Background: an optimization exercise with open tools, aiming at small area, a short achievable clock period and few clock cycles per item. Do not read the settings as production practice.
The series may have gaps, and a smaller design here may also do less where the tests do not look.
No functional check of the RTL was part of any run shown here.
The clock port is modelled as an ideal driver; clocking choices that lean on that would not hold on a real chip.

==> run_1/drive_strength.png <==
Drawn at 2 px/um.
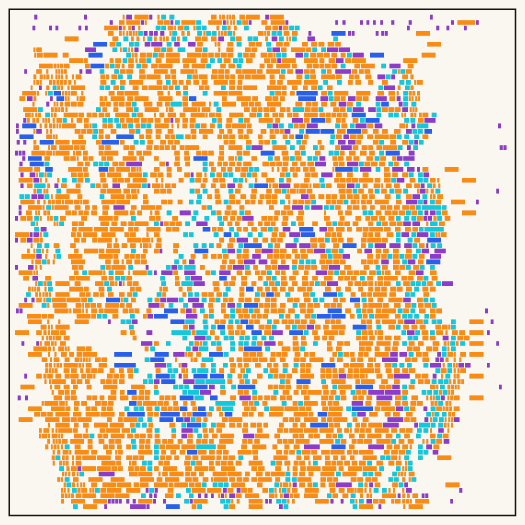
==> run_1/cell_classes.png <==
Drawn at 3 px/um. Fill, decap, tap and diode cells in gray.
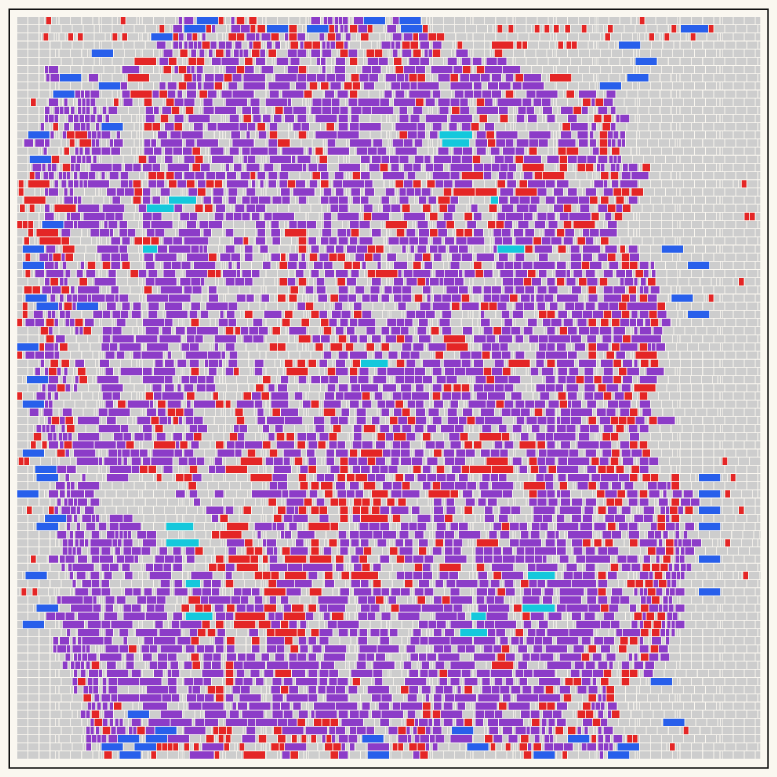
==> run_1/zoom.png <==
Region (38, 38) to (88, 88) um. Cells in gray, sequential cells in the stronger gray; small squares are vias.
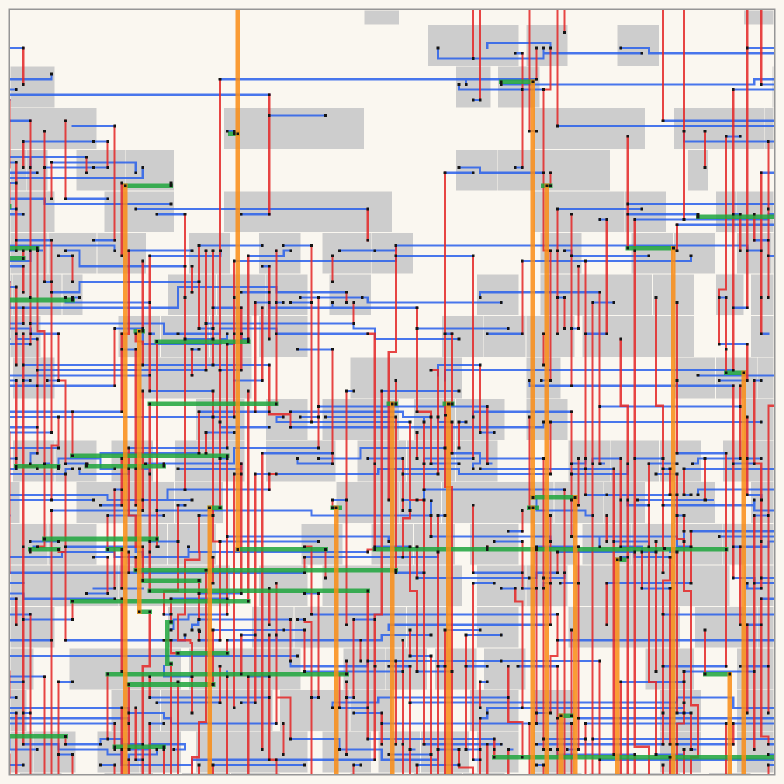
--- flow/design.v: outline only ---
// module booth_fsm: 3208 lines
// module lookahead_adder_64: 716 lines
// module mul_fa: 10 lines
// module mul_ha: 9 lines
// module mul_cfa: 9 lines
// module mul_xor: 7 lines
// module mul_maj: 8 lines
// module mul_enc: 10 lines
// module mul_sel: 10 lines
// module mul_sel0: 8 lines
// module mul_pg0: 9 lines
// module mul_gpn: 11 lines
// module mul_gpp: 11 lines
// module mul_aoi21: 8 lines
// module mul_oai21: 8 lines
// module mul_xnor: 7 lines
module booth_fsm
# (parameter DATAWIDTH = 32)
(
  input                        clk,
  input                        rstn,
  input                        en,
  input        [DATAWIDTH-1:0] multiplier,
  input        [DATAWIDTH-1:0] multiplicand,
  output reg                   done,
  output reg [2*DATAWIDTH-1:0] product
);
  // ...
==> flow/flow/run.sh <==
#!/bin/bash
# Own layout flow: the standard ORFS flow with two changes.
#  - ports are buffered with a plain buffer (buf_2) instead of the delay
#    buffer buffer_ports picks by default; every port still gets a buffer;
#  - before floorplanning, combinational cells that synthesis upsized are set
#    back to their smallest drive strength (registers are left alone); the
#    resizer then upsizes only what timing needs.
set -euo pipefail
here=$(pwd)
export BUFFER_PORTS_ARGS="-buffer_cell sky130_fd_sc_hd__buf_2"
export PRE_FLOORPLAN_TCL="$here/flow/downsize.tcl"
bash standard.sh > "$here/standard.log" 2>&1
==> flow/flow/downsize.tcl <==
# Set every combinational cell to the smallest-area cell of the library with
# the same function and pins (registers, clock, tap and tie cells unchanged).
set lib_cells [get_lib_cells */sky130_fd_sc_hd__*]
proc base_name {name} {
  if {[regexp {^(sky130_fd_sc_hd__[a-z0-9]+)_[0-9]+$} $name -> b]} { return $b }
  return ""
}
set area_of [dict create]
set group [dict create]
foreach c $lib_cells {
  set n [get_name $c]
  set b [base_name $n]
  if {$b eq ""} { continue }
  if {[get_property $c dont_use]} { continue }
  dict set area_of $n [get_property $c area]
  dict lappend group $b $n
}
set n_changed 0
foreach inst [get_cells *] {
  set m [get_name [get_lib_cells -of_objects $inst]]
  set b [base_name $m]
  if {$b eq "" || ![dict exists $group $b]} { continue }
  if {[regexp {(df|dl|sdf|edf|clk|conb|tap|fill|decap|buf|inv|probe|lpflow)} $b]} { continue }
  set best $m
  set best_area [dict get $area_of $m]
  foreach cand [dict get $group $b] {
    set a [dict get $area_of $cand]
    if {$a < $best_area || ($a == $best_area && [string match *_1 $cand])} {
      set best $cand
      set best_area $a
    }
  }
  if {$best ne $m} {
    replace_cell $inst $best
    incr n_changed
  }
}
puts "downsize: $n_changed cells set to their smallest drive strength"
==> flow/standard.sh <==
#!/bin/bash
# synth_recipe.tcl (not shown) runs the flow's synth.tcl, then flattens the netlist and writes it again
# the make line also repeats each setting of config.mk as NAME=value (left out here)
make -C /OpenROAD-flow-scripts/flow DESIGN_CONFIG=/design/flow/config.mk WORK_HOME=/design/flow/orfs CLKGATE_MAP_FILE= SYNTH_SCRIPT=/design/flow/synth_recipe.tcl "${@:-finish}"
==> flow/config.mk <==
export PLATFORM = sky130hd
export DESIGN_NAME = booth_fsm
export DESIGN_NICKNAME = booth_fsm
export VERILOG_FILES = /design/flow/design.v
export SDC_FILE = /design/flow/constraint.sdc
export NUM_CORES = 4
export LEC_CHECK = 0
export CAP_MARGIN = 20
export CORE_MARGIN = 2
export CORE_UTILIZATION = 40
export SLEW_MARGIN = 20
export SYNTH_HIERARCHICAL = 1
==> flow/constraint.sdc <==
create_clock -name core_clock -period 6.0 [get_ports {clk}]
set_input_delay 1.2000 -clock core_clock [delete_from_list [all_inputs] [get_ports {clk}]]
set_output_delay 1.2000 -clock core_clock [all_outputs]
set_load 0.01 [all_outputs]
==> results.txt, run 1 <==
----------------------------------------------------
[Run status]
  Run status ... finished clean

[Place]
  Post-placement worst setup slack ... -0.621 ns
  Standard cell area after detailed placement ... 32300 um^2
  Routability congestion estimate from global placement ... 0.951
  Buffers on Ports ... 131
  Sum of net half-perimeters after detailed placement ... 75800 um

[Final layout]
  Flip-flop count of the largest register, all copies and words added ... 64
  Final nets ... 3994
  # fillers ... 5464
  Post-route standard cell area excluding fillers ... 34200 um^2
  Layout overhead on the synthesized area ... 38.4%
  Fraction of layout cells with a size suffix above 1 ... 0.305

[Floorplanning]
  Ports placed on the boundary ... 132
  Effective utilization at floorplan ... 0.402
  Die boundary height ... 252 um
  Total die area ... 63700 um^2
  Row count ... 91
  Area of the core ... 61400 um^2
  DIE WIDTH ... 252 um

[Worst hold path]
  Min-Delay Path Class ... input port to asynchronous set/reset pin

[Drt]
  Final routed DRC violation total ... 0
  DRT antenna net count ... 0
  Vias per cell ... 5.69
  First-pass DRT Iterations ... 6
  Via count of the routed design ... 25200
  Final WL ... 93900 um
  Routed length per instance ... 21.2 um
  DRT iter0 DRCs ... 2147

[Worst setup path]
  Stages on the worst setup path ... 23
  WP data required ... 6.27 ns
  Cell Chain, Critical Path ... clkbuf_4, buf_4, nand2b_1, o21ai_2, buf_8, buf_12, a22oi_1, xnor2_1, fa_1, fa_1, fa_1, fa_1, nor2_2, o21ai_2, a21oi_2, buf_4, o21ai_2, a21oi_2, o21ai_4, inv_2, buf_12, o21ai_1, xor2_1
  Sort of element at the end of the critical path ... flip-flop
  Worst Path Arrival ... 6.15 ns
  Critical Setup Path Class ... input port to flip-flop
  CP delay by family, top ... adder cells
  Kind of launch point of the worst setup path ... input port
  Number of buffers and inverters on the critical path ... 7
  Crit-path slowest cell ... sky130_fd_sc_hd__fa_1
  Most used cell, CP ... sky130_fd_sc_hd__fa_1
  Largest incremental delay on the critical path ... 0.54 ns
  Maximum fanout count along the critical path ... 16

[STA]
  Slew at the pin closest to its max-slew limit ... 0.932 ns
  Final slew viol count ... 0
  Max transition margin ... 0.379
  Top achievable clock speed ... 170 MHz
  Setup repair after global routing missed its margin ... true
  Final hold violation count ... 0
  Time the worst path needs with I/O delays and setup ... 5.88 ns
  Final critical-path setup slack ... 0.120 ns
  Period utilization ... 0.980
  Setup-failing EPs final ... 0

[Yosys]
  Cell Area, Synth ... 24700 um^2
  Synthesized instance count ... 2776
  Number of warnings printed during yosys synthesis ... 7
  Per-instance average area after synthesis ... 8.89 um^2

[Clocking]
  Clock tree from TritonCTS ... done
  Number of buffers added to fix hold violations after cts ... 0
  Clock Root Buffer ... sky130_fd_sc_hd__clkbuf_16
  CTS H-tree depth ... 3
  Clock transition at the registers of the reported paths ... 0.07 ns
  Bufs on Longest Clock Path ... 2
  Clock buffers created by TritonCTS ... 9
  Number of sinks handled by clock tree synthesis ... 65

[GRT]
  Number of global-route vias before repair ... 25800
  GRT Resource Usage Total ... 0.289
  GR Overflow Total ... 0
  Maximum number of pins on one net before global-route repair ... 33
  Global-route wire length before repair ... 144000 um
  Number of antenna violations at the first check in global routing ... 7

[Flow run]
  Count of max-cap constraint violations ... 0

----------------------------------------------------
Back to the opening pictures, drive_strength.png:
legend:
  drive 3 to 4:
    color: cyan
    cells: 673
  drive 2:
    color: purple
    cells: 343
  drive 6 and up:
    color: blue
    cells: 95
  drive 1 or less:
    color: orange
    cells: 2534

Back to the opening pictures, cell_classes.png:
legend:
  other buffers and delay cells:
    color: red
    cells: 845
    share_of_their_area: 21%
  clock drivers and dummy loads:
    color: cyan
    cells: 16
    share_of_their_area: 1.1%
  flip-flops:
    color: blue
    cells: 65
    share_of_their_area: 3.9%
  all other logic:
    color: purple
    cells: 2719
    share_of_their_area: 74%

Back to the opening pictures, zoom.png:
legend:
  met4:
    color: orange
  met1:
    color: blue
  met3:
    color: green
  met2:
    color: red
most frequent: a22oi_1 (34), xnor2_1 (30), buf_4 (28)
cells with their middle in the window: 144
sequential cells in the window: 0

==> run 1: layout make-up <==
class,count,area (um^2),share of cell area
well taps,790,988,0.0289
multi-input cells,2608,24200,0.709
diodes,2,5.00,0.000146
repair buffers,845,6860,0.201
flip-flops and latches,65,1310,0.0382
clock buffers,12,267,0.00780
clock inverters,4,97.6,0.00286
inverters,111,429,0.0126
==> run 1: metrics by stage <==
step | std cells | utilization | hold WS [ns] | TNS [ns]
detailed placement | 4373 | 0.526 | 0.976 | -20.31
floorplan | 2785 | - | 0.904 | 0
global placement | 4373 | 0.526 | 0.974 | -15.85
global route | 4436 | 0.557 | 0.559 | -3.31
finish | 4437 | 0.557 | 0.565 | 0
CTS | 4393 | 0.533 | 0.541 | 0
==> run 1: layer usage <==
layer | up-vias | GRT usage | routed length (um)
met4 | 10 | 0.123 | 3650
met2 | 1108 | 0.484 | 45200
met1 | 12400 | 0.368 | 37600
li1 | 11500 | - | -
met3 | 237 | 0.0498 | 7390
met5 | - | 0 | 68
==> run 1: repair_timing <==
item | 4_1_cts | 5_1_grt
gates resized for setup | 21 | 254
pin swaps | 8 | 154
setup buffers | 4 | 40
setup endpoints to repair | 31 | 41
cloned | 0 | 2
==> run 1: placed cells by master (no fill, tap or decap), types with 4 or more instances in the layout <==
master and instances:
sky130_fd_sc_hd__a22oi_1 509, sky130_fd_sc_hd__xor2_2 64, sky130_fd_sc_hd__conb_1 11, sky130_fd_sc_hd__nand3b_1 32, sky130_fd_sc_hd__nand2_2 6, sky130_fd_sc_hd__buf_2 122
sky130_fd_sc_hd__inv_1 106, sky130_fd_sc_hd__xor2_4 6, sky130_fd_sc_hd__xnor2_1 552, sky130_fd_sc_hd__maj3_2 43, sky130_fd_sc_hd__nand2b_1 28, sky130_fd_sc_hd__ha_1 48
sky130_fd_sc_hd__xor2_1 434, sky130_fd_sc_hd__o21ai_4 11, sky130_fd_sc_hd__fa_1 225, sky130_fd_sc_hd__nor2_2 28, sky130_fd_sc_hd__dfxtp_1 64, sky130_fd_sc_hd__buf_4 639
sky130_fd_sc_hd__clkbuf_4 4, sky130_fd_sc_hd__o21ai_2 36, sky130_fd_sc_hd__buf_6 21, sky130_fd_sc_hd__nand2b_4 4, sky130_fd_sc_hd__clkbuf_16 11, sky130_fd_sc_hd__nor2_1 109
sky130_fd_sc_hd__a21oi_2 19, sky130_fd_sc_hd__buf_12 53, sky130_fd_sc_hd__fa_2 14, sky130_fd_sc_hd__o21ai_1 94, sky130_fd_sc_hd__a21oi_1 57, sky130_fd_sc_hd__maj3_1 145
sky130_fd_sc_hd__nand2_1 119, sky130_fd_sc_hd__xnor2_2 7
==> run_1/final_all.png <==
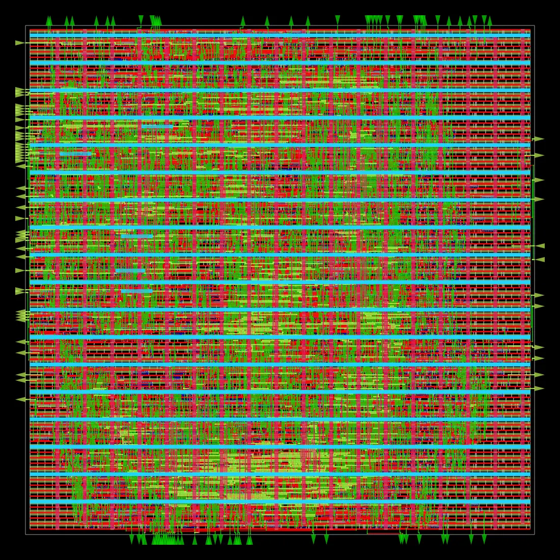

==> run 1 -> run 2 <==
--- a/flow/config.mk
+++ b/flow/config.mk
@@ -9,4 +9,5 @@
 export CORE_MARGIN = 2
 export CORE_UTILIZATION = 40
+export PLACE_DENSITY = 0.75
 export SLEW_MARGIN = 20
 export SYNTH_HIERARCHICAL = 1
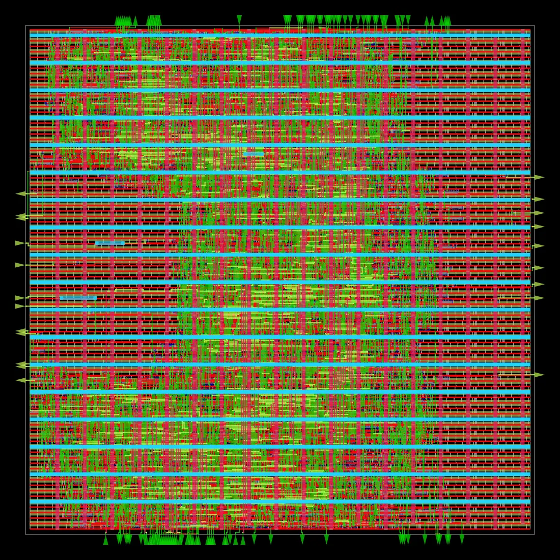
(run_2/final_all.png)
post-route standard cell area excluding fillers: 34200 um^2
DIE WIDTH: 252 um
row count: 91
ports placed on the boundary: 132

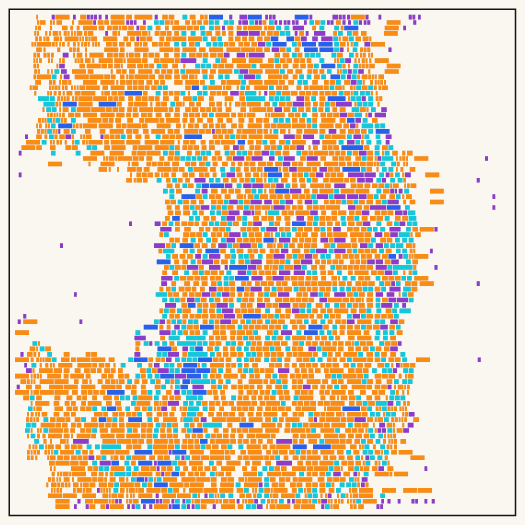
(run_2/drive_strength.png)
Drawn at 2 px/um.
legend:
  drive 3 to 4:
    color: cyan
    cells: 711
  drive 1 or less:
    color: orange
    cells: 2521
  drive 2:
    color: purple
    cells: 353
  drive 6 and up:
    color: blue
    cells: 80

==> results.txt, run 2 <==
----------------------------------------------------
[Run status]
  Run status ... failed layout checks (was finished clean)
  Violated Checks ... negative setup slack

[Worst setup path]
  Worst Path Arrival ... 6.29 ns (was 6.15 ns)
  Maximum fanout count along the critical path ... 8 (was 16)
  Sort of element at the end of the critical path ... flip-flop (unchanged)
  Critical Setup Path Class ... input port to flip-flop (unchanged)
  Most used cell, CP ... sky130_fd_sc_hd__maj3_2 (was sky130_fd_sc_hd__fa_1)
  Kind of launch point of the worst setup path ... input port (unchanged)
  WP data required ... 6.29 ns (was 6.27 ns)
  Largest incremental delay on the critical path ... 0.45 ns (was 0.54 ns)
  Crit-path slowest cell ... sky130_fd_sc_hd__maj3_1 (was sky130_fd_sc_hd__fa_1)

[STA]
  Slew at the pin closest to its max-slew limit ... 0.762 ns (was 0.932 ns)
  Max transition margin ... 0.492 (was 0.379)
  Setup-failing EPs final ... 1 (was 0)
  Setup repair after global routing missed its margin ... true (unchanged)
  Final hold violation count ... 0 (unchanged)
  Final critical-path setup slack ... -0.00708 ns (was 0.120 ns)
  Time the worst path needs with I/O delays and setup ... 6.01 ns (was 5.88 ns)
  Hold slack final ... 0.551 ns (was 0.565 ns)
  Period utilization ... 1.00 (was 0.980)
  Final slew viol count ... 0 (unchanged)
  Setup TNS after final layout ... -0.00708 ns (was 0 ns)
  Top achievable clock speed ... 166 MHz (was 170 MHz)

[Flow run]
  Count of max-cap constraint violations ... 0 (unchanged)

[Final layout]
  Final nets ... 4014 (was 3994)
  Final Non-Filler Cells ... 4461 (was 4437)
  Fraction of layout cells with a size suffix above 1 ... 0.312 (was 0.305)
  Core utilization of the finished layout ... 0.558 (was 0.557)
  Most common library cell in the layout ignoring fill and taps ... sky130_fd_sc_hd__buf_4 (unchanged)
  # fillers ... 5010 (was 5464)
  Layout overhead on the synthesized area ... 38.7% (was 38.4%)
  Flip-flop count of the largest register, all copies and words added ... 64 (unchanged)
  Most frequent cells in the layout ... 675 x sky130_fd_sc_hd__buf_4, 549 x sky130_fd_sc_hd__xnor2_1, 497 x sky130_fd_sc_hd__a22oi_1 (was 639 x sky130_fd_sc_hd__buf_4, 552 x sky130_fd_sc_hd__xnor2_1, 509 x sky130_fd_sc_hd__a22oi_1)

[Place]
  Instance count after placement with tap cells included ... 4392 (was 4373)
  Routability congestion estimate from global placement ... 0.969 (was 0.951)
  Sum of net half-perimeters after detailed placement ... 69900 um (was 75800 um)
  Buffers on Ports ... 131 (unchanged)
  Standard cell area after detailed placement ... 32300 um^2 (about the same)

[Drt]
  Routed length per instance ... 20.2 um (was 21.2 um)
  Routed wl met3 ... 7840 um (was 7390 um)
  Top sig layer ... met5 (unchanged)
  First-pass DRT Iterations ... 7 (was 6)
  Met2 wirelength from detailed routing ... 42400 um (was 45200 um)
  Final WL ... 90200 um (was 93900 um)
  Via count of the routed design ... 25800 (was 25200)
  Final routed DRC violation total ... 0 (unchanged)
  DRT iter0 DRCs ... 2552 (was 2147)
  Vias per cell ... 5.78 (was 5.69)
  Met1 WL ... 34200 um (was 37600 um)
  DRT antenna net count ... 0 (unchanged)

[Clocking]
  Clock transition at the registers of the reported paths ... 0.07 ns (about the same)
  Clock buffers created by TritonCTS ... 9 (unchanged)
  Number of buffers added to fix hold violations after cts ... 0 (unchanged)
  Clock tree from TritonCTS ... done (unchanged)
  Bufs on Longest Clock Path ... 2 (unchanged)
  Clock Root Buffer ... sky130_fd_sc_hd__clkbuf_16 (unchanged)
  Number of sinks handled by clock tree synthesis ... 65 (unchanged)
  CTS H-tree depth ... 3 (unchanged)

[Floorplanning]
  Area of the core ... 61400 um^2 (unchanged)
  Effective utilization at floorplan ... 0.402 (unchanged)
  Total die area ... 63700 um^2 (unchanged)

[GRT]
  GRT Resource Usage Total ... 0.264 (was 0.289)
  Maximum number of pins on one net before global-route repair ... 30 (was 33)
  Number of global-route vias before repair ... 25100 (was 25800)
  Number of antenna violations at the first check in global routing ... 8 (was 7)
  Global-route wire length before repair ... 134000 um (was 144000 um)
  GR Overflow Total ... 0 (unchanged)

[Yosys]
  Cell Area, Synth ... 24700 um^2 (unchanged)
  Per-instance average area after synthesis ... 8.89 um^2 (unchanged)
  Synthesized instance count ... 2776 (unchanged)
  Number of warnings printed during yosys synthesis ... 7 (unchanged)

[Worst hold path]
  Min-Delay Path Class ... input port to asynchronous set/reset pin (unchanged)

----------------------------------------------------
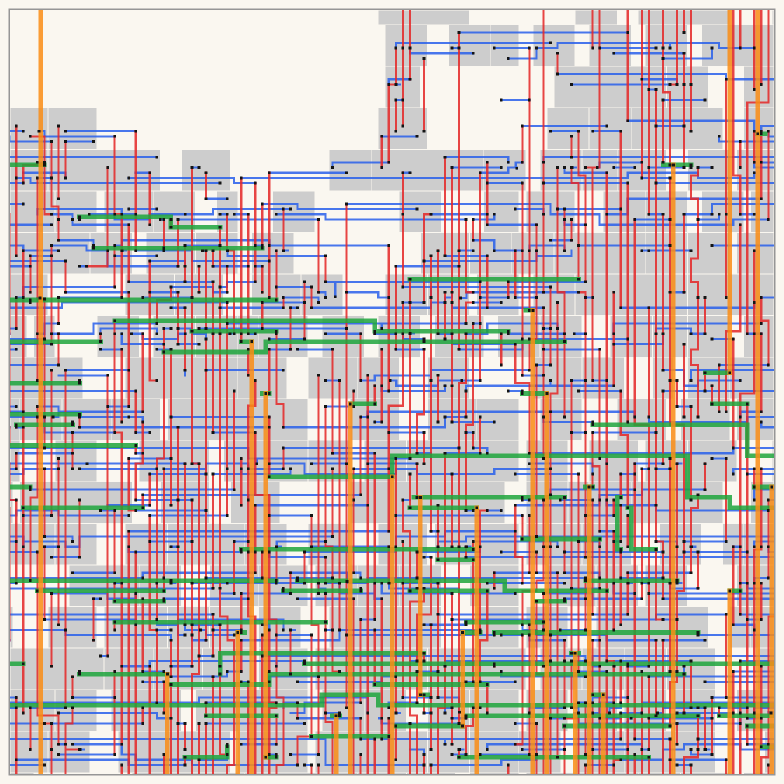
(run_2/zoom.png)
Region (38, 38) to (88, 88) um. Cells in gray, sequential cells in the stronger gray; small squares are vias.
legend:
  met4:
    color: orange
  met3:
    color: green
  met2:
    color: red
  met1:
    color: blue
sequential cells in the window: 0
most frequent: buf_4 (47), a22oi_1 (43), xnor2_1 (43)
cells with their middle in the window: 190

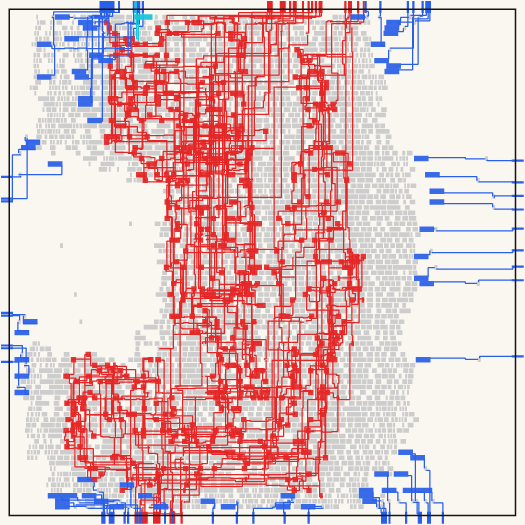
(run_2/port_nets.png)
Drawn at 2 px/um.
legend:
  product:
    color: blue
    bits: 64
    direction: output
    edge: 26 south, 21 north, 9 east, 8 west
    end_cells: 64
    buffers: 64
    wire: 1790 um
  multiplicand:
    color: red
    bits: 32
    direction: input
    edge: 20 north, 12 south
    end_cells: 528
    buffers: 139
    wire: 17800 um
  en:
    color: cyan
    bits: 1
    direction: input
    edge: north
    end_cells: 1
    buffers: 1
    wire: 26.2 um

-- run 2: changes by cell type in the layout (fill, tap and decap cells not counted), moves of 8 or more --
| cell | delta |
|---|---|
| sky130_fd_sc_hd__nor2_2 | -8 |
| sky130_fd_sc_hd__maj3_2 | +19 |
| sky130_fd_sc_hd__a22oi_1 | -12 |
| sky130_fd_sc_hd__buf_4 | +36 |
| sky130_fd_sc_hd__buf_12 | -8 |
| sky130_fd_sc_hd__maj3_1 | -19 |
| sky130_fd_sc_hd__a22oi_2 | +12 |
-- run 2: timing repair --
| item | CTS | global route |
|---|---|---|
| cloned | 0 | 2 |
| setup buffers | 6 | 39 |
| pin swaps | 7 | 179 |
| setup endpoints to repair | 23 | 40 |
| resized for setup | 30 | 259 |
| hold endpoints to repair | 0 | 0 |
-- run 2: final cells by class --
type | instances | area (um^2) | share of cell area
Clock buffer | 13 | 260 | 0.00760
Multi-Input combinational cell | 2608 | 24300 | 0.710
Sequential cell | 65 | 1310 | 0.0382
Inverter | 111 | 424 | 0.0124
Timing Repair Buffer | 865 | 6880 | 0.201
Tap cell | 790 | 988 | 0.0289
Clock inverter | 3 | 40.0 | 0.00117
Antenna cell | 6 | 15.0 | 0.000439
-- run 2: metal layers --
metal,GRT usage,vias up
li1,-,11500
met1,0.329,12500
met2,0.433,1358
met3,0.0477,366
met4,0.146,6
met5,0,-
-- run 2: per-stage QoR --
stage	worst slack, ns
3_3_place_gp	-0.466
6_report	-0.00708
3_5_place_dp	-0.621
5_1_grt	-0.169
2_1_floorplan	0.0451
4_1_cts	-0.0261
-- run 2: critical path, delay by kind of cell --
kind / cells / cell delay (ns)
compound gates: 8 / 1.18
xor+xnor: 4 / 0.69
fa+ha+maj: 5 / 1.83
buf+inv: 7 / 1.14
simple gates: 2 / 0.22
==> run_2/cell_classes.png <==
Drawn at 3 px/um. Fill, decap, tap and diode cells in gray.
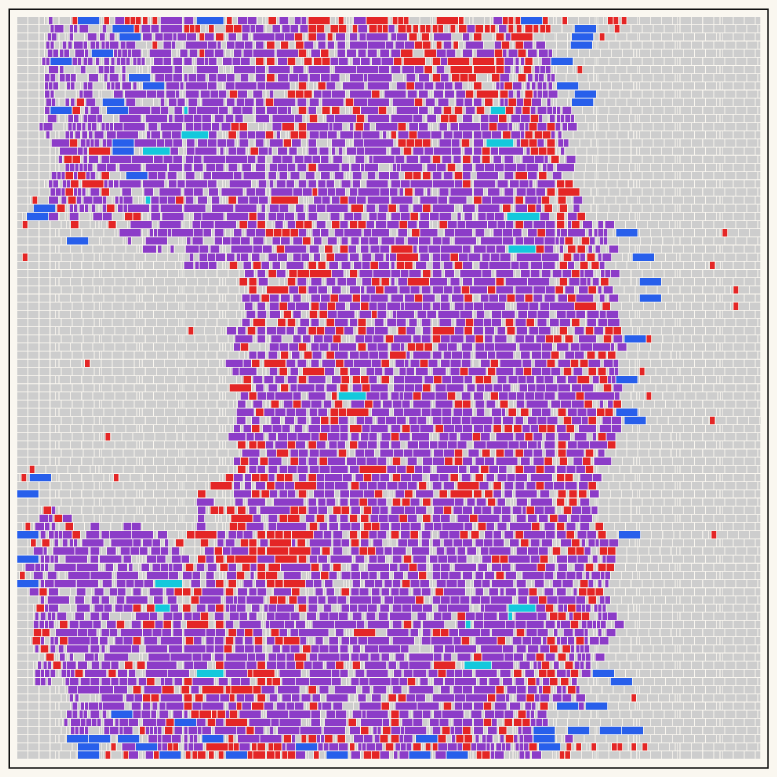

==> run 2 -> run 3 <==
--- a/flow/flow/run.sh
+++ b/flow/flow/run.sh
@@ -5,8 +5,11 @@
 #  - before floorplanning, combinational cells that synthesis upsized are set
 #    back to their smallest drive strength (registers are left alone); the
-#    resizer then upsizes only what timing needs.
+#    resizer then upsizes only what timing needs;
+#  - before clock tree synthesis the buffers that timing-driven placement
+#    added are taken out again (flow/rebuffer.tcl).
 set -euo pipefail
 here=$(pwd)
 export BUFFER_PORTS_ARGS="-buffer_cell sky130_fd_sc_hd__buf_2"
 export PRE_FLOORPLAN_TCL="$here/flow/downsize.tcl"
+export PRE_CTS_TCL="$here/flow/rebuffer.tcl"
 bash standard.sh > "$here/standard.log" 2>&1
==> flow/flow/rebuffer.tcl (new file) <==
# Before clock tree synthesis: take out the buffers that timing-driven global
# placement inserted inside the design (port buffers stay), fix slew,
# capacitance and fanout again, and legalize; the repair after clock tree
# synthesis then buffers or sizes only the paths that need it.
set_dont_use $::env(DONT_USE_CELLS)
# the repair after clock tree synthesis aims for some slack, as routed
# wires come out slower than their placement estimates
set ::env(SETUP_SLACK_MARGIN) 0.3
set n 0
set block [ord::get_db_block]
foreach inst [$block getInsts] {
  if {![string match place* [$inst getName]]} { continue }
  set in_it [$inst findITerm A]
  set out_it [$inst findITerm X]
  if {$in_it eq "NULL" || $out_it eq "NULL"} { continue }
  set in_net [$in_it getNet]
  set out_net [$out_it getNet]
  if {[llength [$out_net getBTerms]] > 0} { continue }
  foreach it [$out_net getITerms] {
    if {[$it getInst] eq $inst} { continue }
    $it disconnect
    $it connect $in_net
  }
  $in_it disconnect
  $out_it disconnect
  odb::dbInst_destroy $inst
  odb::dbNet_destroy $out_net
  incr n
}
puts "rebuffer: removed $n placement buffers"
estimate_parasitics -placement
repair_design -cap_margin $::env(CAP_MARGIN) -slew_margin $::env(SLEW_MARGIN)
detailed_placement
--- a/flow/config.mk
+++ b/flow/config.mk
@@ -9,5 +9,4 @@
 export CORE_MARGIN = 2
 export CORE_UTILIZATION = 40
-export PLACE_DENSITY = 0.75
 export SLEW_MARGIN = 20
 export SYNTH_HIERARCHICAL = 1
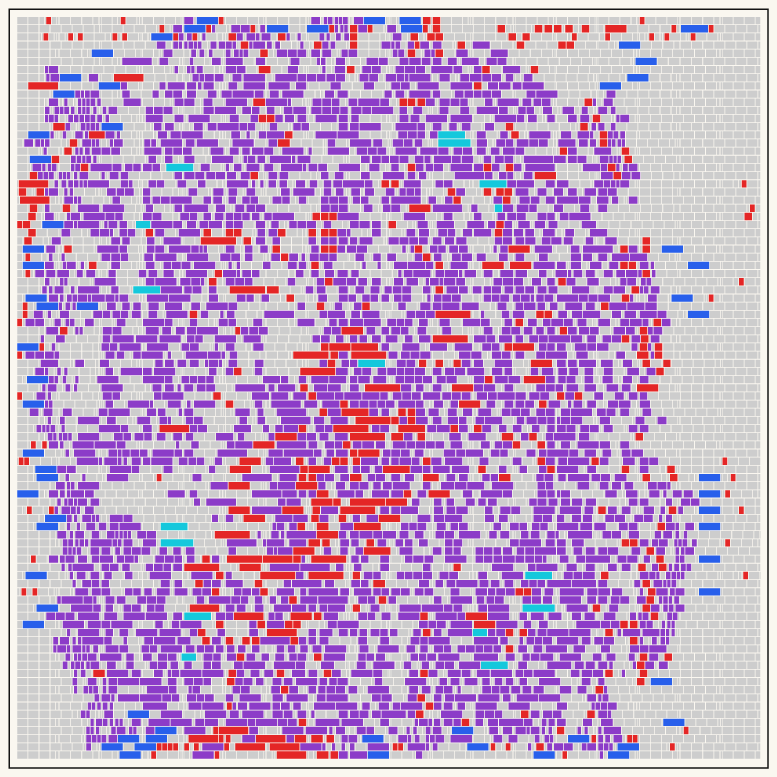
(run_3/cell_classes.png)
Drawn at 3 px/um. Fill, decap, tap and diode cells in gray.
legend:
  clock drivers and dummy loads:
    color: cyan
    cells: 16
    share_of_their_area: 1.2%
  other buffers and delay cells:
    color: red
    cells: 439
    share_of_their_area: 14%
  flip-flops:
    color: blue
    cells: 65
    share_of_their_area: 4.1%
  all other logic:
    color: purple
    cells: 2719
    share_of_their_area: 80%

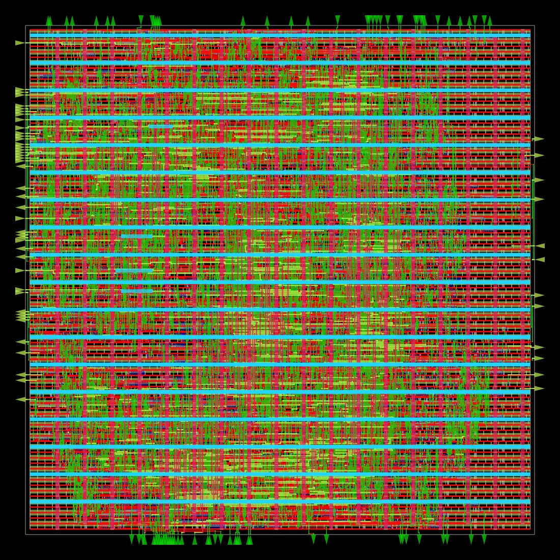
(run_3/final_all.png)
total die area: 63700 um^2
post-route standard cell area excluding fillers: 32600 um^2
core utilization of the finished layout: 0.531
final WL: 96800 um
Final Non-Filler Cells: 4030

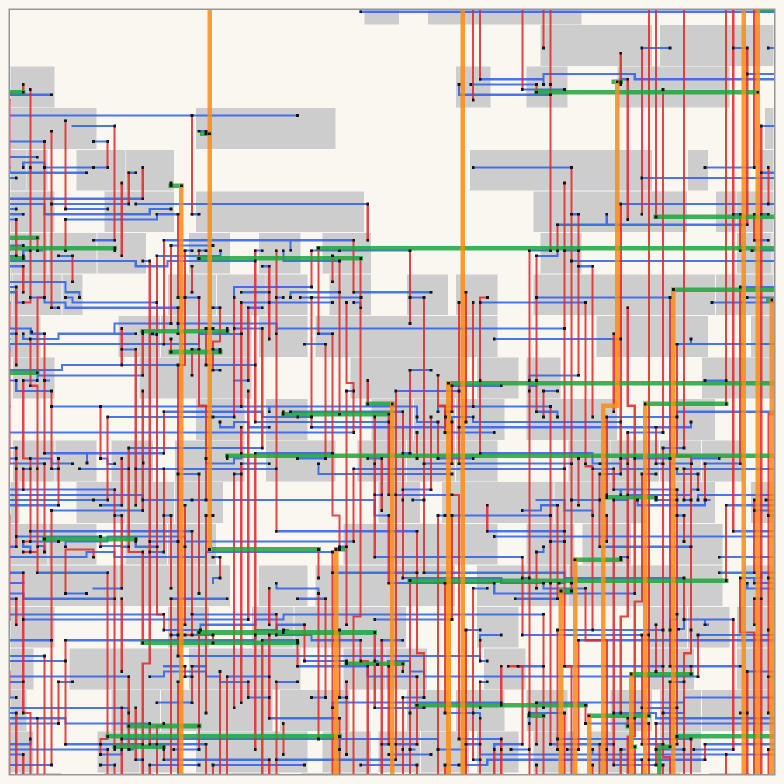
(run_3/zoom.png)
Region (38, 38) to (88, 88) um. Cells in gray, sequential cells in the stronger gray; small squares are vias.
legend:
  met1:
    color: blue
  met2:
    color: red
  met3:
    color: green
  met4:
    color: orange
sequential cells in the window: 0
most frequent: a22oi_1 (35), xnor2_1 (30), buf_4 (13)
cells with their middle in the window: 123

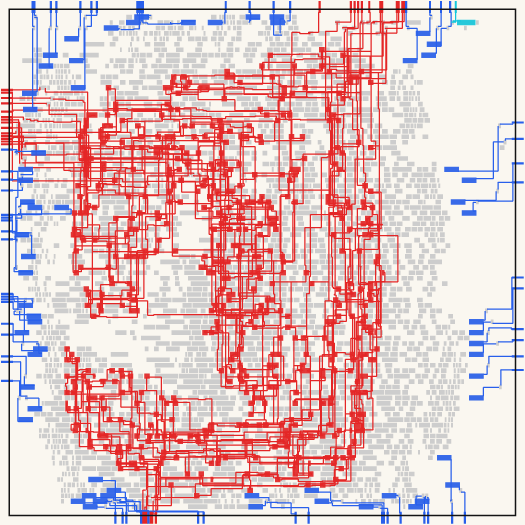
(run_3/port_nets.png)
Drawn at 2 px/um.
legend:
  en:
    color: cyan
    bits: 1
    direction: input
    edge: north
    end_cells: 1
    buffers: 1
    wire: 11.9 um
  product:
    color: blue
    bits: 64
    direction: output
    edge: 19 north, 18 west, 17 south, 10 east
    end_cells: 64
    buffers: 64
    wire: 1680 um
  multiplicand:
    color: red
    bits: 32
    direction: input
    edge: 14 west, 12 north, 6 south
    end_cells: 528
    buffers: 32
    wire: 16900 um

==> results.txt, run 3 <==
----------------------------------------------------
[Run status]
  Run status ... finished clean (was failed layout checks)

[Floorplanning]
  Effective utilization at floorplan ... 0.402 (unchanged)
  Area of the core ... 61400 um^2 (unchanged)
  Ports placed on the boundary ... 132 (unchanged)
  Row count ... 91 (unchanged)
  DIE WIDTH ... 252 um (unchanged)

[Yosys]
  Cell Area, Synth ... 24700 um^2 (unchanged)
  Number of warnings printed during yosys synthesis ... 7 (unchanged)
  Synthesized instance count ... 2776 (unchanged)

[Worst setup path]
  Kind of launch point of the worst setup path ... input port (unchanged)
  Stages on the worst setup path ... 27 (was 26)
  Critical Setup Path Class ... input port to flip-flop (unchanged)
  Crit-path slowest cell ... sky130_fd_sc_hd__maj3_2 (was sky130_fd_sc_hd__maj3_1)
  Worst Path Arrival ... 6.13 ns (was 6.29 ns)
  CP delay by family, top ... XOR/XNOR gates (was adder cells)
  Number of buffers and inverters on the critical path ... 6 (was 7)
  Sort of element at the end of the critical path ... flip-flop (unchanged)
  WP data required ... 6.29 ns (about the same)
  Largest incremental delay on the critical path ... 0.37 ns (was 0.45 ns)

[Final layout]
  Most frequent cells in the layout ... 544 x sky130_fd_sc_hd__xnor2_1, 499 x sky130_fd_sc_hd__a22oi_1, 428 x sky130_fd_sc_hd__xor2_1 (was 675 x sky130_fd_sc_hd__buf_4, 549 x sky130_fd_sc_hd__xnor2_1, 497 x sky130_fd_sc_hd__a22oi_1)
  Flip-flop count of the largest register, all copies and words added ... 64 (unchanged)
  Layout overhead on the synthesized area ... 32.1% (was 38.7%)
  Fraction of layout cells with a size suffix above 1 ... 0.246 (was 0.312)
  Final nets ... 3588 (was 4014)
  Most common library cell in the layout ignoring fill and taps ... sky130_fd_sc_hd__xnor2_1 (was sky130_fd_sc_hd__buf_4)

[Drt]
  DRT antenna net count ... 0 (unchanged)
  Via count of the routed design ... 24200 (was 25800)
  Routed length per instance ... 24.0 um (was 20.2 um)
  DRT iter0 DRCs ... 2065 (was 2552)

[Clocking]
  Clock transition at the registers of the reported paths ... 0.07 ns (about the same)
  Clock tree from TritonCTS ... done (unchanged)
  Number of sinks handled by clock tree synthesis ... 65 (unchanged)

[STA]
  Time the worst path needs with I/O delays and setup ... 5.84 ns (was 6.01 ns)
  Final hold violation count ... 0 (unchanged)
  Top achievable clock speed ... 171 MHz (was 166 MHz)
  Final critical-path setup slack ... 0.161 ns (was -0.00708 ns)
  Max transition margin ... 0.440 (was 0.492)
  Setup repair after global routing missed its margin ... true (unchanged)
  Slew at the pin closest to its max-slew limit ... 0.841 ns (was 0.762 ns)
  Final slew viol count ... 0 (unchanged)

[Place]
  Instance count after placement with tap cells included ... 4373 (was 4392)
  Routability congestion estimate from global placement ... 0.951 (was 0.969)
  Standard cell area after detailed placement ... 32300 um^2 (about the same)
  Post-placement worst setup slack ... -0.621 ns (about the same)

[GRT]
  GRT Resource Usage Total ... 0.302 (was 0.264)
  GR Overflow Total ... 0 (unchanged)
  Number of global-route vias before repair ... 25400 (was 25100)
  Maximum number of pins on one net before global-route repair ... 49 (was 30)

[Flow run]
  Count of max-cap constraint violations ... 0 (unchanged)

[Worst hold path]
  Min-Delay Path Class ... input port to asynchronous set/reset pin (unchanged)

----------------------------------------------------
-- run 3: routing by layer --
| metal | GRT usage | share of wire | up-vias |
|---|---|---|---|
| li1 | - | - | 10700 |
| met1 | 0.364 | 0.38 | 12100 |
| met2 | 0.502 | 0.47 | 1159 |
| met3 | 0.0635 | 0.085 | 307 |
| met4 | 0.163 | 0.056 | 8 |
| met5 | 0 | 0.00056 | - |
-- run 3: area by class of cell --
cell class | instances | area [um^2]
clock inverter | 4 | 97.6
timing repair buffer | 439 | 4500
tap | 790 | 988
clock buffer | 12 | 267
fill | 5534 | 28800
sequential | 65 | 1310
antenna | 1 | 2.50
multi-input combinational | 2608 | 25000
inverter | 111 | 429
-- run 3: repair_timing --
action                                 CTS  global route
endpoints found under the hold margin    0             0
pin swaps                              216            92
hold buffers                             0             0
gates resized for setup                369           110
setup buffers                          249            32
setup endpoints to repair               48            29
gates cloned                            19             6
==> run_3/drive_strength.png <==
Drawn at 2 px/um.
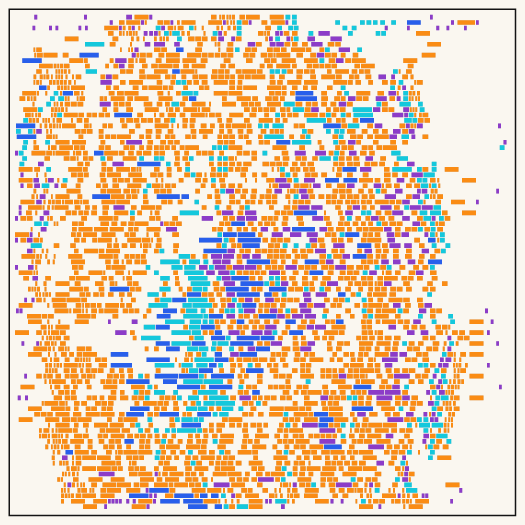

--- run 4: outline of the changes from run 3 ---
flow/design.v: 4051 -> 4204 lines; modules unchanged: 15
  lookahead_adder_64: edited, 716 -> 869 lines
==> flow/flow/run.sh (replaced) <==
#!/bin/bash
# Own layout flow: the standard ORFS flow with two changes.
#  - ports are buffered with a plain buffer (buf_2) instead of the delay
#    buffer buffer_ports picks by default; every port still gets a buffer;
#  - before floorplanning, combinational cells that synthesis upsized are set
#    back to their smallest drive strength (registers are left alone); the
#    resizer then upsizes only what timing needs.
set -euo pipefail
here=$(pwd)
export BUFFER_PORTS_ARGS="-buffer_cell sky130_fd_sc_hd__buf_2"
export PRE_FLOORPLAN_TCL="$here/flow/downsize.tcl"
bash standard.sh > "$here/standard.log" 2>&1
removed: flow/flow/rebuffer.tcl
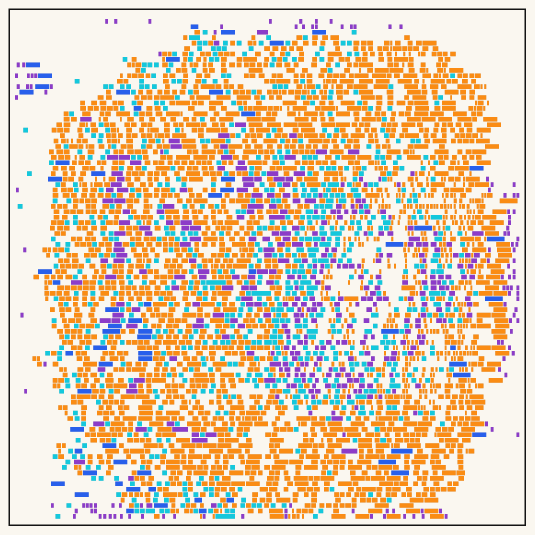
(run_4/drive_strength.png)
Drawn at 2 px/um.
legend:
  drive 6 and up:
    color: blue
    cells: 64
  drive 1 or less:
    color: orange
    cells: 2608
  drive 2:
    color: purple
    cells: 460
  drive 3 to 4:
    color: cyan
    cells: 760

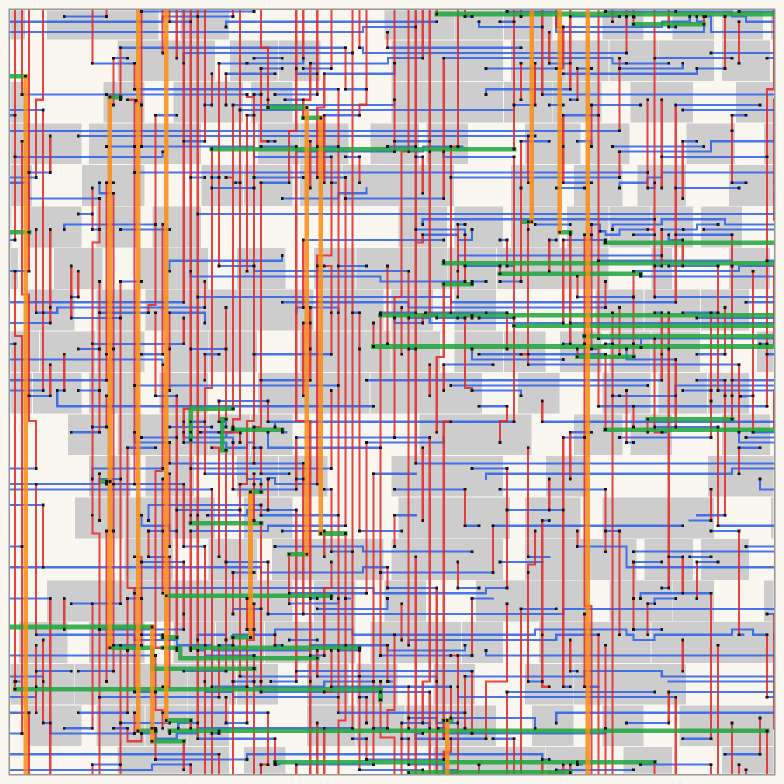
(run_4/zoom.png)
Region (39, 39) to (89, 89) um. Cells in gray, sequential cells in the stronger gray; small squares are vias.
legend:
  met3:
    color: green
  met1:
    color: blue
  met4:
    color: orange
  met2:
    color: red
most frequent: xnor2_1 (33), a22oi_1 (31), xor2_1 (28)
cells with their middle in the window: 166
sequential cells in the window: 0

==> results.txt, run 4 <==
----------------------------------------------------
[Floorplanning]
  Area of the core ... 63200 um^2 (was 61400 um^2)
  Die boundary height ... 257 um (was 252 um)
  Ports placed on the boundary ... 132 (unchanged)
  Effective utilization at floorplan ... 0.406 (was 0.402)
  DIE WIDTH ... 257 um (was 252 um)

[Worst setup path]
  Kind of launch point of the worst setup path ... input port (unchanged)
  Maximum fanout count along the critical path ... 8 (was 22)
  Worst Path Arrival ... 6.11 ns (was 6.13 ns)
  Critical Setup Path Class ... input port to flip-flop (unchanged)
  Largest incremental delay on the critical path ... 0.40 ns (was 0.37 ns)
  WP data required ... 6.24 ns (was 6.29 ns)
  Sort of element at the end of the critical path ... flip-flop (unchanged)

[Clocking]
  Bufs on Longest Clock Path ... 2
  Clock tree from TritonCTS ... done (unchanged)
  Clock buffers created by TritonCTS ... 9 (unchanged)
  Number of sinks handled by clock tree synthesis ... 65 (unchanged)
  CTS H-tree depth ... 3
  Clock transition at the registers of the reported paths ... 0.06 ns (was 0.07 ns)
  Clock Root Buffer ... sky130_fd_sc_hd__clkbuf_16

[Place]
  Buffers on Ports ... 131 (unchanged)
  Routability congestion estimate from global placement ... 0.969 (was 0.951)
  Sum of net half-perimeters after detailed placement ... 82800 um (was 75800 um)
  Instance count after placement with tap cells included ... 4691 (was 4373)

[Drt]
  DRT antenna net count ... 0 (unchanged)
  Routed length per instance ... 21.0 um (was 24.0 um)
  DRT iter0 DRCs ... 2372 (was 2065)
  First-pass DRT Iterations ... 5 (was 6)
  Final WL ... 99300 um (was 96800 um)
  Via count of the routed design ... 26700 (was 24200)
  Vias per cell ... 5.64 (was 6.01)

[Final layout]
  Most common library cell in the layout ignoring fill and taps ... sky130_fd_sc_hd__buf_4 (was sky130_fd_sc_hd__xnor2_1)
  Fraction of layout cells with a size suffix above 1 ... 0.330 (was 0.246)
  Most frequent cells in the layout ... 692 x sky130_fd_sc_hd__buf_4, 563 x sky130_fd_sc_hd__xnor2_1, 509 x sky130_fd_sc_hd__a22oi_1 (was 544 x sky130_fd_sc_hd__xnor2_1, 499 x sky130_fd_sc_hd__a22oi_1, 428 x sky130_fd_sc_hd__xor2_1)
  Final Non-Filler Cells ... 4739 (was 4030)
  Core utilization of the finished layout ... 0.564 (was 0.531)
  Final nets ... 4241 (was 3588)
  Flip-flop count of the largest register, all copies and words added ... 64 (unchanged)
  Layout overhead on the synthesized area ... 38.9% (was 32.1%)

[GRT]
  GR peak layer ... met2 (unchanged)
  Grt met1 use ... 0.394 (was 0.364)
  Global Route met3 Usage ... 0.0393 (was 0.0635)
  Number of antenna violations at the first check in global routing ... 2 (was 4)
  GRT met2 Usage ... 0.473 (was 0.502)
  Number of global-route vias before repair ... 26100 (was 25400)
  GR Overflow Total ... 0 (unchanged)
  GRT Resource Usage Total ... 0.288 (was 0.302)
  Maximum number of pins on one net before global-route repair ... 38 (was 49)

[STA]
  Max transition margin ... 0.589 (was 0.440)
  Period utilization ... 0.978 (was 0.973)
  Final slew viol count ... 0 (unchanged)
  Time the worst path needs with I/O delays and setup ... 5.87 ns (was 5.84 ns)
  Top achievable clock speed ... 170 MHz (was 171 MHz)
  Slew at the pin closest to its max-slew limit ... 0.616 ns (was 0.841 ns)
  Final hold violation count ... 0 (unchanged)

[Run status]
  Run status ... finished clean (unchanged)

[Yosys]
  Synthesized instance count ... 2993 (was 2776)
  Per-instance average area after synthesis ... 8.57 um^2 (was 8.89 um^2)
  Cell Area, Synth ... 25700 um^2 (was 24700 um^2)

[Worst hold path]
  Min-Delay Path Class ... input port to asynchronous set/reset pin (unchanged)

----------------------------------------------------
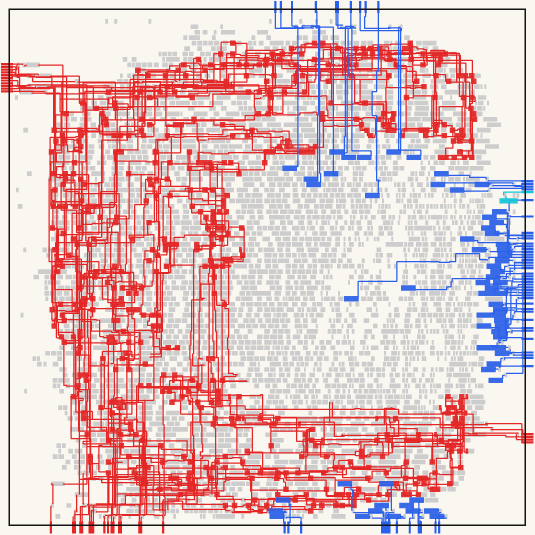
(run_4/port_nets.png)
Drawn at 2 px/um.
legend:
  en:
    color: cyan
    bits: 1
    direction: input
    edge: east
    end_cells: 1
    buffers: 1
    wire: 15.6 um
  multiplicand:
    color: red
    bits: 32
    direction: input
    edge: 17 south, 11 west, 4 east
    end_cells: 528
    buffers: 110
    wire: 18700 um
  product:
    color: blue
    bits: 64
    direction: output
    edge: 40 east, 14 south, 10 north
    end_cells: 64
    buffers: 64
    wire: 2010 um

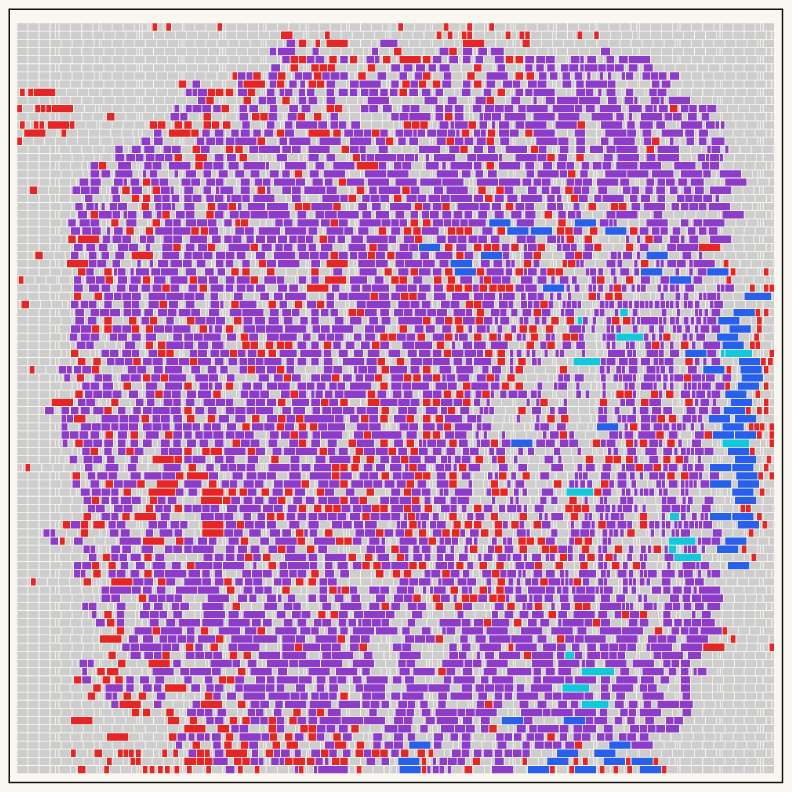
(run_4/cell_classes.png)
Drawn at 3 px/um. Fill, decap, tap and diode cells in gray.
legend:
  other buffers and delay cells:
    color: red
    cells: 875
    share_of_their_area: 20%
  all other logic:
    color: purple
    cells: 2936
    share_of_their_area: 76%
  flip-flops:
    color: blue
    cells: 65
    share_of_their_area: 3.8%
  clock drivers and dummy loads:
    color: cyan
    cells: 16
    share_of_their_area: 0.86%

[run 4: metal layers]
metal  share of wire  wire length, um  vias to the layer above
li1                -                -                    12400
met1            0.43            42700                    13100
met2            0.47            46500                     1127
met3           0.074             7330                      169
met4           0.028             2830                        0
met5               0                0                        -
[run 4: what timing repair did]
action / 4_1_cts / 5_1_grt
gates resized for setup: 19 / 455
hold buffers: 0 / 0
hold endpoints to repair: 0 / 0
pin swaps: 2 / 178
setup endpoints to repair: 44 / 48
gates cloned: 0 / 2
setup buffers: 0 / 29
[run 4: area by class of cell]
cell class	count	area, um^2
Antenna cell	1	2.50
Clock buffer	10	229
Clock inverter	6	67.6
Fill cell	5861	27500
Inverter	70	263
Multi-Input combinational cell	2866	25900
Sequential cell	65	1310
Tap cell	846	1060
Timing Repair Buffer	875	6810
[run 4: through the flow]
step                cell area (um^2)  hold slack (ns)  setup TNS, ns  setup slack, ns
floorplan                      25700            0.904              0            0.266
global placement               33200            0.975         -26.22           -0.877
detailed placement             33200            0.976         -29.38           -0.914
CTS                            33600            0.600              0         0.000929
global route                   35700            0.603          -1.52           -0.139
finish                         35700            0.612              0            0.132
[run 4: critical path: cells and delay by family]
family          cells  cell delay, ns
fa+ha+maj           1            0.40
xor+xnor           11            2.54
buf+inv             7            1.16
simple gates        1            0.08
compound gates      7            0.71
==> run_4/final_all.png <==
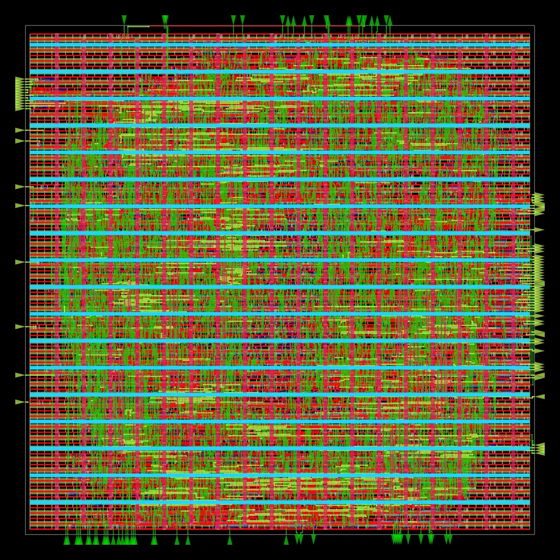

==> run 4 -> run 5 <==
--- a/flow/flow/run.sh
+++ b/flow/flow/run.sh
@@ -5,8 +5,11 @@
 #  - before floorplanning, combinational cells that synthesis upsized are set
 #    back to their smallest drive strength (registers are left alone); the
-#    resizer then upsizes only what timing needs.
+#    resizer then upsizes only what timing needs;
+#  - before clock tree synthesis the buffers that timing-driven placement
+#    added are taken out again (flow/rebuffer.tcl).
 set -euo pipefail
 here=$(pwd)
 export BUFFER_PORTS_ARGS="-buffer_cell sky130_fd_sc_hd__buf_2"
 export PRE_FLOORPLAN_TCL="$here/flow/downsize.tcl"
+export PRE_CTS_TCL="$here/flow/rebuffer.tcl"
 bash standard.sh > "$here/standard.log" 2>&1
==> flow/flow/rebuffer.tcl (new file) <==
# Before clock tree synthesis: take out the buffers that timing-driven global
# placement inserted inside the design (port buffers stay), fix slew,
# capacitance and fanout again, and legalize; the repair after clock tree
# synthesis then buffers or sizes only the paths that need it.
set_dont_use $::env(DONT_USE_CELLS)
# the repair after clock tree synthesis aims for some slack, as routed
# wires come out slower than their placement estimates
set ::env(SETUP_SLACK_MARGIN) 0.3
set n 0
set block [ord::get_db_block]
foreach inst [$block getInsts] {
  if {![string match place* [$inst getName]]} { continue }
  set in_it [$inst findITerm A]
  set out_it [$inst findITerm X]
  if {$in_it eq "NULL" || $out_it eq "NULL"} { continue }
  set in_net [$in_it getNet]
  set out_net [$out_it getNet]
  if {[llength [$out_net getBTerms]] > 0} { continue }
  foreach it [$out_net getITerms] {
    if {[$it getInst] eq $inst} { continue }
    $it disconnect
    $it connect $in_net
  }
  $in_it disconnect
  $out_it disconnect
  odb::dbInst_destroy $inst
  odb::dbNet_destroy $out_net
  incr n
}
puts "rebuffer: removed $n placement buffers"
estimate_parasitics -placement
repair_design -cap_margin $::env(CAP_MARGIN) -slew_margin $::env(SLEW_MARGIN)
detailed_placement
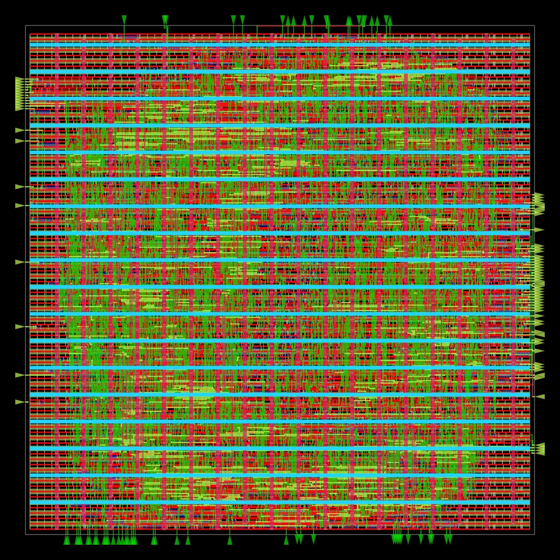
(run_5/final_all.png)
row count: 92
post-route standard cell area excluding fillers: 32600 um^2
die boundary height: 257 um
DIE WIDTH: 257 um
core utilization of the finished layout: 0.516

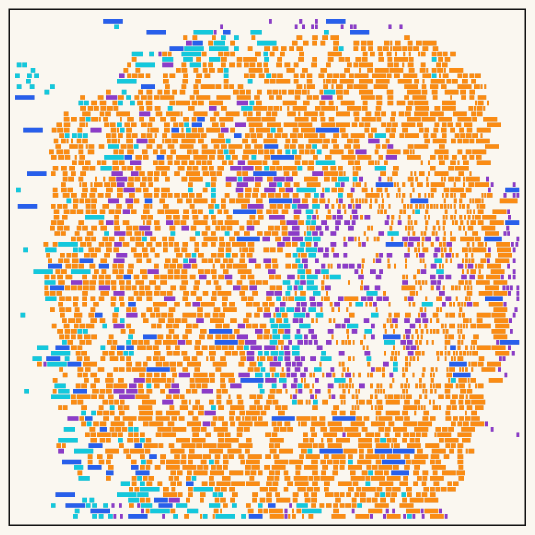
(run_5/drive_strength.png)
Drawn at 2 px/um.
legend:
  drive 6 and up:
    color: blue
    cells: 82
  drive 3 to 4:
    color: cyan
    cells: 280
  drive 1 or less:
    color: orange
    cells: 2612
  drive 2:
    color: purple
    cells: 374

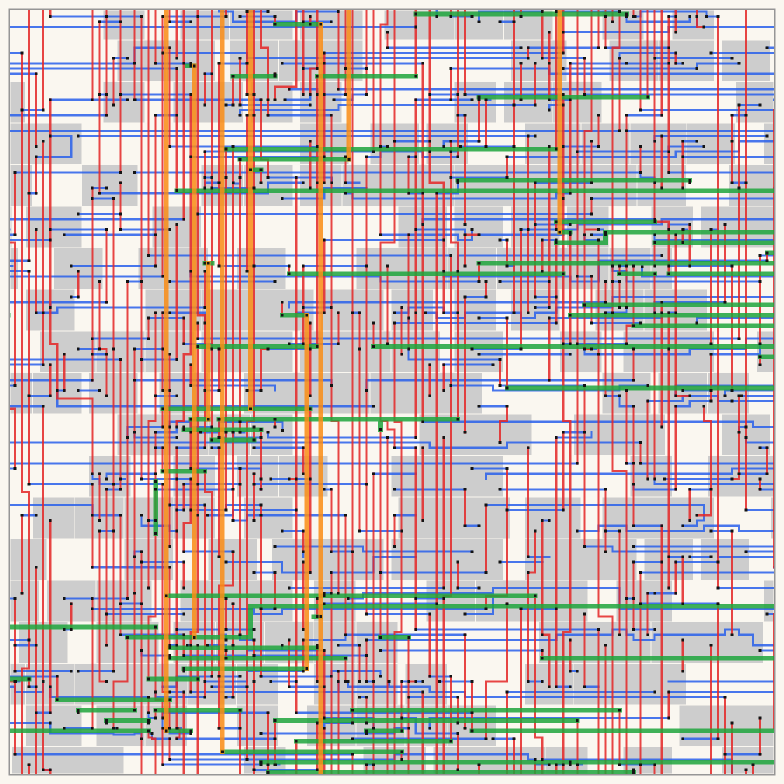
(run_5/zoom.png)
Region (39, 39) to (89, 89) um. Cells in gray, sequential cells in the stronger gray; small squares are vias.
legend:
  met3:
    color: green
  met2:
    color: red
  met1:
    color: blue
  met4:
    color: orange
most frequent: xnor2_1 (34), a22oi_1 (31), xor2_1 (25)
cells with their middle in the window: 155
sequential cells in the window: 0

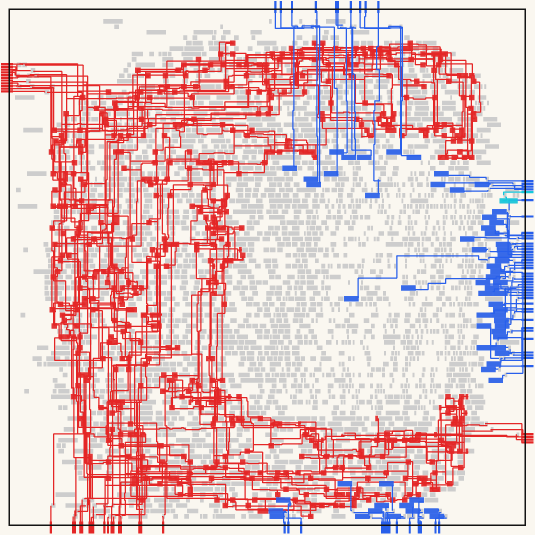
(run_5/port_nets.png)
Drawn at 2 px/um.
legend:
  en:
    color: cyan
    bits: 1
    direction: input
    edge: east
    end_cells: 1
    buffers: 1
    wire: 15.6 um
  multiplicand:
    color: red
    bits: 32
    direction: input
    edge: 17 south, 11 west, 4 east
    end_cells: 528
    buffers: 32
    wire: 17500 um
  product:
    color: blue
    bits: 64
    direction: output
    edge: 40 east, 14 south, 10 north
    end_cells: 64
    buffers: 64
    wire: 2010 um

==> results.txt, run 5 <==
----------------------------------------------------
[Place]
  Sum of net half-perimeters after detailed placement ... 82800 um (unchanged)
  Post-placement worst setup slack ... -0.914 ns (unchanged)
  Buffers on Ports ... 131 (unchanged)
  Routability congestion estimate from global placement ... 0.969 (unchanged)
  Standard cell area after detailed placement ... 33200 um^2 (unchanged)

[Floorplanning]
  Ports placed on the boundary ... 132 (unchanged)
  Effective utilization at floorplan ... 0.406 (unchanged)
  Area of the core ... 63200 um^2 (unchanged)
  Total die area ... 66200 um^2 (unchanged)

[GRT]
  Global-route wire length before repair ... 154000 um (was 150000 um)
  GR Overflow Total ... 0 (unchanged)
  Number of antenna violations at the first check in global routing ... 3 (was 2)
  Maximum number of pins on one net before global-route repair ... 49 (was 38)
  Number of global-route vias before repair ... 25200 (was 26100)
  GRT Resource Usage Total ... 0.301 (was 0.288)

[Final layout]
  # fillers ... 6018 (was 5861)
  Most frequent cells in the layout ... 565 x sky130_fd_sc_hd__xnor2_1, 512 x sky130_fd_sc_hd__a22oi_1, 415 x sky130_fd_sc_hd__xor2_1 (was 692 x sky130_fd_sc_hd__buf_4, 563 x sky130_fd_sc_hd__xnor2_1, 509 x sky130_fd_sc_hd__a22oi_1)
  Flip-flop and latch area ... 1310 um^2 (unchanged)
  Most common library cell in the layout ignoring fill and taps ... sky130_fd_sc_hd__xnor2_1 (was sky130_fd_sc_hd__buf_4)
  Flip-flop count of the largest register, all copies and words added ... 64 (unchanged)
  Combined area of the multi-input logic cells ... 26400 um^2 (was 25900 um^2)
  Final nets ... 3697 (was 4241)
  Layout overhead on the synthesized area ... 27.1% (was 38.9%)
  Fraction of layout cells with a size suffix above 1 ... 0.220 (was 0.330)

[Worst setup path]
  Sort of element at the end of the critical path ... flip-flop (unchanged)
  Critical Setup Path Class ... input port to flip-flop (unchanged)
  Largest incremental delay on the critical path ... 0.42 ns (was 0.40 ns)
  Worst Path Arrival ... 6.13 ns (was 6.11 ns)
  Kind of launch point of the worst setup path ... input port (unchanged)
  Crit-path slowest cell ... sky130_fd_sc_hd__maj3_1 (unchanged)
  Most used cell, CP ... sky130_fd_sc_hd__xor2_2
  WP data required ... 6.24 ns (about the same)
  Maximum fanout count along the critical path ... 22 (was 8)

[STA]
  Final critical-path setup slack ... 0.110 ns (was 0.132 ns)
  Final slew viol count ... 0 (unchanged)
  Top achievable clock speed ... 170 MHz (about the same)
  Final hold violation count ... 0 (unchanged)
  Max transition margin ... 0.426 (was 0.589)
  Time the worst path needs with I/O delays and setup ... 5.89 ns (was 5.87 ns)
  Setup repair after global routing missed its margin ... true (unchanged)
  Slew at the pin closest to its max-slew limit ... 0.860 ns (was 0.616 ns)
  Setup TNS after final layout ... 0 ns (unchanged)
  Setup-failing EPs final ... 0 (unchanged)
  Period utilization ... 0.982 (was 0.978)

[Flow run]
  Count of max-cap constraint violations ... 0 (unchanged)

[Clocking]
  Clock tree from TritonCTS ... done (unchanged)
  Clock buffers created by TritonCTS ... 9 (unchanged)
  Number of buffers added to fix hold violations after cts ... 0 (unchanged)
  Clock transition at the registers of the reported paths ... 0.07 ns (was 0.06 ns)
  Number of sinks handled by clock tree synthesis ... 65 (unchanged)

[Drt]
  First-pass DRT Iterations ... 7 (was 5)
  Routed length per instance ... 24.3 um (was 21.0 um)
  DRT antenna net count ... 0 (unchanged)
  Final WL ... 102000 um (was 99300 um)
  Via count of the routed design ... 25200 (was 26700)
  DRT iter0 DRCs ... 2565 (was 2372)
  Final routed DRC violation total ... 0 (unchanged)
  Vias per cell ... 6.01 (was 5.64)

[Run status]
  Run status ... finished clean (unchanged)

[Yosys]
  Cell Area, Synth ... 25700 um^2 (unchanged)
  Number of warnings printed during yosys synthesis ... 7 (unchanged)
  Synthesized instance count ... 2993 (unchanged)
  Per-instance average area after synthesis ... 8.57 um^2 (unchanged)

[Worst hold path]
  Min-Delay Path Class ... input port to asynchronous set/reset pin (unchanged)

----------------------------------------------------
-- run 5: cell count changes in the layout (fill, tap and decap cells not counted), sizes merged --
cell	change
buf	-556
bufbuf	+14
clkbuf	-2
diode	+2
-- run 5: layer usage --
metal / up-vias / routed length [um] / global-route usage
li1: 11300 / - / -
met1: 12600 / 43300 / 0.408
met2: 1218 / 48200 / 0.502
met3: 170 / 7840 / 0.0381
met4: 0 / 2770 / 0.0849
met5: - / 0 / 0
-- run 5: what timing repair did --
action                     4_1_cts  5_1_grt
setup buffers                  154       12
resized for setup              444       86
hold endpoints to repair         0        0
gates cloned                    15        1
pin swaps                      129       51
setup endpoints to repair       52       39
-- run 5: final cells by class --
cell class,instances,area share
multi-input cells,2866,0.810
well taps,846,0.0325
repair buffers,331,0.0998
clock inverters,6,0.00207
inverters,70,0.00806
flip-flops and latches,65,0.0401
diodes,3,0.000230
clock buffers,10,0.00702
-- run 5: critical path, delay by kind of cell --
family,cells,cell delay [ns]
AOI/OAI and AO/OA,7,1.13
adders and majority gates,3,1.17
xor gates and xnor gates,8,1.54
buffers and inverters,4,0.58
and+or+nand+nor,3,0.45
-- run 5: metrics by stage --
| step | hold slack, ns | instances | util |
|---|---|---|---|
| 2_1_floorplan | 0.904 | 3002 | - |
| 3_3_place_gp | 0.975 | 4691 | 0.526 |
| 3_5_place_dp | 0.976 | 4691 | 0.526 |
| 4_1_cts | 0.599 | 4181 | 0.507 |
| 5_1_grt | 0.604 | 4194 | 0.516 |
| 6_report | 0.611 | 4197 | 0.516 |
==> run_5/cell_classes.png <==
Drawn at 3 px/um. Fill, decap, tap and diode cells in gray.
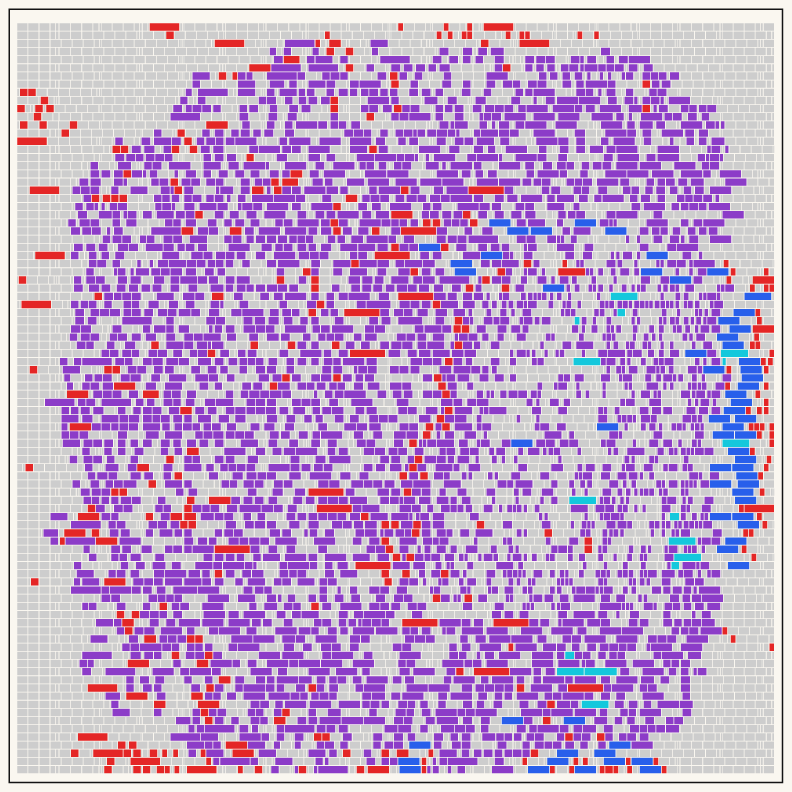

==> run 5 -> run 6 <==
--- a/flow/flow/run.sh
+++ b/flow/flow/run.sh
@@ -1,4 +1,4 @@
 #!/bin/bash
-# Own layout flow: the standard ORFS flow with two changes.
+# Own layout flow: the standard ORFS flow with three changes.
 #  - ports are buffered with a plain buffer (buf_2) instead of the delay
 #    buffer buffer_ports picks by default; every port still gets a buffer;
@@ -7,5 +7,9 @@
 #    resizer then upsizes only what timing needs;
 #  - before clock tree synthesis the buffers that timing-driven placement
-#    added are taken out again (flow/rebuffer.tcl).
+#    added inside the design are taken out again and only slew, capacitance
+#    and fanout are repaired (flow/rebuffer.tcl); the usual timing repair
+#    after clock tree synthesis and global routing then does the rest.
+# Each ORFS step writes its full log under orfs/logs/; make's output goes to
+# standard.log here.
 set -euo pipefail
 here=$(pwd)
--- a/flow/flow/rebuffer.tcl
+++ b/flow/flow/rebuffer.tcl
@@ -4,7 +4,4 @@
 # synthesis then buffers or sizes only the paths that need it.
 set_dont_use $::env(DONT_USE_CELLS)
-# the repair after clock tree synthesis aims for some slack, as routed
-# wires come out slower than their placement estimates
-set ::env(SETUP_SLACK_MARGIN) 0.3
 set n 0
 set block [ord::get_db_block]
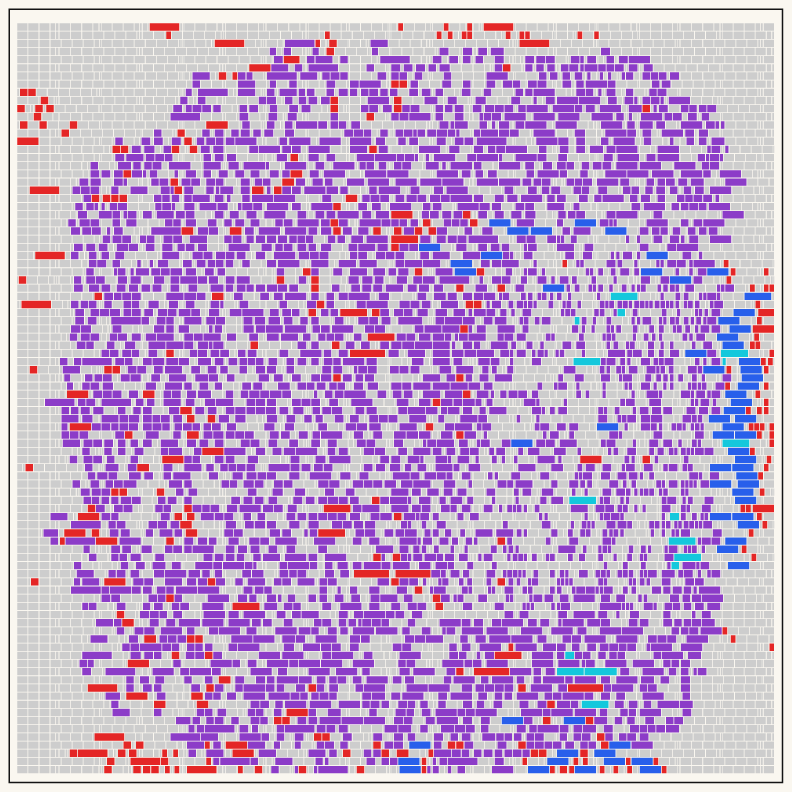
(run_6/cell_classes.png)
Drawn at 3 px/um. Fill, decap, tap and diode cells in gray.
legend:
  clock drivers and dummy loads:
    color: cyan
    cells: 16
    share_of_their_area: 0.94%
  all other logic:
    color: purple
    cells: 2936
    share_of_their_area: 86%
  flip-flops:
    color: blue
    cells: 65
    share_of_their_area: 4.2%
  other buffers and delay cells:
    color: red
    cells: 299
    share_of_their_area: 9.1%

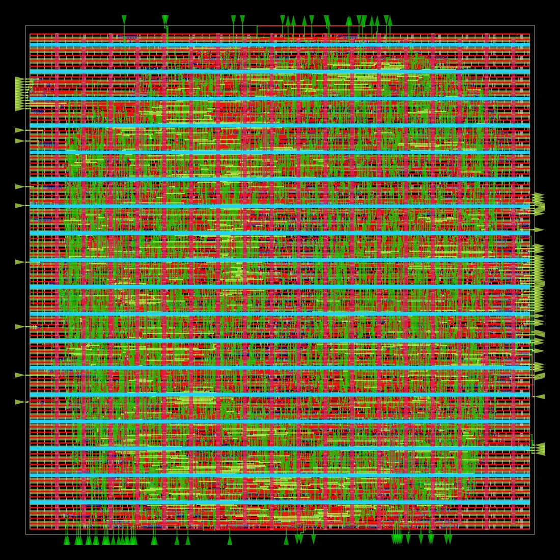
(run_6/final_all.png)
Final Non-Filler Cells: 4163
final WL: 101000 um
post-route standard cell area excluding fillers: 32500 um^2
core utilization of the finished layout: 0.514
total die area: 66200 um^2

==> results.txt, run 6 <==
----------------------------------------------------
[GRT]
  Number of antenna violations at the first check in global routing ... 1 (was 3)
  Number of global-route vias before repair ... 24500 (was 25200)
  GRT Resource Usage Total ... 0.286 (was 0.301)
  Global-route wire length before repair ... 148000 um (was 154000 um)
  Maximum number of pins on one net before global-route repair ... 49 (unchanged)
  GR Overflow Total ... 0 (unchanged)

[Worst setup path]
  Critical Setup Path Class ... input port to flip-flop (unchanged)
  Largest incremental delay on the critical path ... 0.51 ns (was 0.42 ns)
  Cell Chain, Critical Path ... buf_16, nand2b_1, o21ai_4, buf_4, a22oi_1, xnor2_1, fa_1, fa_1, fa_1, maj3_1, xor2_2, xor2_2, buf_4, nand2_1, o21ai_1, a21oi_2, o21ai_1, a21oi_2, o21ai_4, buf_12, xor2_2
  Stages on the worst setup path ... 21 (was 25)
  WP data required ... 6.23 ns (was 6.24 ns)
  CP delay by family, top ... adder cells (was XOR/XNOR gates)
  Kind of launch point of the worst setup path ... input port (unchanged)
  Crit-path slowest cell ... sky130_fd_sc_hd__fa_1 (was sky130_fd_sc_hd__maj3_1)
  Number of buffers and inverters on the critical path ... 4 (unchanged)
  Worst Path Arrival ... 6.10 ns (was 6.13 ns)
  Sort of element at the end of the critical path ... flip-flop (unchanged)
  Maximum fanout count along the critical path ... 22 (unchanged)

[STA]
  Setup-failing EPs final ... 0 (unchanged)
  Time the worst path needs with I/O delays and setup ... 5.87 ns (was 5.89 ns)
  Max transition margin ... 0.430 (was 0.426)
  Slew at the pin closest to its max-slew limit ... 0.855 ns (was 0.860 ns)
  Final hold violation count ... 0 (unchanged)
  Final slew viol count ... 0 (unchanged)
  Top achievable clock speed ... 170 MHz (about the same)
  Period utilization ... 0.978 (was 0.982)
  Setup repair after global routing missed its margin ... true (unchanged)
  Setup TNS after final layout ... 0 ns (unchanged)

[Yosys]
  Cell Area, Synth ... 25700 um^2 (unchanged)
  Number of warnings printed during yosys synthesis ... 7 (unchanged)
  Per-instance average area after synthesis ... 8.57 um^2 (unchanged)
  Synthesized instance count ... 2993 (unchanged)

[Clocking]
  Clock transition at the registers of the reported paths ... 0.06 ns (was 0.07 ns)
  Clock tree from TritonCTS ... done (unchanged)
  Number of buffers added to fix hold violations after cts ... 0 (unchanged)
  Clock buffers created by TritonCTS ... 9 (unchanged)
  Number of sinks handled by clock tree synthesis ... 65 (unchanged)

[Flow run]
  Count of max-cap constraint violations ... 0 (unchanged)

[Worst hold path]
  Min-Delay Path Class ... input port to asynchronous set/reset pin (unchanged)

[Drt]
  Vias per cell ... 5.99 (was 6.01)
  Final routed DRC violation total ... 0 (unchanged)
  Via count of the routed design ... 24900 (was 25200)
  First-pass DRT Iterations ... 6 (was 7)
  DRT iter0 DRCs ... 2258 (was 2565)
  DRT antenna net count ... 0 (unchanged)
  Routed length per instance ... 24.2 um (was 24.3 um)

[Final layout]
  Most common library cell in the layout ignoring fill and taps ... sky130_fd_sc_hd__xnor2_1 (unchanged)
  Fraction of layout cells with a size suffix above 1 ... 0.218 (was 0.220)
  Most frequent cells in the layout ... 563 x sky130_fd_sc_hd__xnor2_1, 510 x sky130_fd_sc_hd__a22oi_1, 393 x sky130_fd_sc_hd__xor2_1 (was 565 x sky130_fd_sc_hd__xnor2_1, 512 x sky130_fd_sc_hd__a22oi_1, 415 x sky130_fd_sc_hd__xor2_1)
  Flip-flop count of the largest register, all copies and words added ... 64 (unchanged)
  # fillers ... 6058 (was 6018)
  Layout overhead on the synthesized area ... 26.6% (was 27.1%)
  Final nets ... 3665 (was 3697)

[Floorplanning]
  Die boundary height ... 257 um (unchanged)
  Effective utilization at floorplan ... 0.406 (unchanged)
  Row count ... 92 (unchanged)
  Area of the core ... 63200 um^2 (unchanged)
  Ports placed on the boundary ... 132 (unchanged)
  DIE WIDTH ... 257 um (unchanged)

[Run status]
  Run status ... finished clean (unchanged)

[Place]
  Buffers on Ports ... 131 (unchanged)
  Sum of net half-perimeters after detailed placement ... 82800 um (unchanged)
  Routability congestion estimate from global placement ... 0.969 (unchanged)

----------------------------------------------------
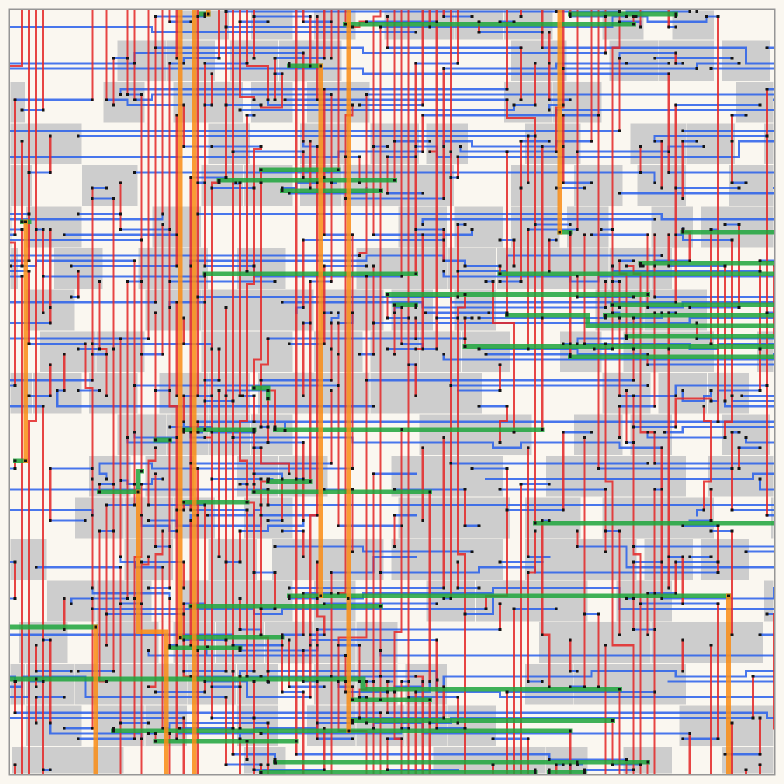
(run_6/zoom.png)
Region (39, 39) to (89, 89) um. Cells in gray, sequential cells in the stronger gray; small squares are vias.
legend:
  met3:
    color: green
  met1:
    color: blue
  met2:
    color: red
  met4:
    color: orange
most frequent: xnor2_1 (34), a22oi_1 (30), xor2_1 (27)
sequential cells in the window: 0
cells with their middle in the window: 151

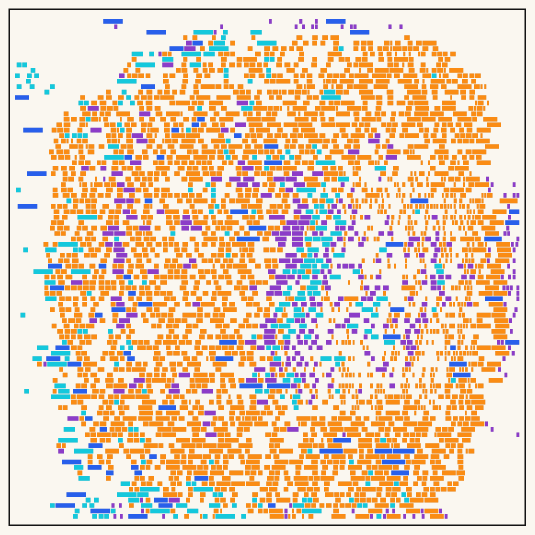
(run_6/drive_strength.png)
Drawn at 2 px/um.
legend:
  drive 3 to 4:
    color: cyan
    cells: 271
  drive 6 and up:
    color: blue
    cells: 77
  drive 2:
    color: purple
    cells: 375
  drive 1 or less:
    color: orange
    cells: 2593

-- run 6: stage by stage --
step	instance area [um^2]	util	instances	hold WS (ns)	setup slack, ns
detailed placement	33200	0.526	4691	0.976	-0.914
finish	32500	0.514	4163	0.607	0.132
global route	32500	0.514	4162	0.603	-0.0684
global placement	33200	0.526	4691	0.975	-0.877
CTS	30200	0.478	4101	0.599	-0.0185
floorplan	25700	-	3002	0.904	0.266
-- run 6: repair_timing --
| action | 4_1_cts | 5_1_grt |
|---|---|---|
| gates resized for setup | 170 | 394 |
| endpoints found under the setup margin | 49 | 49 |
| pin swaps | 41 | 118 |
| cloned | 5 | 8 |
| buffers inserted | 84 | 53 |
-- run 6: area by class of cell --
| type | instances | area [um^2] | share of cell area |
|---|---|---|---|
| timing repair buffer | 299 | 2860 | 0.0879 |
| inverter | 70 | 263 | 0.00809 |
| sequential | 65 | 1310 | 0.0402 |
| clock buffer | 10 | 229 | 0.00705 |
| multi-input combinational | 2866 | 26700 | 0.822 |
| tap | 846 | 1060 | 0.0326 |
| clock inverter | 6 | 67.6 | 0.00208 |
| antenna | 1 | 2.50 | 0.0000770 |
-- run 6: per-layer routing --
layer,vias up,track usage,part of all wire
li1,11200,-,-
met4,0,0.0740,0.027
met5,-,0,0
met3,155,0.0321,0.072
met1,12400,0.399,0.43
met2,1158,0.471,0.47
==> run_6/port_nets.png <==
Drawn at 2 px/um.
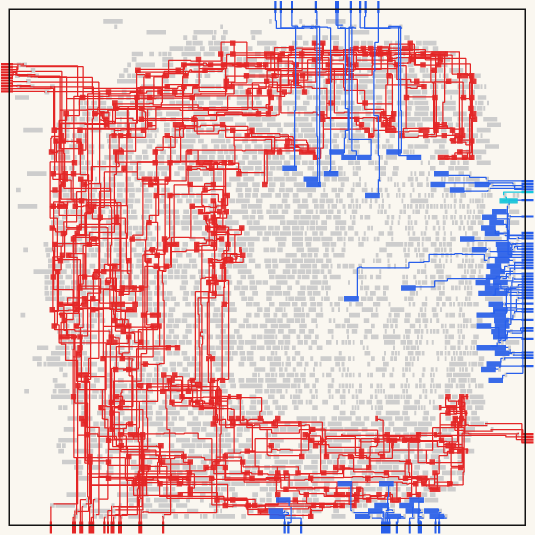

--- run 7: outline of the changes from run 6 ---
flow/design.v: 4204 -> 4315 lines; modules unchanged: 14
  booth_fsm: edited, 3208 -> 3288 lines
  lookahead_adder_64: edited, 869 -> 857 lines
  mul_mux2i: new, 8 lines
  mul_nor: new, 7 lines
  mul_nand: new, 7 lines
  mul_or: new, 7 lines
  mul_andn: new, 7 lines
  mul_orn: new, 7 lines
==> module mul_nor as of run 7 <==
module mul_nor (
  input  a,
  input  b,
  output y
);
assign y = ~(a | b);
endmodule
==> module mul_orn as of run 7 <==
module mul_orn (
  input  an,
  input  b,
  output y
);
assign y = ~an | b;
endmodule
==> module mul_or as of run 7 <==
module mul_or (
  input  a,
  input  b,
  output y
);
assign y = a | b;
endmodule
==> module mul_mux2i as of run 7 <==
module mul_mux2i (
  input  s,
  input  d0,
  input  d1,
  output y
);
assign y = ~(s ? d1 : d0);
endmodule
==> module mul_andn as of run 7 <==
module mul_andn (
  input  an,
  input  b,
  output y
);
assign y = ~an & b;
endmodule
==> module mul_nand as of run 7 <==
module mul_nand (
  input  a,
  input  b,
  output y
);
assign y = ~(a & b);
endmodule
==> flow/flow/run.sh (replaced) <==
#!/bin/bash
# Own layout flow: the standard ORFS flow with two changes.
#  - ports are buffered with a plain buffer (buf_2) instead of the delay
#    buffer buffer_ports picks by default; every port still gets a buffer;
#  - before floorplanning, combinational cells that synthesis upsized are set
#    back to their smallest drive strength (registers are left alone); the
#    resizer then upsizes only what timing needs.
set -euo pipefail
here=$(pwd)
export BUFFER_PORTS_ARGS="-buffer_cell sky130_fd_sc_hd__buf_2"
export PRE_FLOORPLAN_TCL="$here/flow/downsize.tcl"
bash standard.sh > "$here/standard.log" 2>&1
removed: flow/flow/rebuffer.tcl
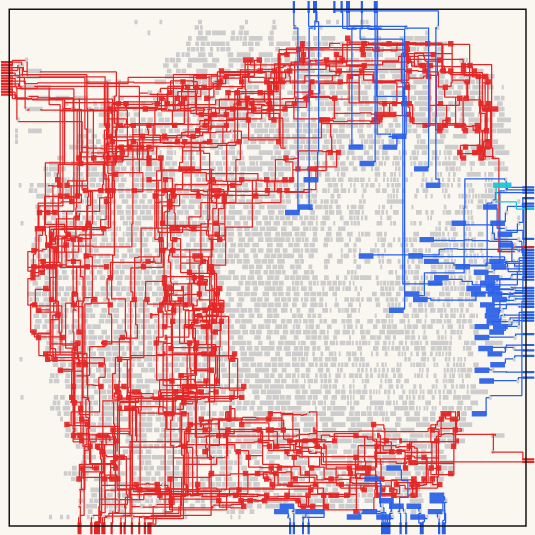
(run_7/port_nets.png)
Drawn at 2 px/um.
legend:
  en:
    color: cyan
    bits: 1
    direction: input
    edge: east
    end_cells: 1
    buffers: 1
    wire: 25.7 um
  product:
    color: blue
    bits: 64
    direction: output
    edge: 37 east, 16 south, 11 north
    end_cells: 64
    buffers: 64
    wire: 2610 um
  multiplicand:
    color: red
    bits: 32
    direction: input
    edge: 16 south, 13 west, 3 east
    end_cells: 528
    buffers: 117
    wire: 19500 um

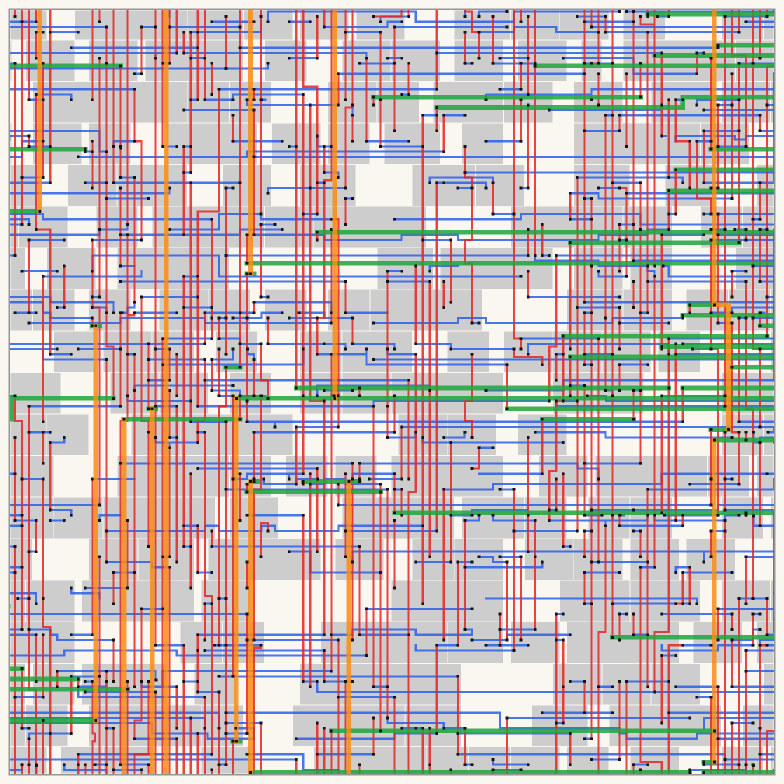
(run_7/zoom.png)
Region (39, 39) to (89, 89) um. Cells in gray, sequential cells in the stronger gray; small squares are vias.
legend:
  met2:
    color: red
  met4:
    color: orange
  met3:
    color: green
  met1:
    color: blue
cells with their middle in the window: 177
sequential cells in the window: 0
most frequent: xor2_1 (36), xnor2_1 (36), a22oi_1 (28)

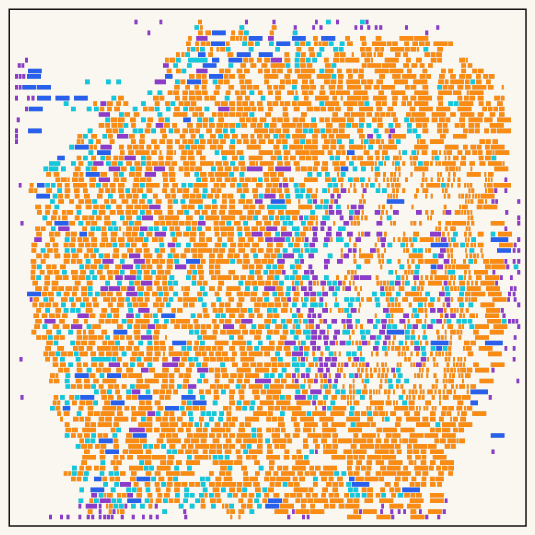
(run_7/drive_strength.png)
Drawn at 2 px/um.
legend:
  drive 3 to 4:
    color: cyan
    cells: 707
  drive 2:
    color: purple
    cells: 362
  drive 6 and up:
    color: blue
    cells: 74
  drive 1 or less:
    color: orange
    cells: 2766

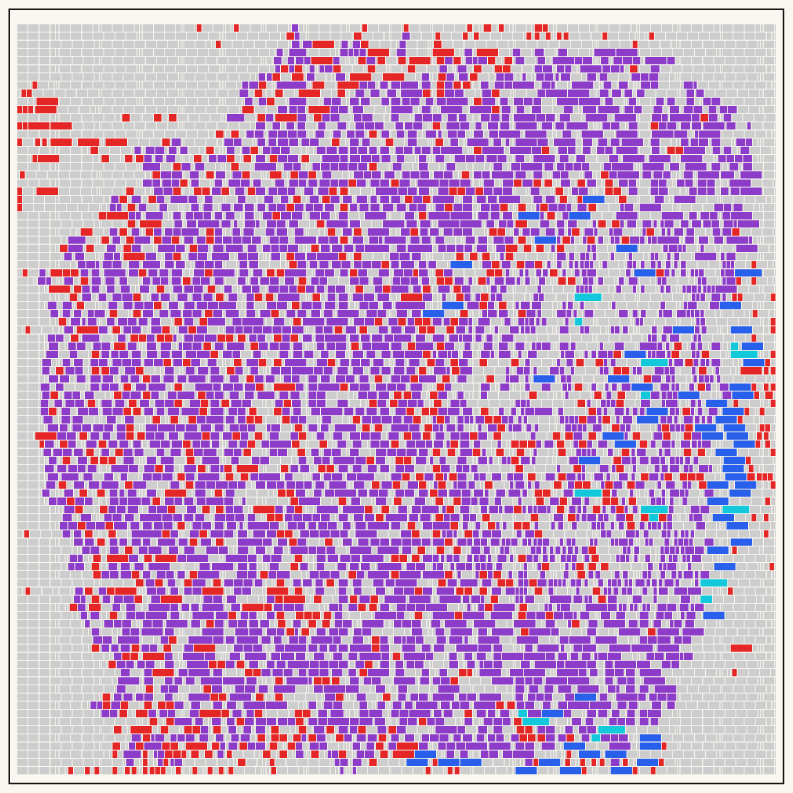
(run_7/cell_classes.png)
Drawn at 3 px/um. Fill, decap, tap and diode cells in gray.
legend:
  clock drivers and dummy loads:
    color: cyan
    cells: 16
    share_of_their_area: 0.84%
  other buffers and delay cells:
    color: red
    cells: 872
    share_of_their_area: 20%
  flip-flops:
    color: blue
    cells: 65
    share_of_their_area: 3.8%
  all other logic:
    color: purple
    cells: 2956
    share_of_their_area: 75%

==> results.txt, run 7 <==
----------------------------------------------------
[GRT]
  Global-route wire length before repair ... 155000 um (was 148000 um)
  Maximum number of pins on one net before global-route repair ... 36 (was 49)
  Number of antenna violations at the first check in global routing ... 2 (was 1)
  GR Overflow Total ... 0 (unchanged)
  Number of global-route vias before repair ... 26400 (was 24500)
  GRT Resource Usage Total ... 0.299 (was 0.286)

[Yosys]
  Number of warnings printed during yosys synthesis ... 7 (unchanged)
  Synthesized instance count ... 3013 (was 2993)
  Cell Area, Synth ... 25700 um^2 (about the same)
  Per-instance average area after synthesis ... 8.54 um^2 (was 8.57 um^2)

[Floorplanning]
  Ports placed on the boundary ... 132 (unchanged)
  Row count ... 92 (unchanged)
  Effective utilization at floorplan ... 0.406 (about the same)
  DIE WIDTH ... 258 um (was 257 um)
  Die boundary height ... 258 um (was 257 um)
  Area of the core ... 63300 um^2 (was 63200 um^2)
  Total die area ... 66400 um^2 (was 66200 um^2)

[Worst setup path]
  Sort of element at the end of the critical path ... flip-flop (unchanged)
  Crit-path slowest cell ... sky130_fd_sc_hd__fa_1 (unchanged)
  Maximum fanout count along the critical path ... 13 (was 22)
  WP data required ... 6.25 ns (was 6.23 ns)
  Stages on the worst setup path ... 22 (was 21)
  Critical Setup Path Class ... input port to flip-flop (unchanged)
  CP delay by family, top ... adder cells (unchanged)
  Kind of launch point of the worst setup path ... input port (unchanged)
  Worst Path Arrival ... 6.12 ns (was 6.10 ns)
  Cell Chain, Critical Path ... clkbuf_4, nand2b_1, o21ai_1, buf_6, buf_4, a22oi_1, xnor2_1, buf_4, maj3_1, fa_1, fa_1, maj3_1, xor2_1, xor2_2, nor2_4, nor2_2, nand2_2, nor2_2, nand2_1, o21ai_1, a21oi_1, xnor2_1 (was buf_16, nand2b_1, o21ai_4, buf_4, a22oi_1, xnor2_1, fa_1, fa_1, fa_1, maj3_1, xor2_2, xor2_2, buf_4, nand2_1, o21ai_1, a21oi_2, o21ai_1, a21oi_2, o21ai_4, buf_12, xor2_2)
  Largest incremental delay on the critical path ... 0.52 ns (was 0.51 ns)
  Number of buffers and inverters on the critical path ... 4 (unchanged)

[Final layout]
  Flip-flop and latch area ... 1310 um^2 (unchanged)
  Flip-flop count of the largest register, all copies and words added ... 64 (unchanged)
  Final Non-Filler Cells ... 4757 (was 4163)
  Most frequent cells in the layout ... 678 x sky130_fd_sc_hd__buf_4, 569 x sky130_fd_sc_hd__xnor2_1, 510 x sky130_fd_sc_hd__a22oi_1 (was 563 x sky130_fd_sc_hd__xnor2_1, 510 x sky130_fd_sc_hd__a22oi_1, 393 x sky130_fd_sc_hd__xor2_1)
  Fraction of layout cells with a size suffix above 1 ... 0.292 (was 0.218)
  Most common library cell in the layout ignoring fill and taps ... sky130_fd_sc_hd__buf_4 (was sky130_fd_sc_hd__xnor2_1)
  Combined area of the multi-input logic cells ... 25400 um^2 (was 26700 um^2)
  Post-route standard cell area excluding fillers ... 35100 um^2 (was 32500 um^2)
  # fillers ... 6026 (was 6058)
  Layout overhead on the synthesized area ... 36.6% (was 26.6%)
  Final nets ... 4228 (was 3665)

[Clocking]
  CTS H-tree depth ... 3
  Clock transition at the registers of the reported paths ... 0.06 ns (about the same)
  Number of buffers added to fix hold violations after cts ... 0 (unchanged)
  Clock Root Buffer ... sky130_fd_sc_hd__clkbuf_16
  Number of sinks handled by clock tree synthesis ... 65 (unchanged)
  Clock buffers created by TritonCTS ... 9 (unchanged)
  Bufs on Longest Clock Path ... 2
  Clock tree from TritonCTS ... done (unchanged)

[Flow run]
  Count of max-cap constraint violations ... 0 (unchanged)

[Place]
  Buffers on Ports ... 131 (unchanged)
  Instance count after placement with tap cells included ... 4712 (was 4691)
  Routability congestion estimate from global placement ... 0.995 (was 0.969)
  Post-placement worst setup slack ... -0.678 ns (was -0.914 ns)
  Standard cell area after detailed placement ... 33500 um^2 (was 33200 um^2)
  Sum of net half-perimeters after detailed placement ... 84500 um (was 82800 um)

[STA]
  Setup repair after global routing missed its margin ... true (unchanged)
  Slew at the pin closest to its max-slew limit ... 0.681 ns (was 0.855 ns)
  Max transition margin ... 0.545 (was 0.430)
  Setup-failing EPs final ... 0 (unchanged)
  Top achievable clock speed ... 170 MHz (about the same)
  Final hold violation count ... 0 (unchanged)
  Final critical-path setup slack ... 0.125 ns (was 0.132 ns)
  Period utilization ... 0.979 (was 0.978)
  Hold slack final ... 0.607 ns (about the same)
  Final slew viol count ... 0 (unchanged)
  Time the worst path needs with I/O delays and setup ... 5.87 ns (about the same)

[Drt]
  Routed length per instance ... 21.6 um (was 24.2 um)
  Final routed DRC violation total ... 0 (unchanged)
  DRT iter0 DRCs ... 2707 (was 2258)
  Final WL ... 103000 um (was 101000 um)
  DRT antenna net count ... 0 (unchanged)
  Via count of the routed design ... 27100 (was 24900)
  Vias per cell ... 5.69 (was 5.99)
  First-pass DRT Iterations ... 6 (unchanged)

[Worst hold path]
  Min-Delay Path Class ... input port to asynchronous set/reset pin (unchanged)

[Run status]
  Run status ... finished clean (unchanged)

----------------------------------------------------
[run 7: cell type report]
type | instances | area share
clock inverters | 7 | 0.00175
inverters | 38 | 0.00406
diodes | 2 | 0.000142
repair buffers | 872 | 0.196
flip-flops and latches | 65 | 0.0372
well taps | 846 | 0.0301
clock buffers | 9 | 0.00641
multi-input cells | 2918 | 0.724
[run 7: metal layers]
metal	global-route usage	vias up	routed length, um
li1	-	12500	-
met1	0.403	13100	43300
met2	0.493	1261	47100
met3	0.0326	243	7890
met4	0.111	0	4440
met5	0	-	0
[run 7: timing repair]
action | 4_1_cts | 5_1_grt
gates resized for setup | 7 | 285
pin swaps | 0 | 97
endpoints found under the setup margin | 31 | 46
buffers inserted | 0 | 25
gates cloned | 0 | 2
[run 7: through the flow]
stage	setup TNS, ns	utilization
floorplan	0	-
global placement	-18.40	0.528
detailed placement	-19.81	0.528
CTS	0	0.533
global route	-0.956	0.555
finish	0	0.555
==> run_7/final_all.png <==
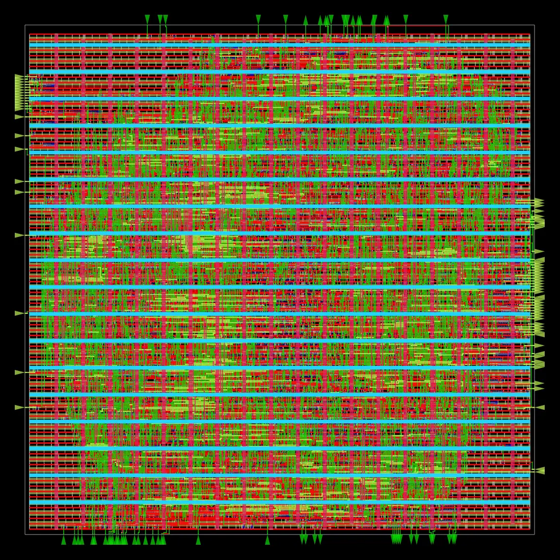

==> run 8: too many edits to list; what changed since run 7 <==
flow/design.v: 4315 -> 4077 lines; modules unchanged: 21
  booth_fsm: edited, 3288 -> 3040 lines
  mul_seln: new, 10 lines
==> module mul_seln as of run 8 <==
module mul_seln (
  input  one,
  input  two,
  input  neg,
  input  x1,
  input  x0,
  output ppn
);
assign ppn = ~(neg ^ ((one & x1) | (two & x0)));
endmodule
--- a/flow/flow/run.sh
+++ b/flow/flow/run.sh
@@ -5,8 +5,11 @@
 #  - before floorplanning, combinational cells that synthesis upsized are set
 #    back to their smallest drive strength (registers are left alone); the
-#    resizer then upsizes only what timing needs.
+#    resizer then upsizes only what timing needs;
+#  - before clock tree synthesis the buffers that timing-driven placement
+#    added are taken out again (flow/rebuffer.tcl).
 set -euo pipefail
 here=$(pwd)
 export BUFFER_PORTS_ARGS="-buffer_cell sky130_fd_sc_hd__buf_2"
 export PRE_FLOORPLAN_TCL="$here/flow/downsize.tcl"
+export PRE_CTS_TCL="$here/flow/rebuffer.tcl"
 bash standard.sh > "$here/standard.log" 2>&1
==> flow/flow/rebuffer.tcl (new file) <==
# Before clock tree synthesis: take out the buffers that timing-driven global
# placement inserted inside the design (port buffers stay), fix slew,
# capacitance and fanout again, and legalize; the repair after clock tree
# synthesis then buffers or sizes only the paths that need it.
set_dont_use $::env(DONT_USE_CELLS)
# the repair after clock tree synthesis aims for some slack, as routed
# wires come out slower than their placement estimates
set ::env(SETUP_SLACK_MARGIN) 0.3
set n 0
set block [ord::get_db_block]
foreach inst [$block getInsts] {
  if {![string match place* [$inst getName]]} { continue }
  set in_it [$inst findITerm A]
  set out_it [$inst findITerm X]
  if {$in_it eq "NULL" || $out_it eq "NULL"} { continue }
  set in_net [$in_it getNet]
  set out_net [$out_it getNet]
  if {[llength [$out_net getBTerms]] > 0} { continue }
  foreach it [$out_net getITerms] {
    if {[$it getInst] eq $inst} { continue }
    $it disconnect
    $it connect $in_net
  }
  $in_it disconnect
  $out_it disconnect
  odb::dbInst_destroy $inst
  odb::dbNet_destroy $out_net
  incr n
}
puts "rebuffer: removed $n placement buffers"
estimate_parasitics -placement
repair_design -cap_margin $::env(CAP_MARGIN) -slew_margin $::env(SLEW_MARGIN)
detailed_placement
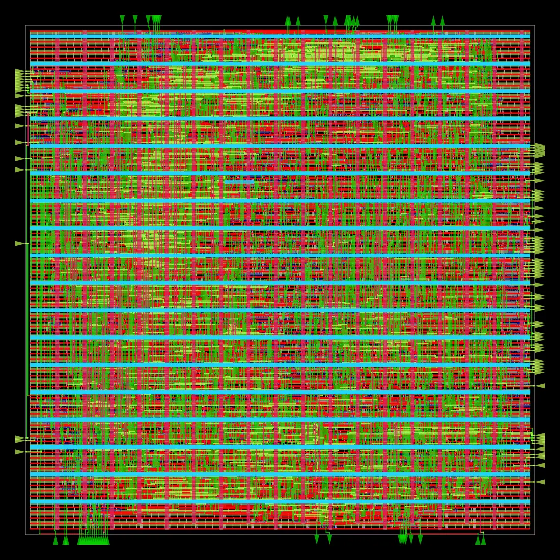
(run_8/final_all.png)
total die area: 63900 um^2
final WL: 113000 um
core utilization of the finished layout: 0.533
DIE WIDTH: 253 um

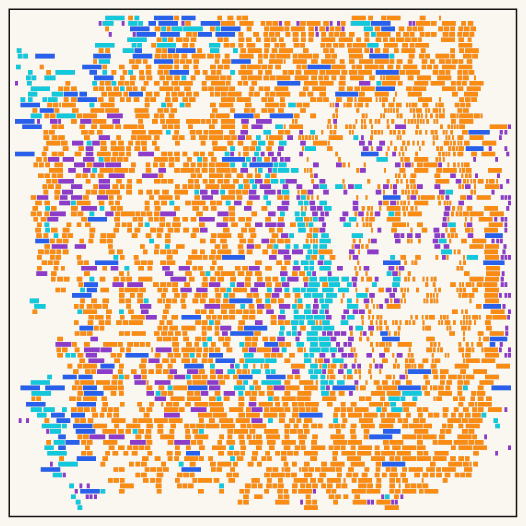
(run_8/drive_strength.png)
Drawn at 2 px/um.
legend:
  drive 2:
    color: purple
    cells: 393
  drive 3 to 4:
    color: cyan
    cells: 316
  drive 1 or less:
    color: orange
    cells: 2389
  drive 6 and up:
    color: blue
    cells: 106

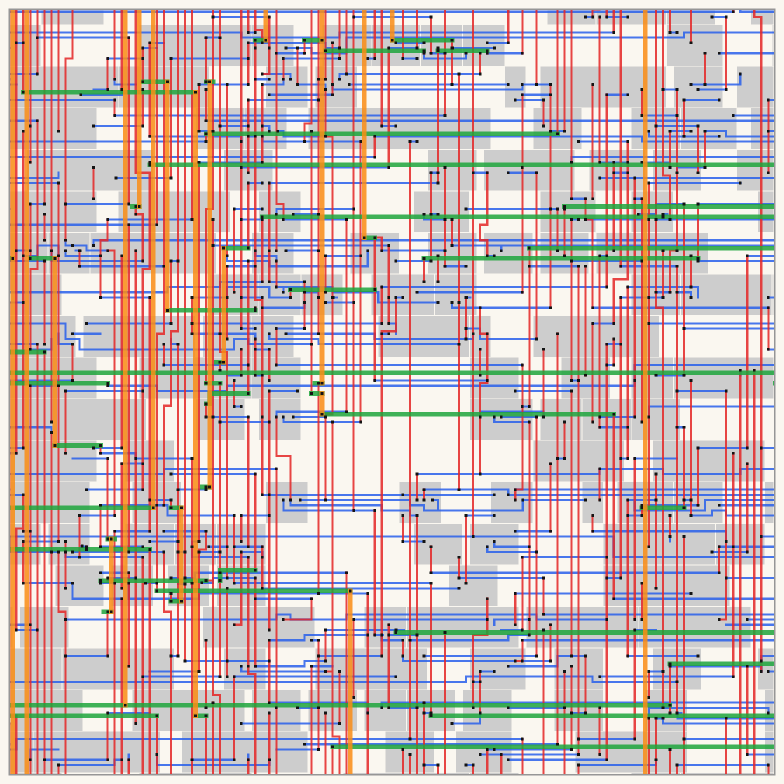
(run_8/zoom.png)
Region (38, 38) to (88, 88) um. Cells in gray, sequential cells in the stronger gray; small squares are vias.
legend:
  met1:
    color: blue
  met3:
    color: green
  met4:
    color: orange
  met2:
    color: red
cells with their middle in the window: 125
sequential cells in the window: 0
most frequent: xnor2_1 (28), a22oi_1 (24), xor2_1 (18)

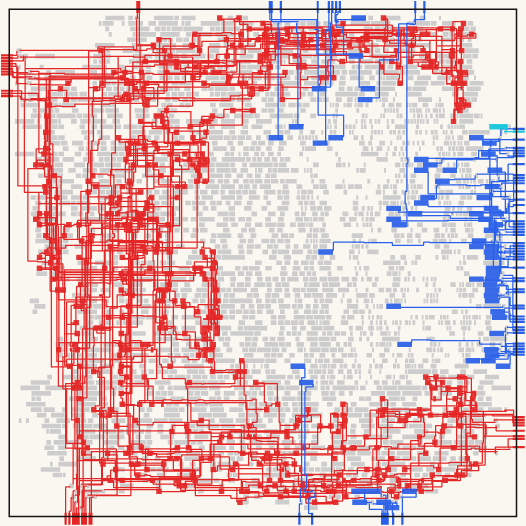
(run_8/port_nets.png)
Drawn at 2 px/um.
legend:
  product:
    color: blue
    bits: 64
    direction: output
    edge: 46 east, 10 north, 8 south
    end_cells: 64
    buffers: 64
    wire: 2210 um
  multiplicand:
    color: red
    bits: 32
    direction: input
    edge: 11 south, 11 west, 8 east, 2 north
    end_cells: 529
    buffers: 32
    wire: 19300 um
  en:
    color: cyan
    bits: 1
    direction: input
    edge: east
    end_cells: 1
    buffers: 1
    wire: 14.4 um

==> results.txt, run 8 <==
----------------------------------------------------
[Place]
  Routability congestion estimate from global placement ... 1.04 (was 0.995)
  Buffers on Ports ... 131 (unchanged)

[Clocking]
  Clock tree from TritonCTS ... done (unchanged)
  Number of sinks handled by clock tree synthesis ... 65 (unchanged)
  Clock transition at the registers of the reported paths ... 0.06 ns (about the same)
  Number of buffers added to fix hold violations after cts ... 0 (unchanged)

[STA]
  Period utilization ... 0.984 (was 0.979)
  Time the worst path needs with I/O delays and setup ... 5.90 ns (was 5.87 ns)
  Slew at the pin closest to its max-slew limit ... 0.914 ns (was 0.681 ns)
  Final hold violation count ... 0 (unchanged)
  Max transition margin ... 0.391 (was 0.545)
  Setup TNS after final layout ... 0 ns (unchanged)
  Top achievable clock speed ... 169 MHz (was 170 MHz)

[Yosys]
  Cell Area, Synth ... 24800 um^2 (was 25700 um^2)

[Final layout]
  Layout overhead on the synthesized area ... 32.4% (was 36.6%)
  # fillers ... 5645 (was 6026)
  Final nets ... 3585 (was 4228)
  Fraction of layout cells with a size suffix above 1 ... 0.254 (was 0.292)
  Most common library cell in the layout ignoring fill and taps ... sky130_fd_sc_hd__xnor2_1 (was sky130_fd_sc_hd__buf_4)

[Worst setup path]
  Number of buffers and inverters on the critical path ... 3 (was 4)
  Crit-path slowest cell ... sky130_fd_sc_hd__fa_2 (was sky130_fd_sc_hd__fa_1)
  Cell Chain, Critical Path ... buf_16, nand2b_1, o21ai_4, clkbuf_16, buf_12, a22oi_1, xnor2_1, fa_1, fa_1, fa_2, xor2_2, xor2_2, maj3_2, nor2_4, nor2_4, nand2_2, o21ai_2, a21oi_1, o21ai_1, a21oi_2, xnor2_1 (was clkbuf_4, nand2b_1, o21ai_1, buf_6, buf_4, a22oi_1, xnor2_1, buf_4, maj3_1, fa_1, fa_1, maj3_1, xor2_1, xor2_2, nor2_4, nor2_2, nand2_2, nor2_2, nand2_1, o21ai_1, a21oi_1, xnor2_1)
  Sort of element at the end of the critical path ... flip-flop (unchanged)
  Stages on the worst setup path ... 21 (was 22)
  Worst Path Arrival ... 6.15 ns (was 6.12 ns)
  WP data required ... 6.25 ns (about the same)
  CP delay by family, top ... adder cells (unchanged)

[Drt]
  Routed length per instance ... 28.4 um (was 21.6 um)
  Vias per cell ... 6.38 (was 5.69)
  First-pass DRT Iterations ... 8 (was 6)

[Floorplanning]
  Effective utilization at floorplan ... 0.403 (was 0.406)
  Area of the core ... 61500 um^2 (was 63300 um^2)

[GRT]
  Maximum number of pins on one net before global-route repair ... 51 (was 36)
  GRT Resource Usage Total ... 0.351 (was 0.299)

[Worst hold path]
  Min-Delay Path Class ... input port to asynchronous set/reset pin (unchanged)

[Run status]
  Run status ... finished clean (unchanged)

----------------------------------------------------
[run 8: repair_timing]
action,CTS,global route
setup endpoints to repair,52,36
buffers inserted,173,14
pin swaps,260,90
gates resized for setup,501,85
cloned,25,0
[run 8: layout make-up]
| type | count | area [um^2] | share of cell area |
|---|---|---|---|
| well taps | 790 | 988 | 0.0301 |
| repair buffers | 368 | 4210 | 0.128 |
| inverters | 22 | 82.6 | 0.00252 |
| multi-input cells | 2733 | 25900 | 0.789 |
| flip-flops and latches | 65 | 1310 | 0.0398 |
| clock buffers | 9 | 225 | 0.00687 |
| clock inverters | 7 | 103 | 0.00313 |
| diodes | 2 | 5.00 | 0.000153 |
[run 8: layer usage]
| metal | global-route usage | part of all wire |
|---|---|---|
| met4 | 0.159 | 0.049 |
| met2 | 0.571 | 0.46 |
| met5 | 0 | 0.00011 |
| met3 | 0.0634 | 0.093 |
| met1 | 0.453 | 0.40 |
[run 8: through the flow]
step	instances	hold WS (ns)	cell area, um^2	setup slack (ns)
6_report	3996	0.606	32800	0.0989
5_1_grt	3995	0.591	32800	-0.0738
4_1_cts	3980	0.587	32300	0.267
3_5_place_dp	4375	0.975	32200	-0.622
3_3_place_gp	4375	0.975	32200	-0.635
2_1_floorplan	2817	0.904	25000	0.0240

-- what the ideal ports hide --
How much do the figures lean on ideal ports? The routed layouts below were timed once more, with nothing changed but the port constraints.
Step 1 (the two cells are an assumption about what drives the block):
set clk [get_ports {clk}]
set_driving_cell -lib_cell sky130_fd_sc_hd__clkbuf_16 $clk
set_driving_cell -lib_cell sky130_fd_sc_hd__buf_2 [delete_from_list [all_inputs] $clk]
Step 2 moves the port delays by t, midway between the first and last clock arrival at a register: inputs arrive t later, outputs are due t later. That takes back most of the time a late clock gives input paths.
Three values: no drivers, after step 1, after step 2; two values: the first two.
| run | t, ns | slack for setup (ns) | slew at the worst register clock pin (ns) | worst slew at a driven data input, ns |
|---|---|---|---|---|
| run 1 | 0.449 | 0.120 / 0.120 / -0.329 | 0.07 / 0.07 | 0.13 |
| run 2 | 0.457 | -0.007 / 0.022 / -0.435 | 0.07 / 0.07 | 0.14 |
| run 3 | 0.463 | 0.161 / 0.016 / -0.447 | 0.08 / 0.08 | 0.31 |
| run 4 | 0.392 | 0.132 / 0.138 / -0.254 | 0.07 / 0.07 | 0.10 |
| run 5 | 0.390 | 0.110 / -0.122 / -0.512 | 0.07 / 0.07 | 0.33 |
| run 6 | 0.394 | 0.132 / -0.092 / -0.486 | 0.07 / 0.07 | 0.31 |
| run 7 | 0.400 | 0.125 / 0.058 / -0.342 | 0.07 / 0.07 | 0.15 |
| run 8 | 0.402 | 0.099 / -0.056 / -0.459 | 0.07 / 0.07 | 0.36 |
With both steps, setup timing fails in 7 of these runs, where it was met with ideal ports. For run 5, which loses most, drivers alone change the setup slack by -0.232 ns; drivers and shift together by -0.622 ns.
